This design comes from an exercise in tuning for small area, a short achievable clock period and few clock cycles on the open sky130 flow, not from production work. The RTL was checked by simulation tests, not by an equivalence proof against the original design. Not every run is shown, and edits may drop behaviour that the tests do not exercise.

$ cat design/flow/run.sh
#!/bin/bash
# synth_recipe.tcl (not shown) runs the flow's synth.tcl, then flattens the netlist and writes it again
# the make line also repeats each setting of config.mk as NAME=value (left out here)
make -C /OpenROAD-flow-scripts/flow DESIGN_CONFIG=/design/flow/config.mk WORK_HOME=/design/flow/orfs CLKGATE_MAP_FILE= SYNTH_SCRIPT=/design/flow/synth_recipe.tcl finish
$ cat design/flow/constraint.sdc
create_clock -name core_clock -period 4.0 [get_ports {aclk}]
set_input_delay 0.8000 -clock core_clock [delete_from_list [all_inputs] [get_ports {aclk}]]
set_output_delay 0.8000 -clock core_clock [all_outputs]
set_load 0.01 [all_outputs]
$ cat design/flow/config.mk
export PLATFORM = sky130hd
export DESIGN_NAME = axi4_lite_slave
export DESIGN_NICKNAME = axi4_lite_slave
export VERILOG_FILES = /design/flow/design.v
export SDC_FILE = /design/flow/constraint.sdc
export NUM_CORES = 4
export LEC_CHECK = 0
export CAP_MARGIN = 20
export CORE_MARGIN = 2
export CORE_UTILIZATION = 40
export SLEW_MARGIN = 20
$ cat design/flow/design.v
module axi4_lite_slave #(
    parameter int unsigned ADDR_WIDTH = 32,
    parameter int unsigned DATA_WIDTH = 32
)(
    input  logic                  aclk,
    input  logic                  aresetn,         
    input  logic [ADDR_WIDTH-1:0] awaddr,
    input  logic                  awvalid,
    output logic                  awready,
    input  logic [DATA_WIDTH-1:0] wdata,
    input  logic [3:0]            wstrb,
    input  logic                  wvalid,
    output logic                  wready,
    output logic [1:0]            bresp,
    output logic                  bvalid,
    input  logic                  bready,
    input  logic [ADDR_WIDTH-1:0] araddr,
    input  logic                  arvalid,
    output logic                  arready,
    output logic [DATA_WIDTH-1:0] rdata,
    output logic [1:0]            rresp,
    output logic                  rvalid,
    input  logic                  rready
);
    localparam int unsigned NUM_REGS  = 16;
    localparam int unsigned REG_BYTES = NUM_REGS * 4;    
    localparam logic [1:0] RESP_OKAY   = 2'b00;
    localparam logic [1:0] RESP_SLVERR = 2'b10;
    logic [DATA_WIDTH-1:0] reg_file [0:NUM_REGS-1];
    function automatic logic addr_ok(input logic [ADDR_WIDTH-1:0] a);
        addr_ok = (a[1:0] == 2'b00) &&
                  (a < ADDR_WIDTH'(REG_BYTES));
    endfunction
    function automatic int unsigned ridx(input logic [ADDR_WIDTH-1:0] a);
        ridx = int'(a[5:2]);
    endfunction
    logic                  aw_done;
    logic                  w_done;
    logic [ADDR_WIDTH-1:0] wr_addr;
    logic [DATA_WIDTH-1:0] wr_data;
    logic [3:0]            wr_strb;
    logic [1:0]            wr_resp;
    logic wr_exec;
    assign wr_exec = aw_done & w_done;
    assign awready = !aw_done;
    assign wready  = !w_done;
    always_ff @(posedge aclk) begin
        if (!aresetn) begin
            aw_done <= 1'b0;
            wr_addr <= '0;
            wr_resp <= RESP_OKAY;
        end else if (awvalid && awready) begin
            aw_done <= 1'b1;
            wr_addr <= awaddr;
            wr_resp <= addr_ok(awaddr) ? RESP_OKAY : RESP_SLVERR;
        end else if (bvalid && bready) begin
            aw_done <= 1'b0;
        end
    end
    always_ff @(posedge aclk) begin
        if (!aresetn) begin
            w_done  <= 1'b0;
            wr_data <= '0;
            wr_strb <= '0;
        end else if (wvalid && wready) begin
            w_done  <= 1'b1;
            wr_data <= wdata;
            wr_strb <= wstrb;
        end else if (bvalid && bready) begin
            w_done <= 1'b0;
        end
    end
    always_ff @(posedge aclk) begin
        if (!aresetn) begin
            bvalid <= 1'b0;
            bresp  <= RESP_OKAY;
        end else if (wr_exec && !bvalid) begin
            bvalid <= 1'b1;
            bresp  <= wr_resp;
        end else if (bvalid && bready) begin
            bvalid <= 1'b0;
        end
    end
    always_ff @(posedge aclk) begin
        if (!aresetn) begin
            for (int i = 0; i < NUM_REGS; i++)
                reg_file[i] <= '0;
        end else if (wr_exec && !bvalid && addr_ok(wr_addr)) begin
            if (wr_strb[0]) reg_file[ridx(wr_addr)][ 7: 0] <= wr_data[ 7: 0];
            if (wr_strb[1]) reg_file[ridx(wr_addr)][15: 8] <= wr_data[15: 8];
            if (wr_strb[2]) reg_file[ridx(wr_addr)][23:16] <= wr_data[23:16];
            if (wr_strb[3]) reg_file[ridx(wr_addr)][31:24] <= wr_data[31:24];
        end
    end
    assign arready = !rvalid;
    always_ff @(posedge aclk) begin
        if (!aresetn) begin
            rvalid <= 1'b0;
            rdata  <= '0;
            rresp  <= RESP_OKAY;
        end else if (arvalid && arready) begin
            rvalid <= 1'b1;
            if (addr_ok(araddr)) begin
                rdata <= reg_file[ridx(araddr)];
                rresp <= RESP_OKAY;
            end else begin
                rdata <= '0;
                rresp <= RESP_SLVERR;
            end
        end else if (rvalid && rready) begin
            rvalid <= 1'b0;
        end
    end
endmodule
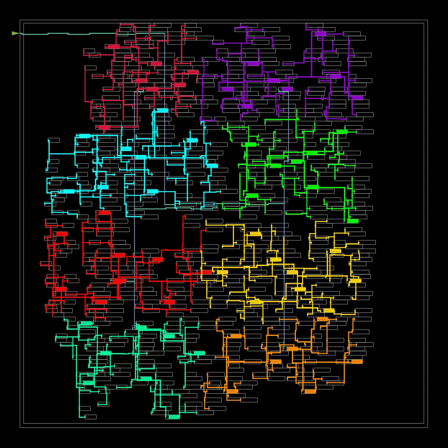
**Above:** run 1 (the clock tree on the layout).
clk sink count: 619
Num CTS Buffers: 66

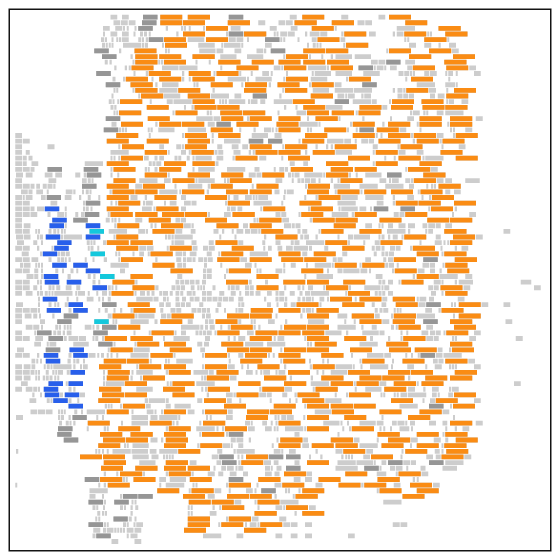
**Above:** run 1 (sequential cells grouped by signal name).
legend:
  wr_addr:
    color: blue
    sequential_cells: 32
    where: left middle
  reg_file:
    color: orange
    sequential_cells: 512
  wr_strb:
    color: cyan
    sequential_cells: 4
    where: left middle
not colored: 71
sequential share of cell area: 56.2%
total area of sequential cells: 17500 um^2
Final Util: 47.7%

==> results.toml, run 1 <==
[grt]
grt_use_met3_pct = 4.06
met1_usage_pct = 28.3
use_met2_pct = 35.9
grt_max_degree = 69
busiest_layer = "met2"
gr-usage-all-layers_pct = 21.4
antenna_found_initial = 0
grt_pass1_wl_um = 108000
grt_pass1_vias = 17238
grt_overflow_total = 0

[hold_path]
min_path_type = "reg2reg"

[clock_tree]
clk-insertion-delay-late_ns = 0.60
htreeDepth = 3
cts.clk_slew.worst_paths_ns = 0.06
cts-root-buf = "clkbuf_16"
holdBufCountCts = 0

[yosys]
async_flop_share_pct = 0
synth_commonest_cells = "nor2_1, edfxtp_1, nand2_1, mux2i_1, clkbuf_1"
synth_ff_type = "edfxtp_1"
synth_edf_count = 512
yosys_warnings = 1
yosys.cell_count.top_type = "nor2_1"
synth_top_area_share_pct = 58.4
syn_inst = 2108
syn_avg_cell_area_um2 = 12.5
ys_types = 34

[finish]
diodes = 0
nets = 2361

[worst_setup_path]
crit_fanout = 16
crit_type = "reg2reg"
r2r_start = "wr_addr[27]"
setup.worst_path.end_class = "flip-flop"
rr_endpoint = "reg_file[8][23]"
r2r_slack_ns = 0.92
worst_ep_arrival_time_ns = 3.37

[timing]
slew_viol_final = 0
whs_ns = 0.451
maxSlewHeadroom_pct = 34.2
finalHoldViolCount = 0
setup_viol = 0
setup_tns_ns = 0
worstMarginPinSlew_ns = 0.985
rsz0062_at_grt = "false"
clock_skew_ns = 0.0270

[drt]
num_vias = 17313
drc = 0
top_layer = "met4"
wl_met2_um = 35400
viasPerCell = 5.46

[die]
die-area_um2 = 67800
row_count = 94
die_h_um = 260
die_w_um = 260

[run_status]
status = "timing/DRC/antenna clean"

[placed_design]
dp_cells = 3050
place_congestion = 0.815
place_area_um2 = 29100
Testbench counts for the RTL of run 1, summed over its fixed seeds: cycles 9,613.
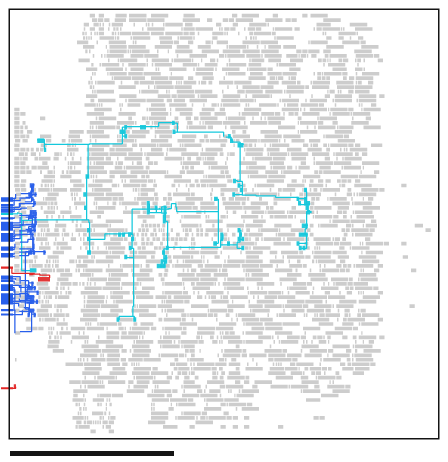
**Above:** run 1 (port wiring).
Bar = 100 um.
legend:
  aresetn:
    color: cyan
    direction: input
    edge: left
    end_cells: 75
    wire: 825 um
  awaddr:
    color: blue
    direction: input
    edge: left
    end_cells: 39
    wire: 607 um
  bresp:
    color: red
    direction: output
    edge: left
    end_cells: 2
    wire: 37.0 um
IO Count: 148
I/O Buffers: 145

==> run 1: cell usage in the layout, fill, tap and decap left out, types with 7 or more instances in the layout <==
cell and instances:
a32o_1 31, nand2_1 200, clkbuf_1 22, dfxtp_1 107, a21oi_1 67, a22oi_1 62
mux4_2 66, clkbuf_16 69, buf_4 111, nor2_1 530, edfxtp_1 512, o21ai_0 68
clkbuf_8 11, nand3_1 12, mux2i_1 159, a21o_1 31, clkinv_1 7, clkdlybuf4s50_1 140
nor4_1 18, nand4_1 24
==> run 1: flip-flops by register name, indices dropped and copies added, names as in the netlist <==
signal and count:
aw_done 1, bresp 1, bvalid 1, rdata 32, reg_file 512, rresp 1, rvalid 1, w_done 1
wr_addr 32, wr_data 32, wr_resp 1, wr_strb 4
==> run 1: kinds of logic after synthesis <==
logic type,synth area share (%)
AND/OR/NAND/NOR,12.4
flip-flops,66.6
AO/OA/AOI/OAI,6.55
multiplexers,11.7
buffers and inverters,2.78
other,0.0143
==> run 1: area by class of cell <==
class | instances | area (um^2)
inverter | 4 | 15.0
timing repair buffer | 261 | 2380
sequential | 619 | 17500
fill | 5705 | 34200
clock buffer | 102 | 1960
multi-input combinational | 1302 | 8090
clock inverter | 18 | 123
tap | 864 | 1080
==> run 1: per-stage QoR <==
stage | util [%]
2_1_floorplan | -
3_3_place_gp | 44.5
3_5_place_dp | 44.5
4_1_cts | 47.7
5_1_grt | 47.7
6_report | 47.7
==> run 1: critical path, stage by stage, from the launching register on <==
cell and delay (ns):
dfxtp_1 0.30, or4_1 0.58, nor4_4 0.53, buf_4 0.30
nand3_1 0.49, o21ai_0 0.34, buf_4 0.22
==> run 1: worst min path at each step <==
stage,slack (ns),start,end,cells past startpoint
after floorplan,0.43,wr_addr[24],wr_addr[24],2
after global placement,0.44,wr_addr[18],wr_addr[18],2
after detailed placement,0.45,wr_addr[19],wr_addr[19],2
after CTS,0.45,wr_addr[19],wr_addr[19],2
after global routing,0.48,wr_addr[26],wr_addr[26],2
final,0.45,wr_addr[22],wr_addr[22],2
**Run 1: layout detail**

Bar = 20 um. Region (40, 170) to (90, 220) um. Cells in gray, sequential cells in the stronger gray; small squares are vias.
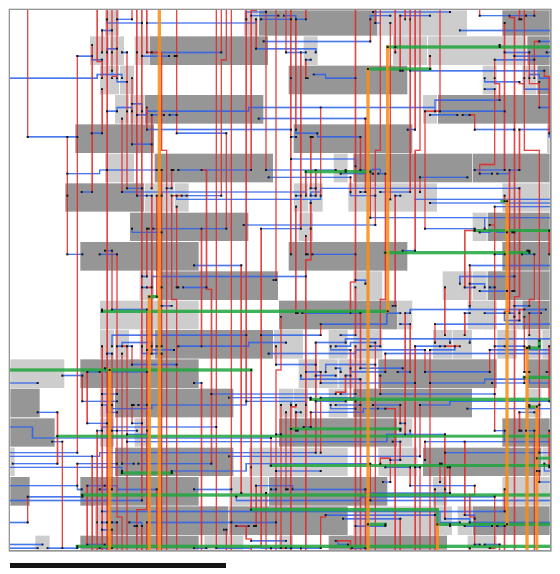

==> run 2, diff against run 1 <==
==> design/flow/design.v (replaced) <==
module axi4_lite_slave #(
    parameter int unsigned ADDR_WIDTH = 32,
    parameter int unsigned DATA_WIDTH = 32
)(
    input  logic                  aclk,
    input  logic                  aresetn,         
    input  logic [ADDR_WIDTH-1:0] awaddr,
    input  logic                  awvalid,
    output logic                  awready,
    input  logic [DATA_WIDTH-1:0] wdata,
    input  logic [3:0]            wstrb,
    input  logic                  wvalid,
    output logic                  wready,
    output logic [1:0]            bresp,
    output logic                  bvalid,
    input  logic                  bready,
    input  logic [ADDR_WIDTH-1:0] araddr,
    input  logic                  arvalid,
    output logic                  arready,
    output logic [DATA_WIDTH-1:0] rdata,
    output logic [1:0]            rresp,
    output logic                  rvalid,
    input  logic                  rready
);
    localparam int unsigned NUM_REGS = 16;
    function automatic logic addr_ok(input logic [ADDR_WIDTH-1:0] a);
        addr_ok = (a[1:0] == 2'b00) && (a[ADDR_WIDTH-1:6] == '0);
    endfunction
    logic [DATA_WIDTH-1:0] reg_file [0:NUM_REGS-1];
    logic                  aw_v, w_v;
    logic [3:0]            aw_idx;
    logic                  aw_ok;
    logic [DATA_WIDTH-1:0] w_data;
    logic [3:0]            w_strb;
    logic                  awready_r, wready_r;
    logic [1:0]            bcnt;           
    logic                  bq0_err, bq1_err;
    logic                  bvalid_r;
    logic aw_hs, w_hs, pair, aw_v_n, w_v_n, push, push_err, pop;
    logic [1:0] brem, bcnt_n;
    assign aw_hs    = awvalid & awready_r;
    assign w_hs     = wvalid & wready_r;
    assign pair     = aw_v & w_v;              
    assign aw_v_n   = aw_hs | (aw_v & ~pair);
    assign w_v_n    = w_hs  | (w_v  & ~pair);
    assign push     = aw_v_n & w_v_n;          
    assign push_err = aw_hs ? ~addr_ok(awaddr) : ~aw_ok;
    assign pop      = bvalid_r & bready;
    assign brem     = bcnt - {1'b0, pop};
    assign bcnt_n   = brem + {1'b0, push};
    assign awready = awready_r;
    assign wready  = wready_r;
    assign bvalid  = bvalid_r;
    assign bresp   = {bq0_err, 1'b0};
    always_ff @(posedge aclk) begin
        if (aw_hs) begin
            aw_idx <= awaddr[5:2];
            aw_ok  <= addr_ok(awaddr);
        end
        if (w_hs) begin
            w_data <= wdata;
            w_strb <= wstrb;
        end
        if (brem == 2'd0)     bq0_err <= push_err;
        else if (pop)         bq0_err <= bq1_err;
        if (brem == 2'd1)     bq1_err <= push_err;
    end
    always_ff @(posedge aclk) begin
        if (!aresetn) begin
            aw_v      <= 1'b0;
            w_v       <= 1'b0;
            bcnt      <= 2'd0;
            bvalid_r  <= 1'b0;
            awready_r <= 1'b1;
            wready_r  <= 1'b1;
        end else begin
            aw_v      <= aw_v_n;
            w_v       <= w_v_n;
            bcnt      <= bcnt_n;
            bvalid_r  <= (bcnt_n != 2'd0);
            awready_r <= ~(aw_v_n & ~w_v_n) & ~bcnt_n[1];
            wready_r  <= ~(w_v_n & ~aw_v_n) & ~bcnt_n[1];
        end
    end
    logic [DATA_WIDTH-1:0] wr_d;
    assign wr_d = w_data & {DATA_WIDTH{aresetn}};
    always_ff @(posedge aclk) begin
        for (int i = 0; i < NUM_REGS; i++)
            for (int b = 0; b < 4; b++)
                if (!aresetn || (pair && aw_ok && aw_idx == 4'(i) && w_strb[b]))
                    reg_file[i][8*b +: 8] <= wr_d[8*b +: 8];
    end
    logic       arready_r;
    logic [1:0] rcnt;                  
    logic [3:0] rq0_idx, rq1_idx;
    logic       rq0_ok, rq1_ok;
    logic       rvalid_r;
    logic [DATA_WIDTH-1:0] rdata_r;
    logic       rerr_r;
    logic ar_hs, adv;
    logic [1:0] rrem, rcnt_n;
    logic [3:0] ar_idx;
    logic       ar_ok;
    assign ar_hs  = arvalid & arready_r;
    assign ar_idx = araddr[5:2];
    assign ar_ok  = addr_ok(araddr);
    assign adv    = (rcnt != 2'd0) & (~rvalid_r | rready);    
    assign rrem   = rcnt - {1'b0, adv};
    assign rcnt_n = rrem + {1'b0, ar_hs};
    assign arready = arready_r;
    assign rvalid  = rvalid_r;
    assign rdata   = rdata_r;
    assign rresp   = {rerr_r, 1'b0};
    always_ff @(posedge aclk) begin
        if (rrem == 2'd0) begin
            rq0_idx <= ar_idx;
            rq0_ok  <= ar_ok;
        end else if (adv) begin
            rq0_idx <= rq1_idx;
            rq0_ok  <= rq1_ok;
        end
        if (rrem == 2'd1) begin
            rq1_idx <= ar_idx;
            rq1_ok  <= ar_ok;
        end
        if (adv) begin
            rdata_r <= rq0_ok ? reg_file[rq0_idx] : '0;
            rerr_r  <= ~rq0_ok;
        end
    end
    always_ff @(posedge aclk) begin
        if (!aresetn) begin
            rcnt      <= 2'd0;
            rvalid_r  <= 1'b0;
            arready_r <= 1'b1;
        end else begin
            rcnt      <= rcnt_n;
            rvalid_r  <= adv | (rvalid_r & ~rready);
            arready_r <= ~rcnt_n[1];
        end
    end
endmodule
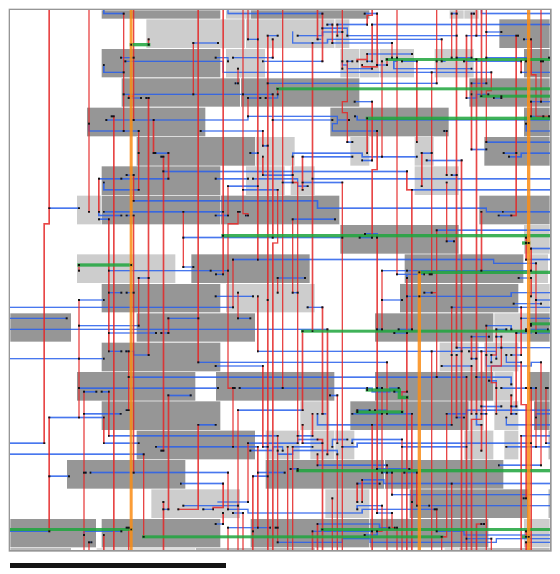
**Above:** run 2 (layout detail).
Bar = 20 um. Region (38, 163) to (88, 213) um. Cells in gray, sequential cells in the stronger gray; small squares are vias.
legend:
  metal 3:
    color: green
  metal 1:
    color: blue
  metal 2:
    color: red
  metal 4:
    color: orange
sequential cells in the window: 35
cells with their middle in the window: 68
most frequent: edfxtp_1 (35), mux2i_1 (4)
netlist names of flops here include: reg_file (33)

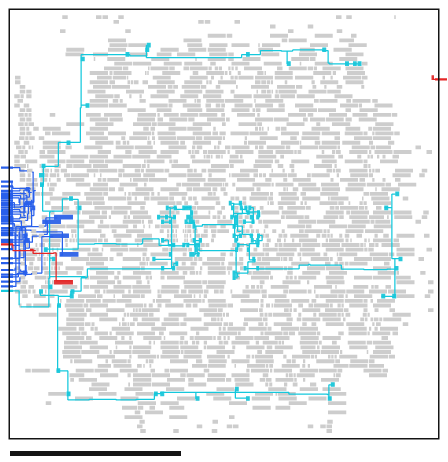
**Above:** run 2 (port wiring).
Bar = 100 um.
legend:
  bresp:
    color: red
    direction: output
    edge: 1 right, 1 left
    end_cells: 2
    wire: 64.6 um
  aresetn:
    color: cyan
    direction: input
    edge: left
    end_cells: 103
    wire: 1480 um
  awaddr:
    color: blue
    direction: input
    edge: left
    end_cells: 11
    wire: 669 um

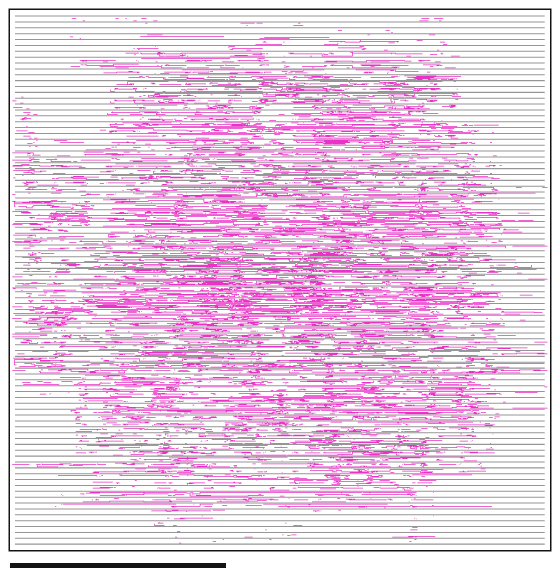
**Above:** run 2 (M1 wires).
Bar = 100 um. Supply wires on this layer in gray.
wire length on this layer: 28.8 mm
main direction: horizontal
share of all routed wire: 40%
longest straight run: 75.0 um
nets with wire on the layer: 1719
met1 usage: 29.7%
via count: 14909
WL final: 72000 um

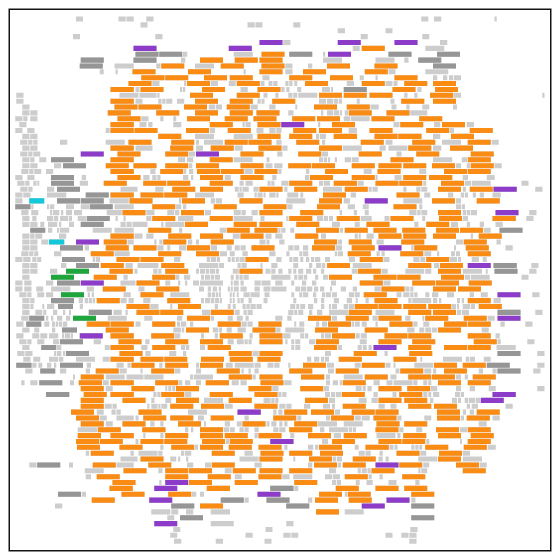
**Above:** run 2 (sequential cells grouped by signal name).
legend:
  rcnt:
    color: cyan
    sequential_cells: 2
  rdata_r:
    color: purple
    sequential_cells: 32
    where: all over the die
  aw_idx:
    color: green
    sequential_cells: 4
    where: left middle
  reg_file:
    color: orange
    sequential_cells: 512
Final Util: 48.2%
total area of sequential cells: 18200 um^2
sequential share of cell area: 62.7%

==> run 2 against run 1 <==
Compared with the run above: die area down 7.6%; worst setup slack improved by 0.092 ns; non-clock buffer count shrank 19; critical path depth decreased by 1; maximum frequency increased by 3.1%; core utilization rose by 0.56 points.
==> results.toml, run 2 <==
[yosys]
yosys.cell_count.top_type = "edfxtp_1"
synth_top_family_by_area = "compound AO/OA/AOI/OAI gates"
synthMuxAreaShare_pct = 4.81
synth_commonest_cells = "edfxtp_1, o21ai_0, mux2i_1, and2_1, a21oi_1"
syn_inst = 1501
synth_ff_type = "edfxtp_1"
synth_compound_area_share_pct = 10.3
async_flop_share_pct = 0
ys_types = 72
synth_top_area_share_pct = 74.0
yosys_warnings = 2
synth_edf_count = 598
synthAdderAreaFrac_pct = 0.206
synth_xor_area_share_pct = 0.144
yosys.area_share.simple_pct = 7.07

[worst_setup_path]
cpPeakStageDelay_ns = 0.92
crit_type = "reg2reg"
path_cells = "buf_4, and3b_1, a32o_1, a2111oi_0, a31oi_1"
crit_fanout = 16
critPathBufInv = 1
crit_slowest_cell = "edfxtp_1"
worst_path_dominant_cell_family = "compound AO/OA/AOI/OAI gates"

[timing]
finalHoldViolCount = 0
slew_viol_final = 0
clock_skew_ns = 0.0207
setup_viol = 0
rsz0062_at_grt = "false"
whs_ns = 0.534
period_needed_ns = 2.99
worstMarginPinSlew_ns = 1.12
setup_tns_ns = 0
fmax_mhz = 334
maxSlewHeadroom_pct = 24.9

[placed_design]
port_buffers = 145
place_area_um2 = 27000
place_congestion = 0.859
hpwl_um = 45600

[grt]
busiest_layer = "met2"
grt_overflow_total = 0
antenna_found_initial = 1
grt_pass1_vias = 14930
grt_max_degree = 73
grt_use_met3_pct = 5.41
grt_pass1_wl_um = 103000
gr-usage-all-layers_pct = 22.7
use_met2_pct = 37.2

[die]
die_h_um = 250
row_count = 90
io_pins = 148
die-area_um2 = 62700
die_w_um = 250

[clock_tree]
htreeDepth = 3
cts.clk_slew.worst_paths_ns = 0.06
cts-root-buf = "clkbuf_16"
cts_buffers = 66
cts_setup_buffers = 0
holdBufCountCts = 0
clk-insertion-delay-late_ns = 0.61
cts_num_sinks = 609

[finish]
nets = 1820
diodes = 0
regMostFlops = "reg_file"
largest_reg_flops = 512
reg.largest.list = "reg_file (512), rdata_r (32), w_data (32)"
mostFrequentLayoutCells = "edfxtp_1, clkdlybuf4s50_1, o21ai_0"
final_common_cell = "edfxtp_1"

[drt]
viasPerCell = 5.87
drc = 0

[hold_path]
min_path_type = "reg2reg"

[run_status]
status = "timing/DRC/antenna clean"
Testbench counts for the RTL of run 2, summed over its fixed seeds: cycles 3,735.
run 2: changes by cell type after synthesis, moves of 43 or more:
cell | previous run | this run
edfxtp_1 | 512 | 598
mux2i_1 | 159 | 65
o21ai_0 | 68 | 111
and2_1 | 5 | 53
clkbuf_1 | 148 | 36
nor2_1 | 532 | 17
dfxtp_1 | 107 | 11
nand2_1 | 200 | 41
mux4_2 | 66 | 8
run 2: path summary, 6_finish.rpt:
path              slack (ns)  startpoint  cells after the start     endpoint
setup / recovery        1.01  rq0_idx[0]                      5  rdata_r[17]
setup reg to reg        1.01  rq0_idx[0]                      5  rdata_r[17]
hold reg to reg         0.53     bq1_err                      2      bq0_err
hold / removal          0.53     bq1_err                      2      bq0_err
run 2: cells by family (layout without fill, tap and decap cells):
logic type / after synthesis / in the layout
DFF: 609 / 609
and+or+nand+nor: 286 / 286
muxes: 103 / 103
AOI/OAI and AO/OA: 371 / 371
adders and majority gates: 4 / 4
xor gates and xnor gates: 4 / 4
other: 1 / 2
buffers and inverters: 123 / 377
run 2: per-layer routing:
layer	up-vias	share of wire (%)
met2	808	47
met4	4	3.4
li1	6429	-
met3	148	9.2
met1	7520	40
met5	-	0.037
run 2: final cells by class:
cell class | instances | area (um^2)
fillers | 5165 | 31100
well taps | 782 | 978
repair buffers | 242 | 2270
clock buffers | 85 | 1790
flip-flops and latches | 609 | 18200
clock inverters | 30 | 213
inverters | 20 | 75.1
multi-input cells | 770 | 5500
run 2: stage by stage:
step / util, % / instances / setup WS (ns)
4_1_cts: 48.2 / 2537 / 1.10
3_3_place_gp: 44.8 / 2420 / 1.09
6_report: 48.2 / 2538 / 1.01
5_1_grt: 48.2 / 2538 / 1.04
3_5_place_dp: 44.9 / 2422 / 1.07
2_1_floorplan: - / 1502 / 0.150
run 2: worst reg2reg max path: cells and delay by family (launching register included):
kind	cells	cell delay (ns)
flops	1	0.92
simple gates	1	0.46
compound gates	3	1.01
buf+inv	1	0.31
**Run 2: the clock tree on the layout**

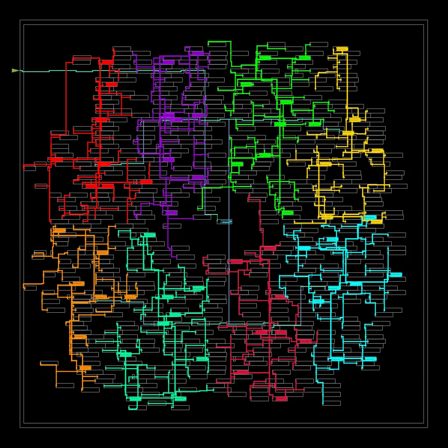

==> run 3, diff against run 2 <==
--- a/design/flow/design.v
+++ b/design/flow/design.v
@@ -92,8 +92,10 @@
     end
     logic       arready_r;
     logic [1:0] rcnt;                  
-    logic [3:0] rq0_idx, rq1_idx;
-    logic       rq0_ok, rq1_ok;
+    logic [NUM_REGS-1:0] rq0_sel;      
+    logic       rq0_err;
+    logic [3:0] rq1_idx;
+    logic       rq1_ok;
     logic       rvalid_r;
     logic [DATA_WIDTH-1:0] rdata_r;
     logic       rerr_r;
@@ -101,31 +103,42 @@
     logic [1:0] rrem, rcnt_n;
     logic [3:0] ar_idx;
     logic       ar_ok;
+    logic [NUM_REGS-1:0] ar_sel, rq1_sel;
+    logic [DATA_WIDTH-1:0] rd_mux;
     assign ar_hs  = arvalid & arready_r;
     assign ar_idx = araddr[5:2];
     assign ar_ok  = addr_ok(araddr);
     assign adv    = (rcnt != 2'd0) & (~rvalid_r | rready);    
     assign rrem   = rcnt - {1'b0, adv};
     assign rcnt_n = rrem + {1'b0, ar_hs};
+    always_comb begin
+        for (int i = 0; i < NUM_REGS; i++) begin
+            ar_sel[i]  = ar_ok  && (ar_idx  == 4'(i));
+            rq1_sel[i] = rq1_ok && (rq1_idx == 4'(i));
+        end
+        rd_mux = '0;
+        for (int i = 0; i < NUM_REGS; i++)
+            rd_mux = rd_mux | (reg_file[i] & {DATA_WIDTH{rq0_sel[i]}});
+    end
     assign arready = arready_r;
     assign rvalid  = rvalid_r;
     assign rdata   = rdata_r;
     assign rresp   = {rerr_r, 1'b0};
     always_ff @(posedge aclk) begin
         if (rrem == 2'd0) begin
-            rq0_idx <= ar_idx;
-            rq0_ok  <= ar_ok;
+            rq0_sel <= ar_sel;
+            rq0_err <= ~ar_ok;
         end else if (adv) begin
-            rq0_idx <= rq1_idx;
-            rq0_ok  <= rq1_ok;
+            rq0_sel <= rq1_sel;
+            rq0_err <= ~rq1_ok;
         end
         if (rrem == 2'd1) begin
             rq1_idx <= ar_idx;
             rq1_ok  <= ar_ok;
         end
         if (adv) begin
-            rdata_r <= rq0_ok ? reg_file[rq0_idx] : '0;
-            rerr_r  <= ~rq0_ok;
+            rdata_r <= rd_mux;
+            rerr_r  <= rq0_err;
         end
     end
     always_ff @(posedge aclk) begin
--- a/design/flow/config.mk
+++ b/design/flow/config.mk
@@ -5,7 +5,9 @@
 export SDC_FILE = /design/flow/constraint.sdc
 export NUM_CORES = 4
 export LEC_CHECK = 0
+export ABC_CLOCK_PERIOD_IN_PS = 1500
 export CAP_MARGIN = 20
 export CORE_MARGIN = 2
 export CORE_UTILIZATION = 40
+export SETUP_SLACK_MARGIN = 2.0
 export SLEW_MARGIN = 20
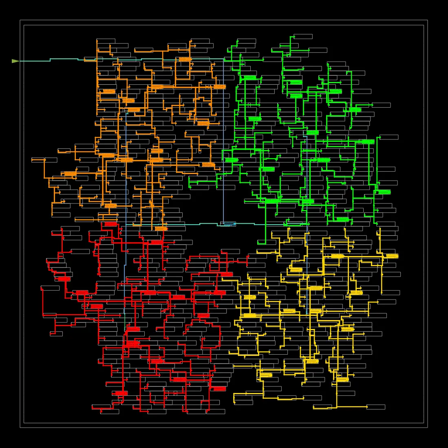
**Above:** run 3 (the clock tree on the layout).
sequential cell count: 621
H-tree levels: 2

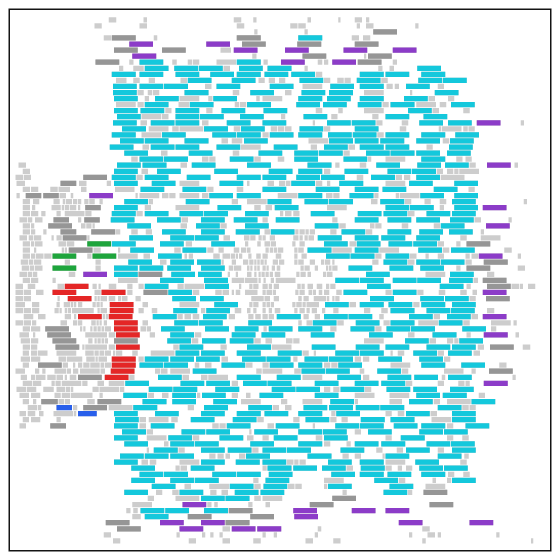
**Above:** run 3 (sequential cells grouped by signal name).
legend:
  rdata_r:
    color: purple
    sequential_cells: 32
    where: all over the die
  rq0_sel:
    color: red
    sequential_cells: 16
    where: left middle
  reg_file:
    color: cyan
    sequential_cells: 512
  aw_idx:
    color: green
    sequential_cells: 4
    where: left middle
  rcnt:
    color: blue
    sequential_cells: 2
Final Util: 49.3%
sequential share of cell area: 66.9%
total area of sequential cells: 18500 um^2

==> run 3 against run 2 <==
Compared with the run above: sequential cell count is 12 higher; critical path type is now reg2out; critical path depth is 4 lower; largest cell class unchanged; clock skew is 0.0071 ns higher; synthesized area is 6.4% lower; hold slack worse by 0.083 ns; first-iteration DRC count is 32% lower; core utilization is 1.0 points higher; final cell count is 10% lower.
==> results.toml, run 3 <==
[placed_design]
hpwl_um = 31900
port_buffers = 145
preCtsSetupSlack_ns = 0.934
place_congestion = 0.786

[grt]
grt_overflow_total = 0
antenna_found_initial = 1
grt_pass1_wl_um = 84700
gr-usage-all-layers_pct = 19.7
grt_max_degree = 77

[hold_path]
min_path_cells = 0
min_path_type = "reg2reg"
hp-start = "rq0_err"
hold_path_end = "rerr_r"

[worst_setup_path]
crit_slowest_cell = "edfxtp_1"
critPathBufInv = 1
critPathLaunch = "rdata_r[7]"
rr_endpoint = "rq0_sel[0]"
worst_path_dominant_cell_family = "flip-flops"
crit_type = "reg2out"
path_cells = "buf_2"
required_ns = 3.20
setup.worst_path.end_class = "primary output"
crit_fanout = 1
cpPeakStageDelay_ns = 0.40
worst_ep_arrival_time_ns = 1.16
r2r_start = "rcnt[1]"
r2r_cells = 8
r2r_slack_ns = 2.06

[timing]
fmax_mhz = 509
finalHoldViolCount = 0
rsz0062_at_grt = "true"
setup_tns_ns = 0
period_needed_ns = 1.96
worstMarginPinSlew_ns = 0.845
slew_viol_final = 0
finalWorstSetupSlack_ns = 2.04
maxSlewHeadroom_pct = 43.7

[clock_tree]
cts.clk_slew.worst_paths_ns = 0.06
cts_buffers = 60
clk-insertion-delay-late_ns = 0.63
cts_num_sinks = 621
cts-root-buf = "clkbuf_16"
holdBufCountCts = 0

[yosys]
syn_inst = 1242
ys_types = 33
async_flop_share_pct = 0
yosys_warnings = 2
yosys.cell_count.top_type = "edfxtp_1"
syn_avg_cell_area_um2 = 18.3
ys_seq_elements = 621
synth_commonest_cells = "edfxtp_1, a221oi_1, a22o_1, o21ai_0, clkbuf_1"
synth_top_area_share_pct = 80.6
synth_ff_type = "edfxtp_1"

[finish]
diodes = 0
regMostFlops = "reg_file"
post_route_cells_drive_above_1_share_pct = 18.8
largest_reg_flops = 512
nets = 1583
area_growth_pct = 22.0
mostFrequentLayoutCells = "edfxtp_1, a22o_1, a221oi_1"
final_common_cell = "edfxtp_1"

[die]
die_w_um = 242
die_h_um = 242
die-area_um2 = 58800
io_pins = 148
row_count = 87

[run_status]
status = "timing/DRC/antenna clean"

[drt]
num_vias = 12993
drtAntennaViolNets = 0
drc = 0
viasPerCell = 5.70
Testbench counts for the RTL of run 3, summed over its fixed seeds: cycles 3,735.
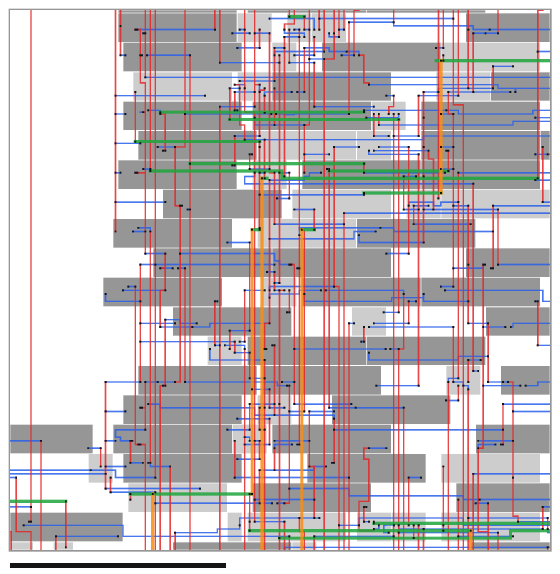
**Above:** run 3 (layout detail).
Bar = 20 um. Region (36, 157) to (86, 207) um. Cells in gray, sequential cells in the stronger gray; small squares are vias.
legend:
  metal 2:
    color: red
  metal 3:
    color: green
  metal 4:
    color: orange
  metal 1:
    color: blue
sequential cells in the window: 39
most frequent: edfxtp_1 (39), clkbuf_16 (9), a22o_1 (8)
netlist names of flops here include: reg_file (37)
cells with their middle in the window: 69

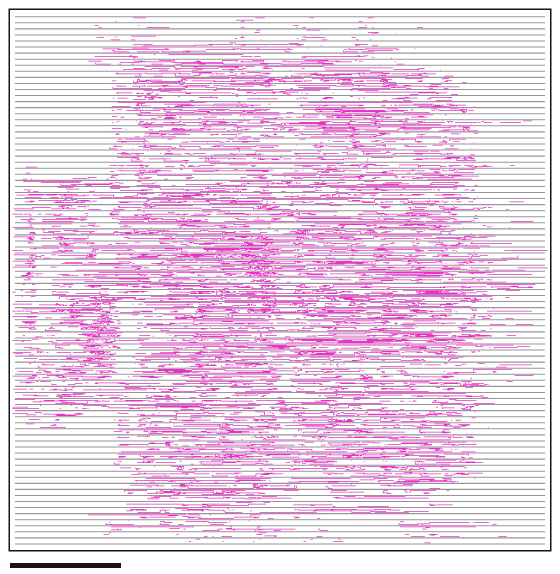
**Above:** run 3 (M1 wires).
Bar = 50 um. Supply wires on this layer in gray.
share of all routed wire: 42%
main direction: horizontal
nets with wire on the layer: 1486
longest straight run: 64.9 um
wire length on this layer: 24.5 mm
met1 usage: 27.2%
WL final: 58900 um

==> run 3: routing by layer <==
metal  share of wire, %  vias to the layer above  GRT usage, %  wire length [um]
met2                 48                      608          32.3             28400
met5                  0                        -             0                 0
li1                   -                     5666             -                 -
met3                8.3                       76          3.87              4910
met1                 42                     6643          27.2             24500
met4                1.9                        0          5.08              1100
==> run 3: layout make-up <==
cell class | instances | area, um^2
inverters | 15 | 56.3
clock inverters | 39 | 395
clock buffers | 74 | 1650
multi-input cells | 538 | 4140
repair buffers | 236 | 2000
well taps | 756 | 946
fillers | 4635 | 28600
flip-flops and latches | 621 | 18500
==> run 3: cells by family after synthesis <==
kind of cell / synth area share [%]
multiplexers: 0.0881
other: 0.0165
buffers and inverters: 1.56
AND/OR/NAND/NOR: 4.37
adder cells (fa/ha/maj): 0.220
XOR/XNOR: 0.154
AO/OA/AOI/OAI: 12.0
flip-flops: 81.5
==> run 3: timing repair <==
item | 4_1_cts | 5_1_grt
resized for setup | 201 | 36
setup buffers | 10 | 6
endpoints found under the hold margin | 0 | 0
pin swaps | 15 | 24
cloned | 0 | 0
endpoints found under the setup margin | 192 | 659
==> run 3: worst max-delay path by stage <==
stage / to / slack (ns) / depth (start not counted)
finish: rdata[7] / 2.04 / 1
global route: rq0_sel[0] / 1.97 / 8
CTS: rdata[7] / 1.99 / 1
detailed placement: rq0_err / 0.93 / 8
global placement: rq0_err / 0.95 / 8
floorplan: rq0_sel[11] / 1.17 / 9
==> run 3: per-stage QoR <==
stage / cell area (um^2) / std cells / util, % / hold WS [ns]
6_report: 27700 / 2279 / 49.3 / 0.450
5_1_grt: 27700 / 2279 / 49.3 / 0.453
4_1_cts: 27500 / 2273 / 49.0 / 0.462
3_5_place_dp: 25500 / 2150 / 45.3 / 0.450
3_3_place_gp: 25500 / 2150 / 45.3 / 0.424
2_1_floorplan: 22800 / 1243 / - / 0.400
==> run 4, diff against run 3 <==
--- a/design/flow/config.mk
+++ b/design/flow/config.mk
@@ -5,7 +5,6 @@
 export SDC_FILE = /design/flow/constraint.sdc
 export NUM_CORES = 4
 export LEC_CHECK = 0
-export ABC_CLOCK_PERIOD_IN_PS = 1500
 export CAP_MARGIN = 20
 export CORE_MARGIN = 2
 export CORE_UTILIZATION = 40
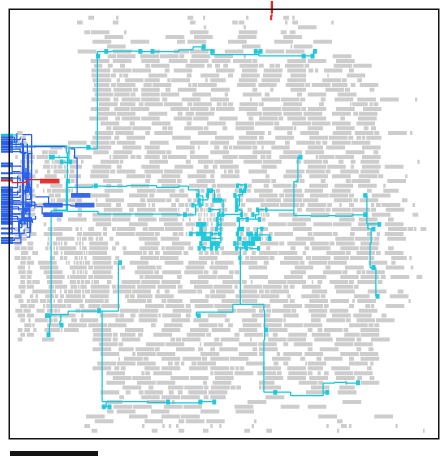
**Above:** run 4 (port wiring).
Bar = 50 um.
legend:
  bresp:
    color: red
    direction: output
    edge: 1 top, 1 left
    end_cells: 2
    wire: 34.2 um
  aresetn:
    color: cyan
    direction: input
    edge: left
    end_cells: 103
    wire: 1410 um
  awaddr:
    color: blue
    direction: input
    edge: left
    end_cells: 11
    wire: 742 um

==> run 4 against run 3 <==
Compared with the run above: wire length stayed put; clock skew unchanged; maximum frequency stayed put; non-clock buffer count stayed put; worst setup slack did not move; core utilization unchanged; register-to-register slack is essentially flat; first-iteration DRC count unchanged; critical endpoint unchanged; largest cell class unchanged.
==> results.toml, run 4 <==
[yosys]
yosys_warnings = 2
syn_area_um2 = 22700
synth_edf_count = 610
synth_ff_type = "edfxtp_1"
ys_types = 33
yosys.cell_count.top_type = "edfxtp_1"
syn_avg_cell_area_um2 = 18.3
yosysTopAreaCell = "edfxtp_1"
synth-seq-area-share_pct = 81.5
netlist_top_cells_area = "edfxtp_1, a221oi_1, a22o_1, o21ai_0, and2_1"
async_flop_share_pct = 0
ys_seq_elements = 621
synth_commonest_cells = "edfxtp_1, a221oi_1, a22o_1, o21ai_0, clkbuf_1"
syn_inst = 1242
synth_top_area_share_pct = 80.6

[finish]
post_route_cells_drive_above_1_share_pct = 18.8
diodes = 0
nets = 1583
fillers = 4635
mostFrequentLayoutCells = "edfxtp_1, a22o_1, a221oi_1"
reg.largest.list = "reg_file (512), rdata_r (32), w_data (32)"
regMostFlops = "reg_file"
final_common_cell = "edfxtp_1"
area_growth_pct = 22.0
final_util_pct = 49.3
largest_reg_flops = 512

[die]
die_w_um = 242
row_count = 87
core_area_um2 = 56300
die_h_um = 242
die-area_um2 = 58800
start_util_pct = 40.4
io_pins = 148

[run]
cap_violations = 0

[worst_setup_path]
path_cells = "buf_2"
r2r_cells = 8
critPathLaunchType = "flip-flop"
cpPeakStageDelay_ns = 0.40
worst_ep_arrival_time_ns = 1.16
setup.worst_path.end_class = "primary output"
critPathBufInv = 1
cp.depth = 1
crit_fanout = 1
crit_slowest_cell = "edfxtp_1"
crit_type = "reg2out"
required_ns = 3.20
worst_path_dominant_cell_family = "flip-flops"

[placed_design]
hpwl_um = 31900
port_buffers = 145
preCtsSetupSlack_ns = 0.934
place_congestion = 0.786

[clock_tree]
clock_path_buffers = 3
cts_buffers = 60
cts.clk_slew.worst_paths_ns = 0.06
clk-insertion-delay-late_ns = 0.63
cts-root-buf = "clkbuf_16"
holdBufCountCts = 0
cts_tree = "built"
cts_num_sinks = 621
htreeDepth = 2

[grt]
antenna_found_initial = 1
grt_overflow_total = 0
grt_pass1_wl_um = 84700
gr-usage-all-layers_pct = 19.7
grt_pass1_vias = 12875
grt_max_degree = 77

[hold_path]
min_path_type = "reg2reg"
min_path_cells = 0

[drt]
wl_per_cell_um = 25.8
drtAntennaViolNets = 0
num_vias = 12993
drt-pass1-iter-count = 5
viasPerCell = 5.70
drt_iter0_drc = 1453
drc = 0
drt_wl_total_um = 58900

[timing]
fmax_mhz = 509
setup_viol = 0
slew_viol_final = 0
fin_crit_sh_pct = 49.1
finalHoldViolCount = 0
rsz0062_at_grt = "true"
setup_tns_ns = 0
maxSlewHeadroom_pct = 43.7
worstMarginPinSlew_ns = 0.845
finalWorstSetupSlack_ns = 2.04
period_needed_ns = 1.96
clock_skew_ns = 0.0278

[run_status]
status = "timing/DRC/antenna clean"
[run 4: worst paths after layout]
path,start,endpoint,slack (ns)
min,rq0_err,rerr_r,0.45
max reg2reg,rcnt[1],rq0_sel[0],2.06
max,rdata_r[7],rdata[7],2.04
min reg2reg,rq0_err,rerr_r,0.45
[run 4: logic make-up (layout without fill, tap and decap cells)]
family          count (synthesis)  count (layout)  synth area share [%]
compound gates                343             343                  12.0
buf+inv                        84             364                  1.56
fa+ha+maj                       4               4                 0.220
xor+xnor                        4               4                 0.154
simple gates                  183             183                  4.37
flops                         621             621                  81.5
mux                             2               2                0.0881
other cells                     1               2                0.0165
[run 4: repair_timing]
action	in CTS	in global routing
endpoints found under the hold margin	0	0
endpoints found under the setup margin	192	659
pin swaps	15	24
buffers inserted	10	6
resized for setup	201	36
[run 4: layout make-up]
cell class	instances	area, um^2	area share (%)
Multi-Input combinational cell	538	4140	14.9
Timing Repair Buffer	236	2000	7.22
Inverter	15	56.3	0.203
Sequential cell	621	18500	66.9
Clock buffer	74	1650	5.94
Clock inverter	39	395	1.43
Tap cell	756	946	3.41
[run 4: metrics by stage]
stage | cells | area [um^2] | hold slack, ns
finish | 2279 | 27700 | 0.450
global route | 2279 | 27700 | 0.453
CTS | 2273 | 27500 | 0.462
detailed placement | 2150 | 25500 | 0.450
global placement | 2150 | 25500 | 0.424
floorplan | 1243 | 22800 | 0.400
[run 4: per-layer routing]
metal | vias up | track usage [%] | share of wire [%]
met3 | 76 | 3.87 | 8.3
met5 | - | 0 | 0
met4 | 0 | 5.08 | 1.9
met2 | 608 | 32.3 | 48
li1 | 5666 | - | -
met1 | 6643 | 27.2 | 42
==> run 5, diff against run 4 <==
--- a/design/flow/config.mk
+++ b/design/flow/config.mk
@@ -8,5 +8,4 @@
 export CAP_MARGIN = 20
 export CORE_MARGIN = 2
 export CORE_UTILIZATION = 40
-export SETUP_SLACK_MARGIN = 2.0
 export SLEW_MARGIN = 20
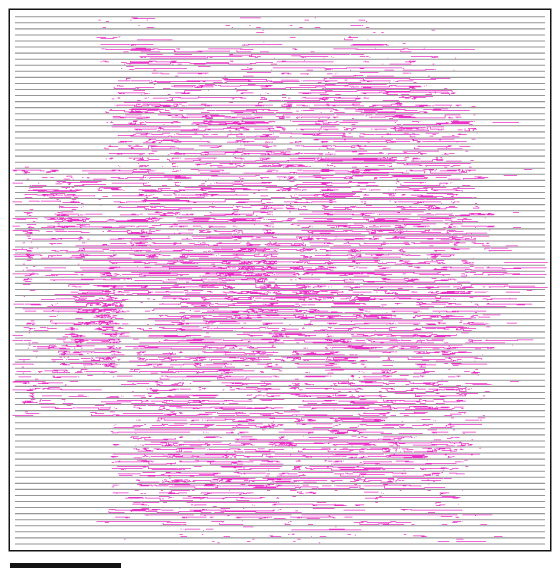
**Above:** run 5 (M1 wires).
Bar = 50 um. Supply wires on this layer in gray.
share of all routed wire: 41%
nets with wire on the layer: 1468
main direction: horizontal
wire length on this layer: 24.3 mm
longest straight run: 71.3 um
via count: 12960
met1 usage: 26.9%
WL final: 59100 um

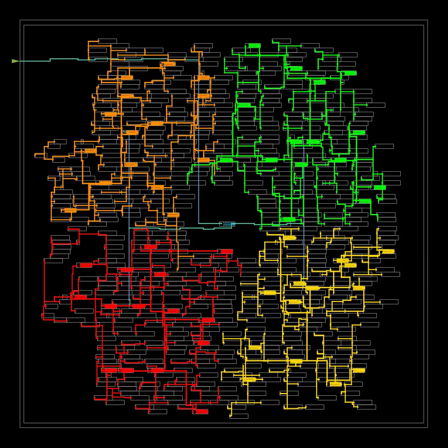
**Above:** run 5 (the clock tree on the layout).
Num CTS Buffers: 60
clk root buf: clkbuf_16
clk sink count: 621

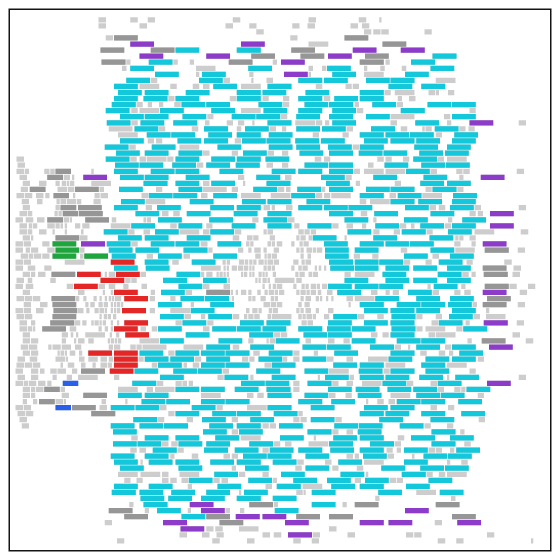
**Above:** run 5 (sequential cells grouped by signal name).
legend:
  rq0_sel:
    color: red
    sequential_cells: 16
    where: left middle
  rcnt:
    color: blue
    sequential_cells: 2
  reg_file:
    color: cyan
    sequential_cells: 512
  aw_idx:
    color: green
    sequential_cells: 4
    where: left middle
  rdata_r:
    color: purple
    sequential_cells: 32
    where: all over the die
total area of sequential cells: 18500 um^2
Final Util: 48.5%

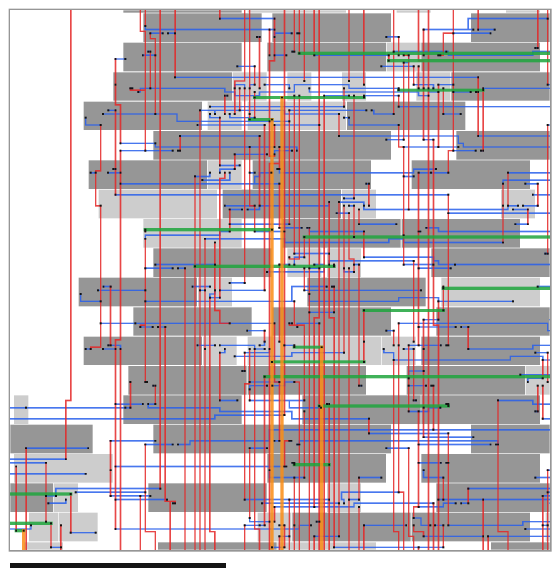
**Above:** run 5 (layout detail).
Bar = 20 um. Region (36, 157) to (86, 207) um. Cells in gray, sequential cells in the stronger gray; small squares are vias.
legend:
  metal 2:
    color: red
  metal 3:
    color: green
  metal 4:
    color: orange
  metal 1:
    color: blue
cells with their middle in the window: 72
most frequent: edfxtp_1 (44), a22o_1 (10), a221oi_1 (6)
sequential cells in the window: 44
netlist names of flops here include: reg_file (43), rdata_r (1)

==> run 5 against run 4 <==
Compared with the run above: core utilization down 0.75 points; still clean on timing, DRC and antenna; sequential cell count is the same; wire length up 0.38%; register-to-register slack got worse by 0.64 ns; critical path type is now reg2reg; design area shrank 1.5%; first-iteration DRC count rose by 6.3%; non-clock buffer count fell by 10; global-route usage about the same; count of clock-buffer cells in the layout shrank 3.
==> results.toml, run 5 <==
[timing]
slew_viol_final = 0
setup_viol = 0
rsz0062_at_grt = "false"
fin_crit_sh_pct = 64.5
setup_tns_ns = 0
finalHoldViolCount = 0
period_needed_ns = 2.58
clock_skew_ns = 0.0128
fmax_mhz = 387
worstMarginPinSlew_ns = 1.25
maxSlewHeadroom_pct = 16.7

[clock_tree]
cts.clk_slew.worst_paths_ns = 0.06
clock_path_buffers = 3
clk-insertion-delay-late_ns = 0.61
cts_setup_buffers = 0
cts_tree = "built"
htreeDepth = 2
holdBufCountCts = 0
cts.repair.resized = 0

[yosys]
syn_avg_cell_area_um2 = 18.3
synth-seq-area-share_pct = 81.5
yosys.cell_count.top_type = "edfxtp_1"
async_flop_share_pct = 0
synth_edf_count = 610
netlist_top_cells_area = "edfxtp_1, a221oi_1, a22o_1, o21ai_0, and2_1"
yosysTopAreaCell = "edfxtp_1"
synth_commonest_cells = "edfxtp_1, a221oi_1, a22o_1, o21ai_0, clkbuf_1"
ys_seq_elements = 621
syn_inst = 1242
yosys_warnings = 2
ys_types = 33
syn_area_um2 = 22700
synth_top_area_share_pct = 80.6
synth_ff_type = "edfxtp_1"

[finish]
reg.largest.list = "reg_file (512), rdata_r (32), w_data (32)"
multi_input_area_um2 = 3860
regMostFlops = "reg_file"
fillers = 4692
post_route_cells_drive_above_1_share_pct = 12.3
finalNonFillerCells = 2264
diodes = 0
area_growth_pct = 20.1
nets = 1573
largest_reg_flops = 512
mostFrequentLayoutCells = "edfxtp_1, clkdlybuf4s50_1, a22o_1, a221oi_1, buf_4"

[die]
die-area_um2 = 58800
die_h_um = 242
row_count = 87
io_pins = 148
core_area_um2 = 56300
die_w_um = 242

[grt]
grt_max_degree = 74
gr-usage-all-layers_pct = 19.8
grt_pass1_vias = 13033
grt_pass1_wl_um = 84700
antenna_found_initial = 0
grt_overflow_total = 0

[drt]
drt_iter0_drc = 1545
viasPerCell = 5.72
drc = 0
wl_per_cell_um = 26.1
drt-pass1-iter-count = 5
drtAntennaViolNets = 0

[run]
cap_violations = 0

[worst_setup_path]
setup.worst_path.end_class = "flip-flop"
crit_fanout = 8
path_cells = "nand3_1, nor3_1, nand2_1, o21ai_1"
worst_ep_arrival_time_ns = 2.81
crit_slowest_cell = "o21ai_1"
critPathLaunchType = "flip-flop"
required_ns = 4.23
cpPeakStageDelay_ns = 0.91
r2r_cells = 4

[placed_design]
port_buffers = 145
dp_cells = 2156
place_congestion = 0.795
hpwl_um = 32200

[run_status]
status = "timing/DRC/antenna clean"

[hold_path]
min_path_type = "reg2reg"
min_path_cells = 0
run 5: logic make-up (layout without fill, tap and decap cells):
kind of cell,after synthesis,after routing,share of synthesized area (%)
AND/OR/NAND/NOR,183,183,4.37
multiplexers,2,2,0.0881
AO/OA/AOI/OAI,343,343,12.0
flip-flops,621,621,81.5
XOR/XNOR,4,4,0.154
adder cells (fa/ha/maj),4,4,0.220
buffers and inverters,84,349,1.56
other,1,2,0.0165
run 5: layout make-up:
class / count / area share, %
flip-flops and latches: 621 / 67.9
multi-input cells: 538 / 14.1
repair buffers: 226 / 7.53
clock buffers: 71 / 5.73
well taps: 756 / 3.46
clock inverters: 37 / 1.03
inverters: 15 / 0.206
run 5: worst max-delay path, delay by kind of cell, from the launching register on:
family | cells | cell delay, ns
AND/OR/NAND/NOR | 3 | 0.91
AO/OA/AOI/OAI | 1 | 0.91
flip-flops | 1 | 0.39
run 5: stage by stage:
stage          area, um^2  hold WS, ns  setup WS (ns)
6_report            27300        0.443           1.42
3_3_place_gp        25500        0.432          0.869
3_5_place_dp        25500        0.442          0.848
2_1_floorplan       22700        0.400          0.541
5_1_grt             27300        0.467           1.34
4_1_cts             27300        0.459           1.42
run 5: final timing paths:
| path | startpoint | end | slack [ns] |
|---|---|---|---|
| worst max register to register | w_v | reg_file[4][30] | 1.42 |
| worst min-delay path | rq0_err | rerr_r | 0.44 |
| worst min register to register | rq0_err | rerr_r | 0.44 |
| worst max-delay path | w_v | reg_file[4][30] | 1.42 |
run 5: metal layers:
layer  wire [um]  global-route usage [%]
met1       24300                    26.9
met2       28100                    31.8
met3        5190                    4.10
met4        1570                    6.41
met5           0                       0
**Run 5: port wiring**

Bar = 50 um.
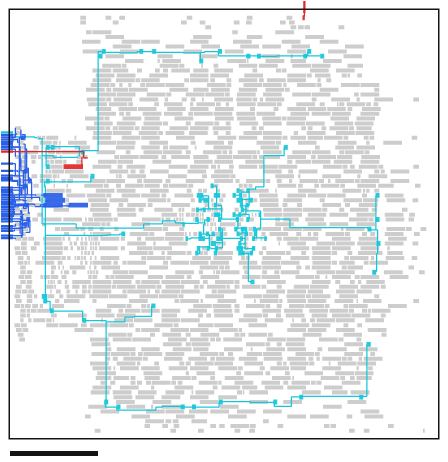

==> run 6: a larger rewrite; changed files in full <==
==> design/flow/design.v <==
module axi4_lite_slave #(
    parameter int unsigned ADDR_WIDTH = 32,
    parameter int unsigned DATA_WIDTH = 32
)(
    input  logic                  aclk,
    input  logic                  aresetn,         
    input  logic [ADDR_WIDTH-1:0] awaddr,
    input  logic                  awvalid,
    output logic                  awready,
    input  logic [DATA_WIDTH-1:0] wdata,
    input  logic [3:0]            wstrb,
    input  logic                  wvalid,
    output logic                  wready,
    output logic [1:0]            bresp,
    output logic                  bvalid,
    input  logic                  bready,
    input  logic [ADDR_WIDTH-1:0] araddr,
    input  logic                  arvalid,
    output logic                  arready,
    output logic [DATA_WIDTH-1:0] rdata,
    output logic [1:0]            rresp,
    output logic                  rvalid,
    input  logic                  rready
);
    localparam int unsigned NUM_REGS = 16;
    function automatic logic addr_ok(input logic [ADDR_WIDTH-1:0] a);
        addr_ok = (a[1:0] == 2'b00) && (a[ADDR_WIDTH-1:6] == '0);
    endfunction
    logic [DATA_WIDTH-1:0] reg_file [0:NUM_REGS-1];
    logic                  aw_v, w_v;      
    logic                  wr_go;          
    logic [3:0]            aw_idx;
    logic                  aw_ok;
    logic [DATA_WIDTH-1:0] w_data;
    logic [3:0]            w_strb;
    logic                  awready_r, wready_r;
    logic                  b0_v, b1_v;     
    logic                  b0_err, b1_err;
    logic aw_hs, w_hs, pair, aw_v_n, w_v_n, push, push_ok, pop;
    logic b0_v_n, b1_v_n;
    assign aw_hs   = awvalid & awready_r;
    assign w_hs    = wvalid & wready_r;
    assign pair    = aw_v & w_v;               
    assign aw_v_n  = aw_hs | (aw_v & ~pair);
    assign w_v_n   = w_hs  | (w_v  & ~pair);
    assign push    = aw_v_n & w_v_n;           
    assign push_ok = aw_hs ? addr_ok(awaddr) : aw_ok;
    assign pop     = b0_v & bready;
    assign b0_v_n  = b1_v | push | (b0_v & ~pop);
    assign b1_v_n  = ~pop & (b1_v | (b0_v & push));
    assign awready = awready_r;
    assign wready  = wready_r;
    assign bvalid  = b0_v;
    assign bresp   = {b0_err, 1'b0};
    always_ff @(posedge aclk) begin
        if (aw_hs) begin
            aw_idx <= awaddr[5:2];
            aw_ok  <= addr_ok(awaddr);
        end
        if (w_hs) begin
            w_data <= wdata;
            w_strb <= wstrb;
        end
        if (~b0_v | pop) b0_err <= b1_v ? b1_err : ~push_ok;
        if (~b1_v | pop) b1_err <= ~push_ok;
    end
    always_ff @(posedge aclk) begin
        if (!aresetn) begin
            aw_v      <= 1'b0;
            w_v       <= 1'b0;
            wr_go     <= 1'b0;
            b0_v      <= 1'b0;
            b1_v      <= 1'b0;
            awready_r <= 1'b1;
            wready_r  <= 1'b1;
        end else begin
            aw_v      <= aw_v_n;
            w_v       <= w_v_n;
            wr_go     <= push & push_ok;
            b0_v      <= b0_v_n;
            b1_v      <= b1_v_n;
            awready_r <= ~(aw_v_n & ~w_v_n) & ~b1_v_n;
            wready_r  <= ~(w_v_n & ~aw_v_n) & ~b1_v_n;
        end
    end
    logic [DATA_WIDTH-1:0] wr_d;
    assign wr_d = w_data & {DATA_WIDTH{aresetn}};
    always_ff @(posedge aclk) begin
        for (int i = 0; i < NUM_REGS; i++)
            for (int b = 0; b < 4; b++)
                if (!aresetn || (wr_go && aw_idx == 4'(i) && w_strb[b]))
                    reg_file[i][8*b +: 8] <= wr_d[8*b +: 8];
    end
    logic                  arready_r;
    logic                  q0_v, q1_v;      
    logic [NUM_REGS-1:0]   q0_sel;          
    logic                  q0_err;
    logic [3:0]            q1_idx;
    logic                  q1_ok;
    logic                  rvalid_r;
    logic [DATA_WIDTH-1:0] rdata_r;
    logic                  rerr_r;
    logic ar_hs, adv, ar_ok, q1_v_n;
    logic [3:0] ar_idx;
    logic [NUM_REGS-1:0] ar_sel, q1_sel;
    logic [DATA_WIDTH-1:0] rd_mux;
    assign ar_hs  = arvalid & arready_r;
    assign ar_idx = araddr[5:2];
    assign ar_ok  = addr_ok(araddr);
    assign adv    = q0_v & (~rvalid_r | rready);    
    assign q1_v_n = ~adv & (q1_v | (q0_v & ar_hs));
    always_comb begin
        for (int i = 0; i < NUM_REGS; i++) begin
            ar_sel[i] = ar_ok && (ar_idx == 4'(i));
            q1_sel[i] = q1_ok && (q1_idx == 4'(i));
        end
        rd_mux = '0;
        for (int i = 0; i < NUM_REGS; i++)
            rd_mux = rd_mux | (reg_file[i] & {DATA_WIDTH{q0_sel[i]}});
    end
    assign arready = arready_r;
    assign rvalid  = rvalid_r;
    assign rdata   = rdata_r;
    assign rresp   = {rerr_r, 1'b0};
    always_ff @(posedge aclk) begin
        if (~q0_v | adv) begin
            q0_sel <= q1_v ? q1_sel : ar_sel;
            q0_err <= q1_v ? ~q1_ok : ~ar_ok;
        end
        if (~q1_v | adv) begin
            q1_idx <= ar_idx;
            q1_ok  <= ar_ok;
        end
        if (adv) begin
            rdata_r <= rd_mux;
            rerr_r  <= q0_err;
        end
    end
    always_ff @(posedge aclk) begin
        if (!aresetn) begin
            q0_v      <= 1'b0;
            q1_v      <= 1'b0;
            rvalid_r  <= 1'b0;
            arready_r <= 1'b1;
        end else begin
            q0_v      <= q1_v | ar_hs | (q0_v & ~adv);
            q1_v      <= q1_v_n;
            rvalid_r  <= adv | (rvalid_r & ~rready);
            arready_r <= ~q1_v_n;
        end
    end
endmodule
==> design/flow/config.mk <==
export PLATFORM = sky130hd
export DESIGN_NAME = axi4_lite_slave
export DESIGN_NICKNAME = axi4_lite_slave
export VERILOG_FILES = /design/flow/design.v
export SDC_FILE = /design/flow/constraint.sdc
export NUM_CORES = 4
export LEC_CHECK = 0
export CAP_MARGIN = 20
export CORE_MARGIN = 2
export CORE_UTILIZATION = 40
export SETUP_SLACK_MARGIN = 2.0
export SLEW_MARGIN = 20
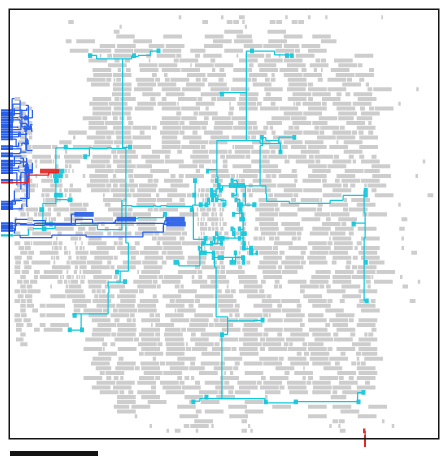
**Above:** run 6 (port wiring).
Bar = 50 um.
legend:
  bresp:
    color: red
    direction: output
    edge: 1 bottom, 1 left
    end_cells: 2
    wire: 36.2 um
  awaddr:
    color: blue
    direction: input
    edge: left
    end_cells: 11
    wire: 744 um
  aresetn:
    color: cyan
    direction: input
    edge: left
    end_cells: 106
    wire: 1420 um

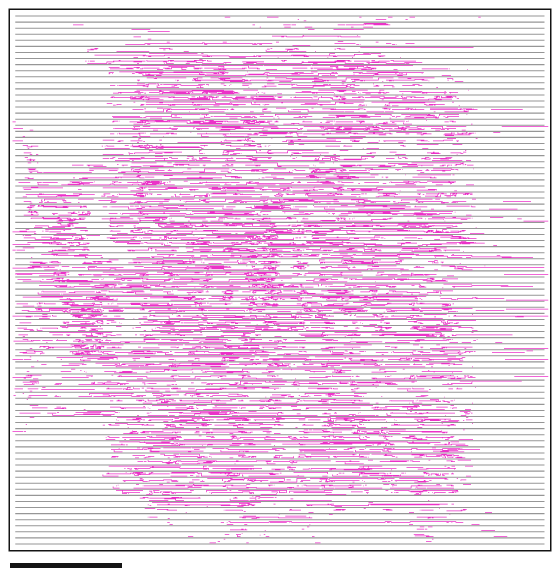
**Above:** run 6 (M1 wires).
Bar = 50 um. Supply wires on this layer in gray.
wire length on this layer: 24.7 mm
share of all routed wire: 41%
nets with wire on the layer: 1458
longest straight run: 94.3 um
via count: 12992
WL final: 60600 um
met1 usage: 28.0%

==> run 6 against run 5 <==
Compared with the run above: via count increased by 0.25%; largest cell class unchanged; count of clock-buffer cells in the layout is 4 higher; wire length is 2.5% higher; die area decreased by 0.26%; register-to-register slack gained 0.50 ns; maximum frequency grew 24%; critical path depth unchanged; design area fell by 0.26%; first-iteration DRC count is 6.1% higher.
==> results.toml, run 6 <==
[hold_path]
min_path_cells = 0
hold_path_end = "rerr_r"
hp-start = "q0_err"
min_path_type = "reg2reg"

[timing]
slew_viol_final = 0
setup_tns_ns = 0
clock_skew_ns = 0.0177
setup_viol = 0
period_needed_ns = 2.08
fmax_mhz = 480
whs_ns = 0.425

[grt]
use_met2_pct = 33.3
grt_max_degree = 70
gr-usage-all-layers_pct = 20.2
grt_pass1_vias = 12940
antenna_found_initial = 1
grt_pass1_wl_um = 86200
busiest_layer = "met2"

[yosys]
netlist_top_cells_area = "edfxtp_1, a221oi_1, a22o_1, nand2_1, dfxtp_1"
synth_top_area_share_pct = 80.7
syn_avg_cell_area_um2 = 18.3
syn_area_um2 = 22700
synth-seq-area-share_pct = 81.7
async_flop_share_pct = 0
synth_commonest_cells = "edfxtp_1, a221oi_1, a22o_1, nand2_1, clkbuf_1"
synth_ff_type = "edfxtp_1"
yosysTopAreaCell = "edfxtp_1"
yosys.cell_count.top_type = "edfxtp_1"
ys_types = 36
ys_seq_elements = 621

[clock_tree]
holdBufCountCts = 0
cts_num_sinks = 621
cts-root-buf = "clkbuf_16"
clock_path_buffers = 3
clk-insertion-delay-late_ns = 0.61
cts_tree = "built"
cts.clk_slew.worst_paths_ns = 0.06

[finish]
regMostFlops = "reg_file"
post_route_cells_drive_above_1_share_pct = 15.9
reg.largest.list = "reg_file (512), rdata_r (32), w_data (32)"
diodes = 0
nets = 1554
largest_reg_flops = 512
fin_area_um2 = 27200

[die]
io_pins = 148
die_w_um = 242
die-area_um2 = 58600
die_h_um = 242
start_util_pct = 40.4

[worst_setup_path]
critPathLaunchType = "flip-flop"
r2r_cells = 4
rr_endpoint = "reg_file[15][4]"
crit_fanout = 11
r2r_start = "aw_idx[3]"
setup.worst_path.end_class = "flip-flop"

[placed_design]
preCtsSetupSlack_ns = 1.24
dp_cells = 2132
hpwl_um = 32100
place_area_um2 = 25300
port_buffers = 145

[drt]
viasPerCell = 5.78
drt_iter0_drc = 1640
drc = 0
drt-pass1-iter-count = 5

[run_status]
status = "timing/DRC/antenna clean"
Testbench counts for the RTL of run 6, summed over its fixed seeds: cycles 3,735.
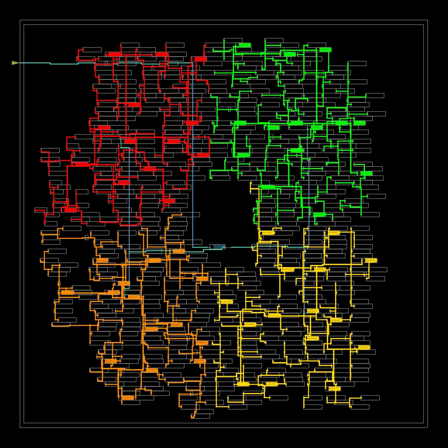
**Above:** run 6 (the clock tree on the layout).
Num CTS Buffers: 59

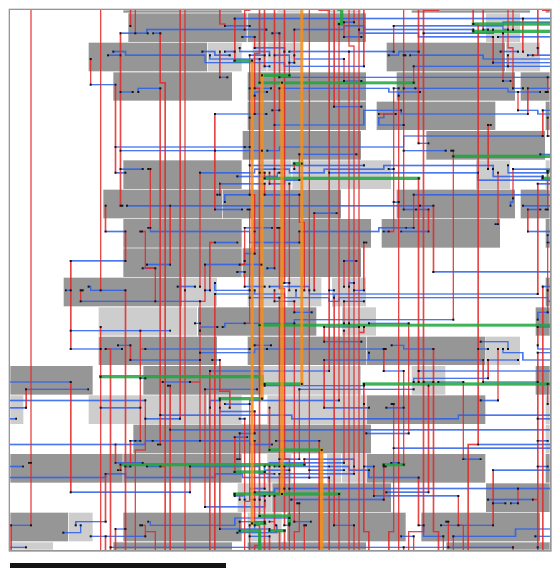
**Above:** run 6 (layout detail).
Bar = 20 um. Region (36, 157) to (86, 207) um. Cells in gray, sequential cells in the stronger gray; small squares are vias.
legend:
  metal 2:
    color: red
  metal 1:
    color: blue
  metal 4:
    color: orange
  metal 3:
    color: green
most frequent: edfxtp_1 (38), a22o_1 (8), a221oi_1 (8)
cells with their middle in the window: 65
netlist names of flops here include: reg_file (36)
sequential cells in the window: 38

==> run 6: changes by cell type after synthesis, moves of 4 or more <==
cell      change
ha_1          -4
o21ai_0      -21
xnor2_1       -4
nand2b_1      +7
nor3b_1       +4
o31ai_1      +12
o21ai_2       -9
and2_1        -8
nor2b_1       -5
inv_1         -5
o21a_1        +4
nand3_1       -6
nand2_1      +25
nor2_1        -4
==> run 6: cell type report <==
cell class / count / area, um^2
clock buffers: 75 / 1580
flip-flops and latches: 621 / 18500
fillers: 4720 / 28900
inverters: 10 / 41.3
clock inverters: 32 / 250
well taps: 756 / 946
multi-input cells: 537 / 4020
repair buffers: 218 / 1860
==> run 6: per-layer routing <==
layer / share of wire [%] / up-vias
li1: - / 5609
met1: 41 / 6652
met2: 48 / 651
met3: 8.9 / 78
met4: 1.8 / 2
met5: 0.018 / -
==> run 6: repair_timing <==
action | CTS | global route
setup endpoints to repair | 216 | 508
pin swaps | 0 | 6
gates cloned | 0 | 1
buffers inserted | 5 | 4
gates resized for setup | 175 | 36
==> run 6: worst max path at each step <==
stage | from | to | slack (ns) | cells past startpoint
floorplan | rready | rdata_r[0] | 2.00 | 3
global placement | wvalid | w_data[8] | 1.29 | 3
detailed placement | wvalid | w_data[6] | 1.24 | 3
CTS | rerr_r | rresp[1] | 1.85 | 1
global route | aw_idx[3] | reg_file[3][17] | 1.85 | 4
finish | aw_idx[3] | reg_file[15][4] | 1.92 | 4
==> run 6: logic make-up (layout without fill, tap and decap cells) <==
logic type	after synthesis	count (layout)	share of synthesized area [%]
AO/OA/AOI/OAI	334	334	11.9
AND/OR/NAND/NOR	201	201	4.85
buffers and inverters	82	335	1.47
other	1	2	0.0165
flip-flops	621	621	81.7
==> run 6: worst max-delay path: stages (launching register included) <==
cell      delay [ns]
edfxtp_1        0.61
nand2_1         0.16
nor2_1          0.37
nand2_1         0.11
nand2_1         0.47
**Run 6: sequential cells grouped by signal name**

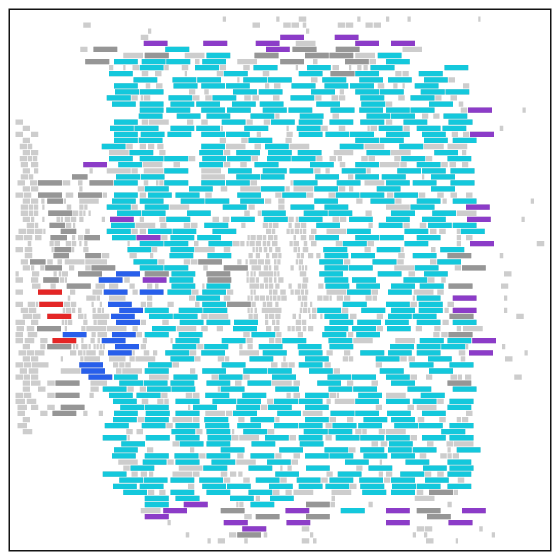

==> run 7, diff against run 6 <==
==> design/flow/flow/run.sh (new file) <==
#!/bin/bash
# Standard ORFS layout, with the I/O port buffers made from a small buffer
# cell (buffer_ports -buffer_cell) instead of the one OpenROAD picks itself.
set -euo pipefail
EXTRA=()
[[ -f flow/extra_args ]] && mapfile -t EXTRA < flow/extra_args
bash standard.sh "BUFFER_PORTS_ARGS=-buffer_cell sky130_fd_sc_hd__buf_1" "${EXTRA[@]}" finish > make_finish.log 2>&1
==> design/flow/standard.sh (new file) <==
#!/bin/bash
# synth_recipe.tcl (not shown) runs the flow's synth.tcl, then flattens the netlist and writes it again
# the make line also repeats each setting of config.mk as NAME=value (left out here)
make -C /OpenROAD-flow-scripts/flow DESIGN_CONFIG=/design/flow/config.mk WORK_HOME=/design/flow/orfs CLKGATE_MAP_FILE= SYNTH_SCRIPT=/design/flow/synth_recipe.tcl "${@:-finish}"
removed: design/flow/run.sh
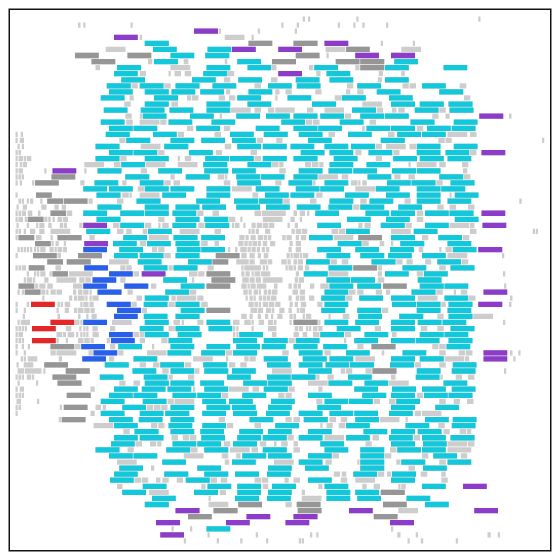
**Above:** run 7 (sequential cells grouped by signal name).
legend:
  q0_sel:
    color: blue
    sequential_cells: 16
    where: left middle
  reg_file:
    color: cyan
    sequential_cells: 512
  rdata_r:
    color: purple
    sequential_cells: 32
    where: all over the die
  q1_idx:
    color: red
    sequential_cells: 4
    where: left middle
sequential share of cell area: 70.3%

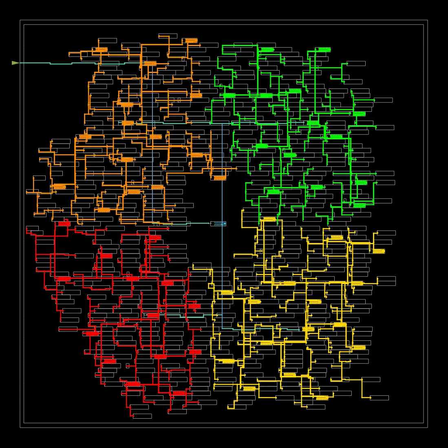
**Above:** run 7 (the clock tree on the layout).
Num CTS Buffers: 60

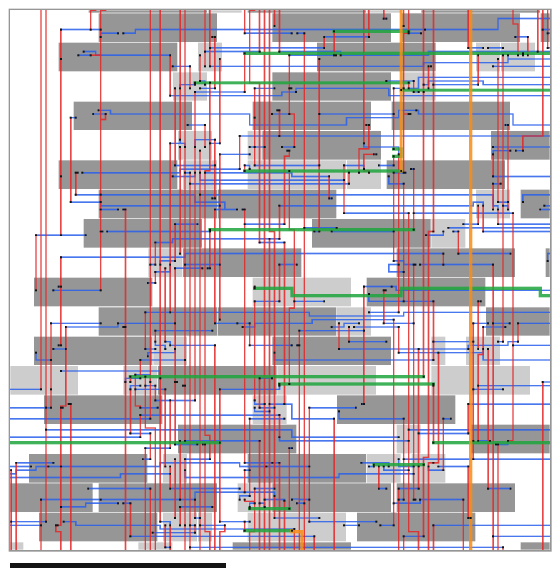
**Above:** run 7 (layout detail).
Bar = 20 um. Region (36, 157) to (86, 207) um. Cells in gray, sequential cells in the stronger gray; small squares are vias.
legend:
  metal 3:
    color: green
  metal 1:
    color: blue
  metal 2:
    color: red
  metal 4:
    color: orange
sequential cells in the window: 38
cells with their middle in the window: 69
netlist names of flops here include: reg_file (38)
most frequent: edfxtp_1 (38), a22o_1 (9), a221oi_1 (9)

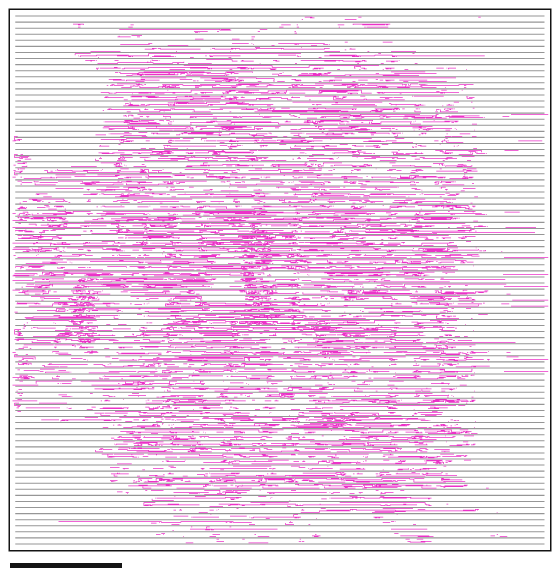
**Above:** run 7 (M1 wires).
Bar = 50 um. Supply wires on this layer in gray.
nets with wire on the layer: 1457
longest straight run: 73.6 um
WL final: 59800 um
met1 usage: 27.8%
via count: 13120

==> run 7 against run 6 <==
Compared with the run above: global-route usage fell by 0.16 points; core utilization down 1.6 points; final cell count rose by 0.13%; hold slack worse by 0.087 ns; via count up 0.99%; non-clock buffer count up 1; design area decreased by 3.2%; critical path depth shrank 3; wire length fell by 1.3%; critical path type is now reg2out; highest routed layer is now met4.
==> results.toml, run 7 <==
[grt]
gr-usage-all-layers_pct = 20.0
grt_pass1_vias = 12952
grt_pass1_wl_um = 85400
grt_overflow_total = 0

[timing]
setup_tns_ns = 0
finalHoldViolCount = 0
clock_skew_ns = 0.0251
maxSlewHeadroom_pct = 48.2
worstMarginPinSlew_ns = 0.776
slew_viol_final = 0

[finish]
final_common_cell = "edfxtp_1"
mostFrequentLayoutCells = "edfxtp_1, buf_1, a22o_1, a221oi_1, buf_4"
finalNonFillerCells = 2252
regMostFlops = "reg_file"
multi_input_area_um2 = 3910

[worst_setup_path]
setup.worst_path.end_class = "primary output"
worst_path_dominant_cell_family = "flip-flops"
path_cells = "buf_1"
required_ns = 3.20
cpPeakStageDelay_ns = 0.44

[drt]
viasPerCell = 5.83

[die]
start_util_pct = 40.4
die-area_um2 = 58600
die_h_um = 242
row_count = 87

[yosys]
yosys_warnings = 2
ys_types = 36
syn_area_um2 = 22700
synth_edf_count = 609
synth_top_area_share_pct = 80.7
async_flop_share_pct = 0
netlist_top_cells_area = "edfxtp_1, a221oi_1, a22o_1, nand2_1, dfxtp_1"
syn_inst = 1239
yosysTopAreaCell = "edfxtp_1"
synth-seq-area-share_pct = 81.7

[placed_design]
hpwl_um = 32000
place_congestion = 0.801
dp_cells = 2135
port_buffers = 145

[clock_tree]
cts_tree = "built"
htreeDepth = 2
cts.clk_slew.worst_paths_ns = 0.06
clock_path_buffers = 3
clk-insertion-delay-late_ns = 0.63

[run_status]
status = "timing/DRC/antenna clean"

[hold_path]
min_path_type = "in2reg"
[run 7: final timing paths]
kind | slack (ns) | to | startpoint | depth (start not counted)
min reg2reg | 0.43 | rerr_r | q0_err | 0
min | 0.34 | w_data[17] | wdata[17] | 1
max | 1.97 | rdata[14] | rdata_r[14] | 1
max reg2reg | 2.05 | reg_file[9][26] | aw_idx[1] | 5
[run 7: what timing repair did]
item	CTS	global route
pin swaps	0	1
resized for setup	13	24
setup endpoints to repair	132	533
endpoints found under the hold margin	0	0
setup buffers	3	5
[run 7: metrics by stage]
stage	worst slack [ns]
floorplan	2.00
global placement	1.45
detailed placement	1.38
CTS	1.94
global route	1.91
finish	1.97
[run 7: cells by family after synthesis]
group / synth area share, %
AOI/OAI and AO/OA: 11.9
DFF: 81.7
buffers and inverters: 1.47
and+or+nand+nor: 4.85
other: 0.0165
[run 7: area by class of cell]
cell class | count | share of cell area (%)
clock buffer | 75 | 5.99
clock inverter | 34 | 0.869
inverter | 10 | 0.157
multi-input combinational | 537 | 14.8
sequential | 621 | 70.3
tap | 756 | 3.59
timing repair buffer | 219 | 4.24
[run 7: layer usage]
layer / vias to the layer above / global-route usage, % / share of wire, %
met5: - / 0 / 0
met4: 0 / 6.10 / 2.6
met2: 701 / 31.6 / 47
met1: 6668 / 27.8 / 42
met3: 127 / 4.62 / 9.0
li1: 5624 / - / -
[run 7: worst register-to-register path: stages, from the launching register on]
cell	delay, ns
edfxtp_1	0.51
buf_4	0.20
nor2_2	0.18
nand4_1	0.25
o21ai_0	0.22
buf_4	0.25
**Run 7: port wiring**

Bar = 50 um.
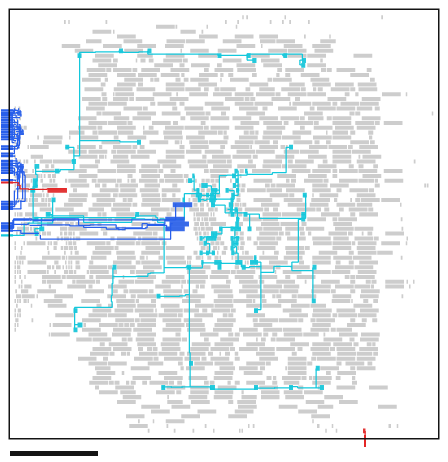

==> run 8, diff against run 7 <==
--- a/design/flow/config.mk
+++ b/design/flow/config.mk
@@ -8,5 +8,7 @@
 export CAP_MARGIN = 20
 export CORE_MARGIN = 2
 export CORE_UTILIZATION = 40
+export CTS_CLUSTER_DIAMETER = 80
+export CTS_CLUSTER_SIZE = 25
 export SETUP_SLACK_MARGIN = 2.0
 export SLEW_MARGIN = 20
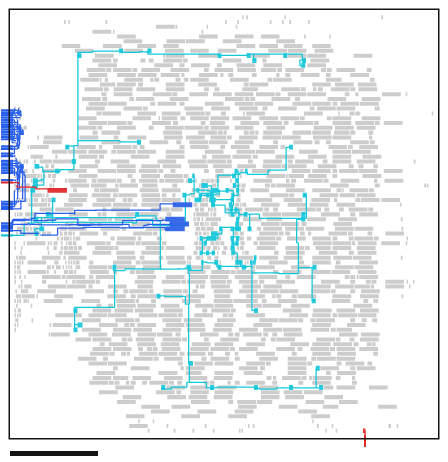
**Above:** run 8 (port wiring).
Bar = 50 um.
legend:
  bresp:
    color: red
    direction: output
    edge: 1 bottom, 1 left
    end_cells: 2
    wire: 38.7 um
  awaddr:
    color: blue
    direction: input
    edge: left
    end_cells: 11
    wire: 710 um
  aresetn:
    color: cyan
    direction: input
    edge: left
    end_cells: 106
    wire: 1440 um

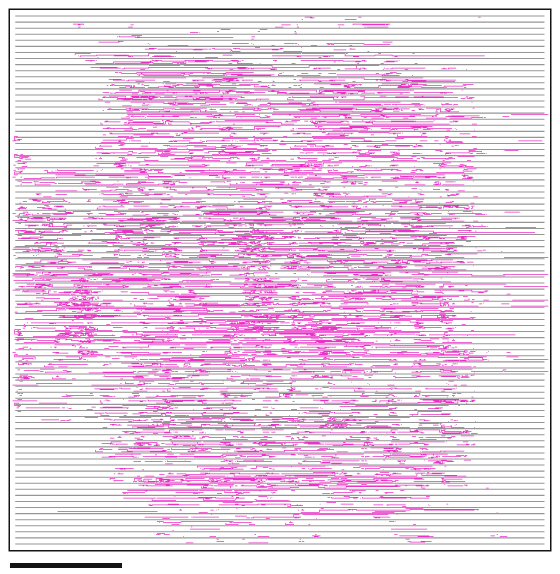
**Above:** run 8 (M1 wires).
Bar = 50 um. Supply wires on this layer in gray.
nets with wire on the layer: 1431
longest straight run: 68.3 um
WL final: 58700 um
via count: 12947
met1 usage: 28.0%

==> run 8 against run 7 <==
Compared with the run above: critical path depth stayed put; count of clock-buffer cells in the layout is 36 lower; largest cell class unchanged; sequential share of layout area is 2.6 points higher; first-iteration DRC count is 8.5% higher; global-route usage is 0.52 points lower; final cell count is 2.8% lower; critical endpoint unchanged; core utilization is 1.7 points lower.
==> results.toml, run 8 <==
[yosys]
synth_commonest_cells = "edfxtp_1, a221oi_1, a22o_1, nand2_1, clkbuf_1"
synth-seq-area-share_pct = 81.7
synth_top_area_share_pct = 80.7
yosys_warnings = 2
syn_area_um2 = 22700
ys_types = 36
netlist_top_cells_area = "edfxtp_1, a221oi_1, a22o_1, nand2_1, dfxtp_1"
yosys.cell_count.top_type = "edfxtp_1"
syn_inst = 1239
async_flop_share_pct = 0
synth_edf_count = 609
syn_avg_cell_area_um2 = 18.3
synth_ff_type = "edfxtp_1"
ys_seq_elements = 621
yosysTopAreaCell = "edfxtp_1"

[finish]
largest_reg_flops = 512
reg.largest.list = "reg_file (512), rdata_r (32), w_data (32)"
final_util_pct = 45.2
final_common_cell = "edfxtp_1"
area_growth_pct = 12.0
fillers = 4912
nets = 1524
diodes = 0
post_route_cells_drive_above_1_share_pct = 10.2
regMostFlops = "reg_file"
mostFrequentLayoutCells = "edfxtp_1, buf_1, a22o_1, a221oi_1, buf_4"

[clock_tree]
cts-root-buf = "clkbuf_16"
cts.clk_slew.worst_paths_ns = 0.09
clk-insertion-delay-late_ns = 0.61
cts_tree = "built"
holdBufCountCts = 0
cts_num_sinks = 621
clock_path_buffers = 3

[worst_setup_path]
path_cells = "buf_1"
cp.depth = 1
critPathLaunchType = "flip-flop"
cpPeakStageDelay_ns = 0.45
required_ns = 3.20
r2r_start = "aw_idx[0]"
r2r_cells = 4
crit_slowest_cell = "edfxtp_1"
crit_fanout = 1
crit_type = "reg2out"
crit_end = "rdata[14]"
worst_ep_arrival_time_ns = 1.21
rr_endpoint = "reg_file[1][4]"
r2r_slack_ns = 2.04
setup.worst_path.end_class = "primary output"
critPathLaunch = "rdata_r[14]"
worst_path_dominant_cell_family = "flip-flops"
critPathBufInv = 1

[grt]
grt_overflow_total = 0
grt_pass1_vias = 12628
grt_pass1_wl_um = 84100
grt_max_degree = 40
gr-usage-all-layers_pct = 19.5
antenna_found_initial = 0

[hold_path]
min_path_type = "in2reg"
hp-start = "wdata[17]"

[drt]
drt_iter0_drc = 1672
wl_per_cell_um = 26.8
drt-pass1-iter-count = 5
drc = 0
viasPerCell = 5.91
drtAntennaViolNets = 0

[timing]
setup_tns_ns = 0
clock_skew_ns = 0.0129
fmax_mhz = 497
setup_viol = 0
period_needed_ns = 2.01
slew_viol_final = 0
worstMarginPinSlew_ns = 0.771
fin_crit_sh_pct = 50.3
rsz0062_at_grt = "true"
finalHoldViolCount = 0
maxSlewHeadroom_pct = 48.5

[die]
start_util_pct = 40.4
die_h_um = 242
io_pins = 148
die-area_um2 = 58600
row_count = 87
die_w_um = 242
core_area_um2 = 56200

[run_status]
status = "timing/DRC/antenna clean"

[run]
cap_violations = 0

[placed_design]
port_buffers = 145
place_congestion = 0.801
hpwl_um = 32000
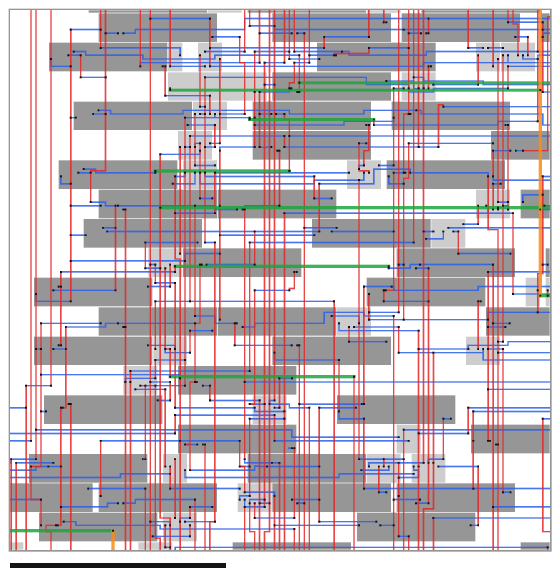
**Above:** run 8 (layout detail).
Bar = 20 um. Region (36, 157) to (86, 207) um. Cells in gray, sequential cells in the stronger gray; small squares are vias.
legend:
  metal 1:
    color: blue
  metal 3:
    color: green
  metal 2:
    color: red
  metal 4:
    color: orange
netlist names of flops here include: reg_file (38)
most frequent: edfxtp_1 (38), a22o_1 (9), a221oi_1 (9)
sequential cells in the window: 38
cells with their middle in the window: 63

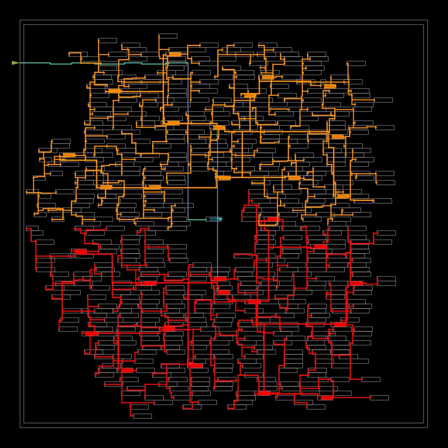
**Above:** run 8 (the clock tree on the layout).
Num CTS Buffers: 30
H-tree levels: 1

-- run 8: cells by family (layout without fill, tap and decap cells) --
group	count (synthesis)	in the layout	share of synthesized area, %
and+or+nand+nor	201	201	4.85
AOI/OAI and AO/OA	334	334	11.9
buffers and inverters	82	275	1.47
other	1	2	0.0165
DFF	621	621	81.7
-- run 8: worst min-delay path by stage --
| stage | endpoint | slack (ns) | cells after the start |
|---|---|---|---|
| after CTS | w_data[12] | 0.32 | 1 |
| after detailed placement | rerr_r | 0.41 | 0 |
| after global placement | rerr_r | 0.41 | 0 |
| after floorplan | rerr_r | 0.40 | 0 |
| after global routing | w_data[12] | 0.33 | 1 |
| final | w_data[17] | 0.35 | 1 |
-- run 8: metal layers --
layer | up-vias | track usage [%] | routed length [um]
met2 | 671 | 31.5 | 27600
li1 | 5531 | - | -
met4 | 0 | 4.61 | 1170
met1 | 6659 | 28.0 | 25100
met5 | - | 0 | 0
met3 | 86 | 2.96 | 4810
-- run 8: what timing repair did --
item	in CTS	in global routing
resized for setup	7	21
setup endpoints to repair	130	444
setup buffers	1	5
pin swaps	0	0
-- run 8: layout make-up --
class	instances	area, um^2	share of cell area (%)
inverter	10	41.3	0.163
timing repair buffer	217	1100	4.32
multi-input combinational	537	3900	15.3
tap	756	946	3.72
sequential	621	18500	72.9
clock inverter	9	75.1	0.296
clock buffer	39	816	3.21
-- run 8: stage by stage --
| step | area, um^2 | hold WS, ns | worst slack (ns) | instances |
|---|---|---|---|---|
| 3_5_place_dp | 24400 | 0.415 | 1.38 | 2135 |
| 2_1_floorplan | 22700 | 0.400 | 2.00 | 1240 |
| 4_1_cts | 25300 | 0.321 | 1.84 | 2184 |
| 6_report | 25400 | 0.349 | 1.99 | 2189 |
| 5_1_grt | 25400 | 0.331 | 1.92 | 2189 |
| 3_3_place_gp | 24400 | 0.414 | 1.45 | 2135 |
==> run 9, diff against run 8 <==
==> design/flow/flow/extra_args (new file) <==
MATCH_CELL_FOOTPRINT=0
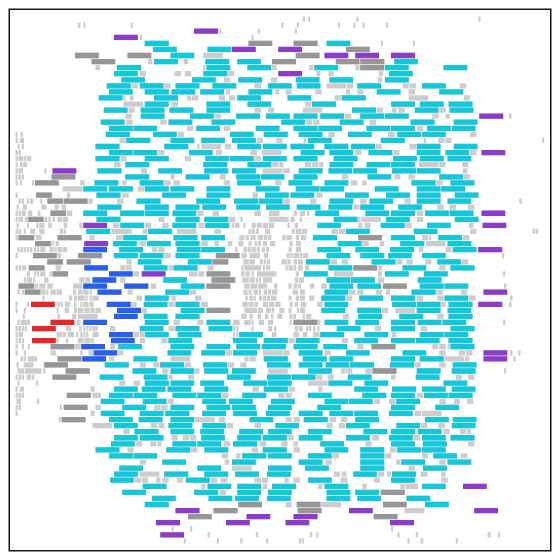
**Above:** run 9 (sequential cells grouped by signal name).
legend:
  rdata_r:
    color: purple
    sequential_cells: 32
    where: all over the die
  q1_idx:
    color: red
    sequential_cells: 4
    where: left middle
  reg_file:
    color: cyan
    sequential_cells: 512
  q0_sel:
    color: blue
    sequential_cells: 16
    where: left middle
sequential share of cell area: 72.9%
Final Util: 45.2%
total area of sequential cells: 18500 um^2

==> run 9 against run 8 <==
Compared with the run above: wire length stayed put; clock skew did not move; design area did not move; critical endpoint unchanged.
==> results.toml, run 9 <==
[worst_setup_path]
crit_slowest_cell = "edfxtp_1"
crit_type = "reg2out"
crit_fanout = 1
critPathLaunchType = "flip-flop"
setup.worst_path.end_class = "primary output"
worst_ep_arrival_time_ns = 1.21
worst_path_dominant_cell_family = "flip-flops"
cpPeakStageDelay_ns = 0.45
critPathBufInv = 1
required_ns = 3.20

[drt]
wl_met2_um = 27600
drt-pass1-iter-count = 5
num_vias = 12947
drt_wl_total_um = 58700
wl_met3_um = 4810
drt_iter0_drc = 1672
drtAntennaViolNets = 0
wl_met1_um = 25100
top_layer = "met4"

[clock_tree]
cts-root-buf = "clkbuf_16"
cts_num_sinks = 621
clock_path_buffers = 3
holdBufCountCts = 0
cts.clk_slew.worst_paths_ns = 0.09
htreeDepth = 1
clk-insertion-delay-late_ns = 0.61

[finish]
final_common_cell = "edfxtp_1"
regMostFlops = "reg_file"
fillers = 4912
reg.largest.list = "reg_file (512), rdata_r (32), w_data (32)"
nets = 1524
largest_reg_flops = 512
mostFrequentLayoutCells = "edfxtp_1, buf_1, a22o_1, a221oi_1, buf_4"
diodes = 0
area_growth_pct = 12.0

[grt]
gr-usage-all-layers_pct = 19.5
grt_overflow_total = 0

[timing]
fin_crit_sh_pct = 50.3
clock_skew_ns = 0.0129
rsz0062_at_grt = "true"
slew_viol_final = 0
fmax_mhz = 497
setup_viol = 0
period_needed_ns = 2.01
worstMarginPinSlew_ns = 0.771

[hold_path]
min_path_type = "in2reg"

[die]
die-area_um2 = 58600
start_util_pct = 40.4
io_pins = 148
die_w_um = 242
row_count = 87
core_area_um2 = 56200
die_h_um = 242

[yosys]
yosysTopAreaCell = "edfxtp_1"
synth_ff_type = "edfxtp_1"
yosys.cell_count.top_type = "edfxtp_1"
async_flop_share_pct = 0
synth_top_area_share_pct = 80.7
synth_commonest_cells = "edfxtp_1, a221oi_1, a22o_1, nand2_1, clkbuf_1"
syn_inst = 1239
synth-seq-area-share_pct = 81.7
yosys_warnings = 2
ys_seq_elements = 621
synth_edf_count = 609
syn_area_um2 = 22700
netlist_top_cells_area = "edfxtp_1, a221oi_1, a22o_1, nand2_1, dfxtp_1"
ys_types = 36

[run]
cap_violations = 0

[placed_design]
place_congestion = 0.801
port_buffers = 145
hpwl_um = 32000

[run_status]
status = "timing/DRC/antenna clean"
==> run 9: cell counts after synthesis <==
No cell type changed its count.
==> run 9: timing repair <==
| action | 4_1_cts | 5_1_grt |
|---|---|---|
| setup buffers | 1 | 5 |
| resized for setup | 7 | 21 |
| pin swaps | 0 | 0 |
| setup endpoints to repair | 130 | 444 |
==> run 9: logic make-up (layout without fill, tap and decap cells) <==
| family | count (synthesis) | after routing | share of synthesized area (%) |
|---|---|---|---|
| buffers and inverters | 82 | 275 | 1.47 |
| other | 1 | 2 | 0.0165 |
| AOI/OAI and AO/OA | 334 | 334 | 11.9 |
| DFF | 621 | 621 | 81.7 |
| and+or+nand+nor | 201 | 201 | 4.85 |
==> run 9: area by class of cell <==
class                   instances  area, um^2  area share, %
multi-input cells             537        3900           15.3
clock buffers                  39         816           3.21
well taps                     756         946           3.72
inverters                      10        41.3          0.163
repair buffers                217        1100           4.32
flip-flops and latches        621       18500           72.9
clock inverters                 9        75.1          0.296
==> run 9: metal layers <==
metal  vias to the layer above  GRT usage (%)
li1                       5531              -
met1                      6659           28.0
met2                       671           31.5
met3                        86           2.96
met4                         0           4.61
met5                         -              0
==> run 9: worst paths after layout <==
check | start | end | slack (ns) | cells past startpoint
worst max register to register | aw_idx[0] | reg_file[1][4] | 2.04 | 4
worst min-delay path | wdata[17] | w_data[17] | 0.35 | 1
worst max-delay path | rdata_r[14] | rdata[14] | 1.99 | 1
worst min register to register | q0_err | rerr_r | 0.45 | 0
==> run 9: stage by stage <==
| step | hold WS [ns] | worst slack, ns | cell area, um^2 | instances |
|---|---|---|---|---|
| 2_1_floorplan | 0.400 | 2.00 | 22700 | 1240 |
| 3_3_place_gp | 0.414 | 1.45 | 24400 | 2135 |
| 3_5_place_dp | 0.415 | 1.38 | 24400 | 2135 |
| 4_1_cts | 0.321 | 1.84 | 25300 | 2184 |
| 5_1_grt | 0.331 | 1.92 | 25400 | 2189 |
| 6_report | 0.349 | 1.99 | 25400 | 2189 |
==> run 10, diff against run 9 <==
--- a/design/flow/config.mk
+++ b/design/flow/config.mk
@@ -10,5 +10,6 @@
 export CORE_UTILIZATION = 40
 export CTS_CLUSTER_DIAMETER = 80
 export CTS_CLUSTER_SIZE = 25
+export PLACE_DENSITY = 0.75
 export SETUP_SLACK_MARGIN = 2.0
 export SLEW_MARGIN = 20
removed: design/flow/flow/extra_args
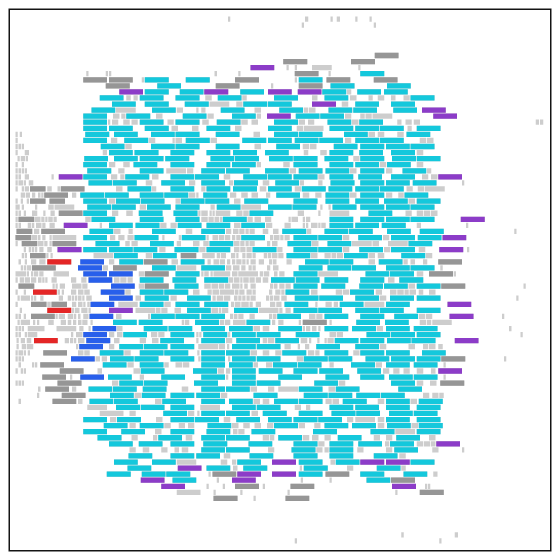
**Above:** run 10 (sequential cells grouped by signal name).
legend:
  rdata_r:
    color: purple
    sequential_cells: 32
    where: all over the die
  q0_sel:
    color: blue
    sequential_cells: 16
    where: left middle
  q1_idx:
    color: red
    sequential_cells: 4
    where: left middle
  reg_file:
    color: cyan
    sequential_cells: 512
not colored: 57
sequential share of cell area: 72.6%

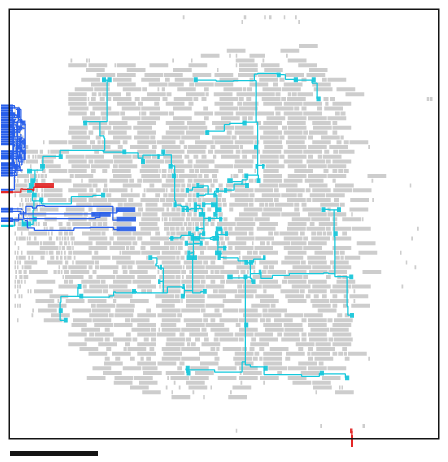
**Above:** run 10 (port wiring).
Bar = 50 um.
legend:
  aresetn:
    color: cyan
    direction: input
    edge: left
    end_cells: 106
    wire: 1250 um
  awaddr:
    color: blue
    direction: input
    edge: left
    end_cells: 11
    wire: 691 um
  bresp:
    color: red
    direction: output
    edge: 1 bottom, 1 left
    end_cells: 2
    wire: 32.7 um

==> run 10 against run 9 <==
Compared with the run above: clock skew rose by 0.012 ns; global-route usage fell by 0.24 points; first-iteration DRC count rose by 32%; critical endpoint is now reg_file[5][20]; sequential cell count did not move; register-to-register slack got worse by 0.10 ns; synthesized cell count did not move.
==> results.toml, run 10 <==
[yosys]
syn_avg_cell_area_um2 = 18.3
synth_xor_area_share_pct = 0
syn_area_um2 = 22700
netlist_top_cells_area = "edfxtp_1, a221oi_1, a22o_1, nand2_1, dfxtp_1"
synth_ff_type = "edfxtp_1"
synth-seq-area-share_pct = 81.7
ys_types = 36
synthAdderAreaFrac_pct = 0

[worst_setup_path]
crit_type = "reg2reg"
critPathLaunchType = "flip-flop"
path_cells = "nand2_1, nor3b_4, buf_4, nand2_1, nand2_2"
crit_slowest_cell = "edfxtp_1"
r2r_slack_ns = 1.94
worst_ep_arrival_time_ns = 2.34
setup.worst_path.end_class = "flip-flop"

[timing]
maxSlewHeadroom_pct = 47.0
fin_crit_sh_pct = 51.5
setup_tns_ns = 0

[die]
core_area_um2 = 56200
die_w_um = 242
die_h_um = 242
io_pins = 148

[grt]
grt_pass1_vias = 12966
grt_overflow_total = 0
grt_pass1_wl_um = 84100

[drt]
drt_iter0_drc = 2203
viasPerCell = 6.02
drt-pass1-iter-count = 6
wl_per_cell_um = 26.7
drc = 0
drtAntennaViolNets = 0

[finish]
reg.largest.list = "reg_file (512), rdata_r (32), w_data (32)"
post_route_cells_drive_above_1_share_pct = 11.1
nets = 1531
mostFrequentLayoutCells = "edfxtp_1, buf_1, a22o_1, a221oi_1, buf_4"

[clock_tree]
htreeDepth = 1
clock_path_buffers = 3
cts.clk_slew.worst_paths_ns = 0.10

[placed_design]
place_area_um2 = 24300
preCtsSetupSlack_ns = 1.14

[run_status]
status = "timing/DRC/antenna clean"
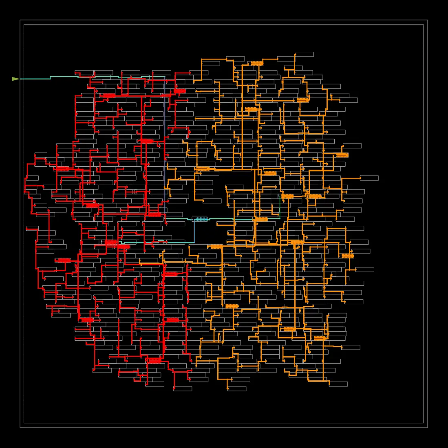
**Above:** run 10 (the clock tree on the layout).
Num CTS Buffers: 29

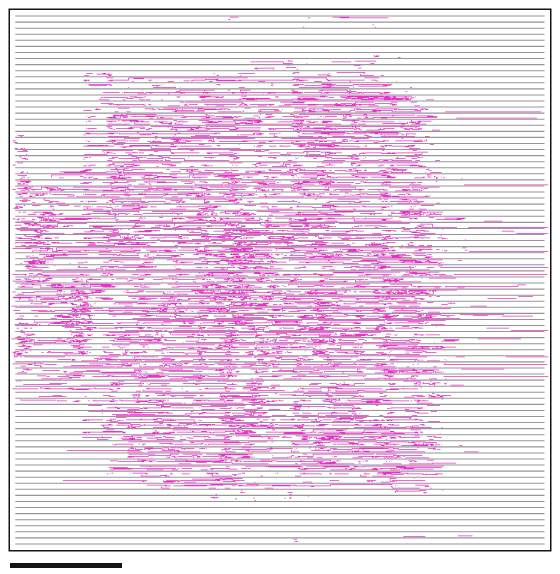
**Above:** run 10 (M1 wires).
Bar = 50 um. Supply wires on this layer in gray.
share of all routed wire: 37%
wire length on this layer: 21.9 mm
WL final: 58700 um
via count: 13220
met1 usage: 26.6%

[run 10: cell counts after synthesis]
Identical to the previous run, type by type.
[run 10: metal layers]
metal | global-route usage, % | part of all wire [%]
met1 | 26.6 | 37
met4 | 4.85 | 2.5
met2 | 31.7 | 48
met5 | 0 | 0
met3 | 3.61 | 12
[run 10: repair_timing]
action,CTS,global route
gates resized for setup,17,23
setup endpoints to repair,222,360
buffers inserted,11,10
gates cloned,1,0
pin swaps,1,1
[run 10: cells by family (layout without fill, tap and decap cells)]
| kind of cell | after synthesis | after routing |
|---|---|---|
| AO/OA/AOI/OAI | 334 | 334 |
| buffers and inverters | 82 | 280 |
| flip-flops | 621 | 621 |
| other | 1 | 3 |
| AND/OR/NAND/NOR | 201 | 201 |
[run 10: worst paths after layout]
kind / cells past startpoint / from / endpoint
worst max register to register: 5 / aw_idx[0] / reg_file[5][20]
worst max-delay path: 5 / aw_idx[0] / reg_file[5][20]
worst min-delay path: 1 / wdata[7] / w_data[7]
worst min register to register: 0 / q0_err / rerr_r
[run 10: stage by stage]
| step | utilization, % | cells | hold WS (ns) |
|---|---|---|---|
| 5_1_grt | 45.4 | 2194 | 0.339 |
| 6_report | 45.4 | 2195 | 0.347 |
| 3_3_place_gp | 43.3 | 2127 | 0.419 |
| 4_1_cts | 45.2 | 2184 | 0.333 |
| 3_5_place_dp | 43.3 | 2127 | 0.419 |
| 2_1_floorplan | - | 1240 | 0.400 |
[run 10: area by class of cell]
type                            count  area [um^2]  share of cell area (%)
Inverter                           10         41.3                   0.162
Timing Repair Buffer              224         1170                    4.59
Multi-Input combinational cell    537         3940                    15.4
Antenna cell                        1         2.50                 0.00981
Sequential cell                   621        18500                    72.6
Clock buffer                       38          759                    2.98
Timing Repair inverter              1         7.51                  0.0294
Clock inverter                      7          121                   0.476
Tap cell                          756          946                    3.71
**Run 10: layout detail**

Bar = 20 um. Region (36, 157) to (86, 207) um. Cells in gray, sequential cells in the stronger gray; small squares are vias.
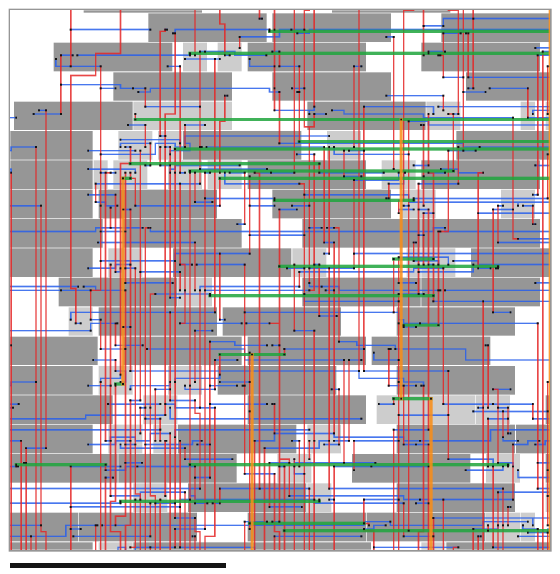

==> run 11, diff against run 10 <==
--- a/design/flow/config.mk
+++ b/design/flow/config.mk
@@ -10,6 +10,6 @@
 export CORE_UTILIZATION = 40
 export CTS_CLUSTER_DIAMETER = 80
 export CTS_CLUSTER_SIZE = 25
-export PLACE_DENSITY = 0.75
+export GPL_TIMING_DRIVEN = 0
 export SETUP_SLACK_MARGIN = 2.0
 export SLEW_MARGIN = 20
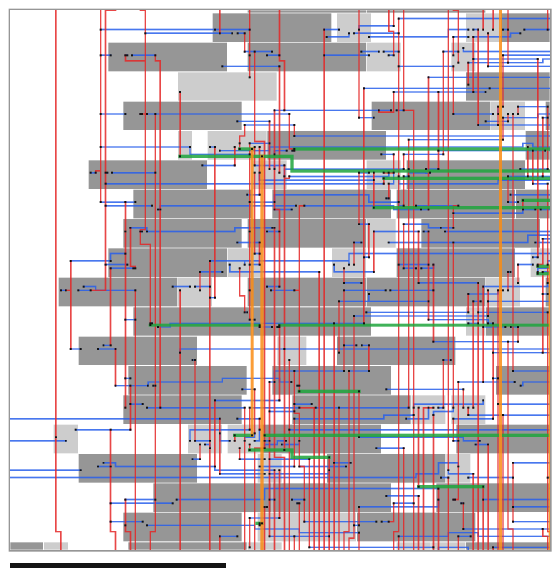
**Above:** run 11 (layout detail).
Bar = 20 um. Region (36, 157) to (86, 207) um. Cells in gray, sequential cells in the stronger gray; small squares are vias.
legend:
  metal 3:
    color: green
  metal 1:
    color: blue
  metal 4:
    color: orange
  metal 2:
    color: red
netlist names of flops here include: reg_file (38)
sequential cells in the window: 38
most frequent: edfxtp_1 (38), a22o_1 (8), a221oi_1 (7)
cells with their middle in the window: 64

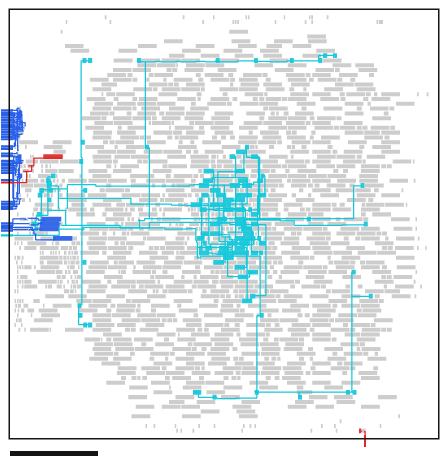
**Above:** run 11 (port wiring).
Bar = 50 um.
legend:
  awaddr:
    color: blue
    direction: input
    edge: left
    end_cells: 11
    wire: 481 um
  aresetn:
    color: cyan
    direction: input
    edge: left
    end_cells: 106
    wire: 2370 um
  bresp:
    color: red
    direction: output
    edge: 1 bottom, 1 left
    end_cells: 2
    wire: 50.6 um
I/O Buffers: 144

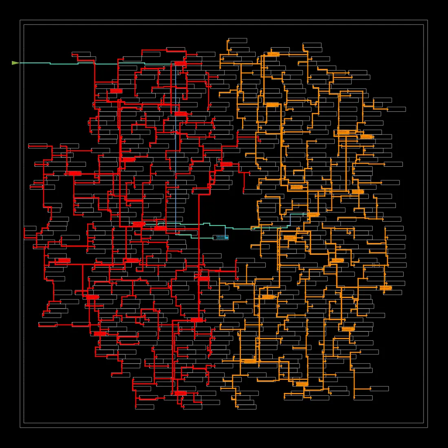
**Above:** run 11 (the clock tree on the layout).
Num CTS Buffers: 30

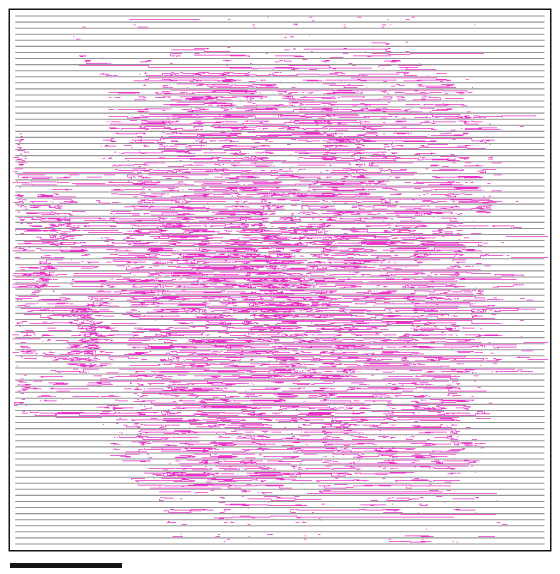
**Above:** run 11 (M1 wires).
Bar = 50 um. Supply wires on this layer in gray.
longest straight run: 91.1 um
nets with wire on the layer: 1480
wire length on this layer: 27.2 mm
main direction: horizontal
met1 usage: 30.7%
WL final: 68800 um
via count: 13642

==> run 11 against run 10 <==
Compared with the run above: design area grew 4.8%; register-to-register slack better by 0.02 ns; sequential share of layout area down 3.3 points; core utilization is 2.2 points higher; critical endpoint is now bresp[1]; still clean on timing, DRC and antenna; wire length grew 17%; sequential cell count unchanged.
==> results.toml, run 11 <==
[run_status]
status = "timing/DRC/antenna clean"

[timing]
fmax_mhz = 479
slew_viol_final = 0
finalHoldViolCount = 0
rsz0062_at_grt = "true"
worstMarginPinSlew_ns = 1.21
whs_ns = 0.341
setup_tns_ns = 0
fin_crit_sh_pct = 52.1
clock_skew_ns = 0.0245
maxSlewHeadroom_pct = 19.3

[grt]
busiest_layer = "met2"
grt_max_degree = 42
grt_use_met3_pct = 4.26
use_met2_pct = 36.2
grt_pass1_vias = 12955
grt_overflow_total = 0
gr-usage-all-layers_pct = 22.5
antenna_found_initial = 0
grt_pass1_wl_um = 93800

[yosys]
syn_area_um2 = 22700
ys_seq_elements = 621
yosys.cell_count.top_type = "edfxtp_1"
yosysTopAreaCell = "edfxtp_1"
ys_types = 36
yosys_warnings = 2
synth_top_area_share_pct = 80.7
netlist_top_cells_area = "edfxtp_1, a221oi_1, a22o_1, nand2_1, dfxtp_1"
synth_ff_type = "edfxtp_1"
syn_inst = 1239
synth_edf_count = 609
synth-seq-area-share_pct = 81.7

[clock_tree]
cts-root-buf = "clkbuf_16"
clk-insertion-delay-late_ns = 0.62
holdBufCountCts = 0
clock_path_buffers = 3
cts_num_sinks = 621
htreeDepth = 1
cts_tree = "built"
cts.clk_slew.worst_paths_ns = 0.10

[die]
row_count = 87
die-area_um2 = 58600
die_h_um = 242
io_pins = 148
start_util_pct = 40.4
die_w_um = 242

[drt]
drt_iter0_drc = 2132
drt-pass1-iter-count = 5
wl_per_cell_um = 30.4
viasPerCell = 6.04
drtAntennaViolNets = 0
drc = 0

[finish]
largest_reg_flops = 512
final_common_cell = "edfxtp_1"
reg.largest.list = "reg_file (512), rdata_r (32), w_data (32)"
regMostFlops = "reg_file"
post_route_cells_drive_above_1_share_pct = 18.4
final_util_pct = 47.6
diodes = 0
fin_area_um2 = 26700
nets = 1594
area_growth_pct = 17.9

[worst_setup_path]
required_ns = 3.20
path_cells = "buf_6, buf_6"
worst_path_dominant_cell_family = "flip-flops"
crit_slowest_cell = "edfxtp_1"
critPathBufInv = 2
r2r_start = "aw_idx[0]"
crit_fanout = 1
critPathLaunchType = "flip-flop"
cpPeakStageDelay_ns = 0.42
setup.worst_path.end_class = "primary output"

[hold_path]
min_path_type = "in2reg"

[placed_design]
place_area_um2 = 24400
place_congestion = 0.921

[run]
cap_violations = 0
==> run 11: cell counts after synthesis <==
Identical to the previous run, type by type.
==> run 11: final timing paths <==
check                    to  slack [ns]  cells past startpoint
max                bresp[1]        1.91                      2
min              w_data[11]        0.34                      1
max reg2reg  reg_file[6][3]        1.96                      4
min reg2reg          rerr_r        0.45                      0
==> run 11: stage by stage <==
stage | setup WS (ns) | std cells
detailed placement | 1.10 | 2161
global route | 1.89 | 2259
global placement | 0.744 | 2140
floorplan | 2.00 | 1240
finish | 1.91 | 2259
CTS | 1.82 | 2228
==> run 11: cell families (layout without fill, tap and decap cells) <==
family	Yosys count	in the layout	synth area share [%]
AOI/OAI and AO/OA	334	334	11.9
buffers and inverters	82	345	1.47
DFF	621	621	81.7
other	1	2	0.0165
and+or+nand+nor	201	201	4.85
==> run 11: layer usage <==
layer | vias up | routed length [um]
met5 | - | 0
met4 | 0 | 2410
met3 | 146 | 7140
met2 | 916 | 32100
met1 | 6906 | 27200
li1 | 5674 | -
==> run 11: layout make-up <==
class,instances,area [um^2]
well taps,756,946
clock buffers,42,817
fillers,4731,29400
plain buffers,72,440
repair inverters,1,7.51
clock inverters,6,95.1
inverters,10,41.3
multi-input cells,537,4540
flip-flops and latches,621,18500
repair buffers,214,1320
==> run 11: timing repair <==
action,4_1_cts,5_1_grt
resized for setup,151,95
gates cloned,1,0
buffers inserted,18,31
pin swaps,7,21
endpoints found under the setup margin,559,386

## re-timing with driven ports
How much do the figures lean on ideal ports? The routed layouts below were timed once more, with nothing changed but the port constraints.
Step 1 assumes that a clkbuf_16 drives the clock port and a buf_2 every other input.
Step 2, shift: input delay + t, output delay - t, t = (earliest + latest rising clock arrival at the registers) / 2. This alone moves slack from input paths to output paths.
Slacks: ideal ports / drivers / drivers and shift; pairs: ideal ports / drivers.
run | t, ns | setup slack, ns | worst slew at a driven data input, ns | cell pins on the clock port's net
run 1 | 0.643 | 0.918 / 0.918 / 0.891 | 0.09 | 1
run 2 | 0.663 | 1.010 / 1.010 / 1.010 | 0.05 | 1
run 3 | 0.674 | 2.037 / 1.977 / 1.419 | 0.05 | 1
run 4 | 0.674 | 2.037 / 1.977 / 1.419 | 0.05 | 1
run 5 | 0.659 | 1.419 / 1.419 / 0.853 | 0.04 | 1
run 6 | 0.662 | 1.916 / 1.916 / 1.418 | 0.07 | 1
run 7 | 0.671 | 1.968 / 1.913 / 1.469 | 0.04 | 1
run 8 | 0.668 | 1.986 / 1.927 / 1.464 | 0.04 | 1
run 9 | 0.668 | 1.986 / 1.927 / 1.464 | 0.04 | 1
run 10 | 0.659 | 1.938 / 1.938 / 1.613 | 0.05 | 1
run 11 | 0.671 | 1.914 / 1.856 / 1.333 | 0.22 | 1
After both steps every run listed still meets setup and hold.
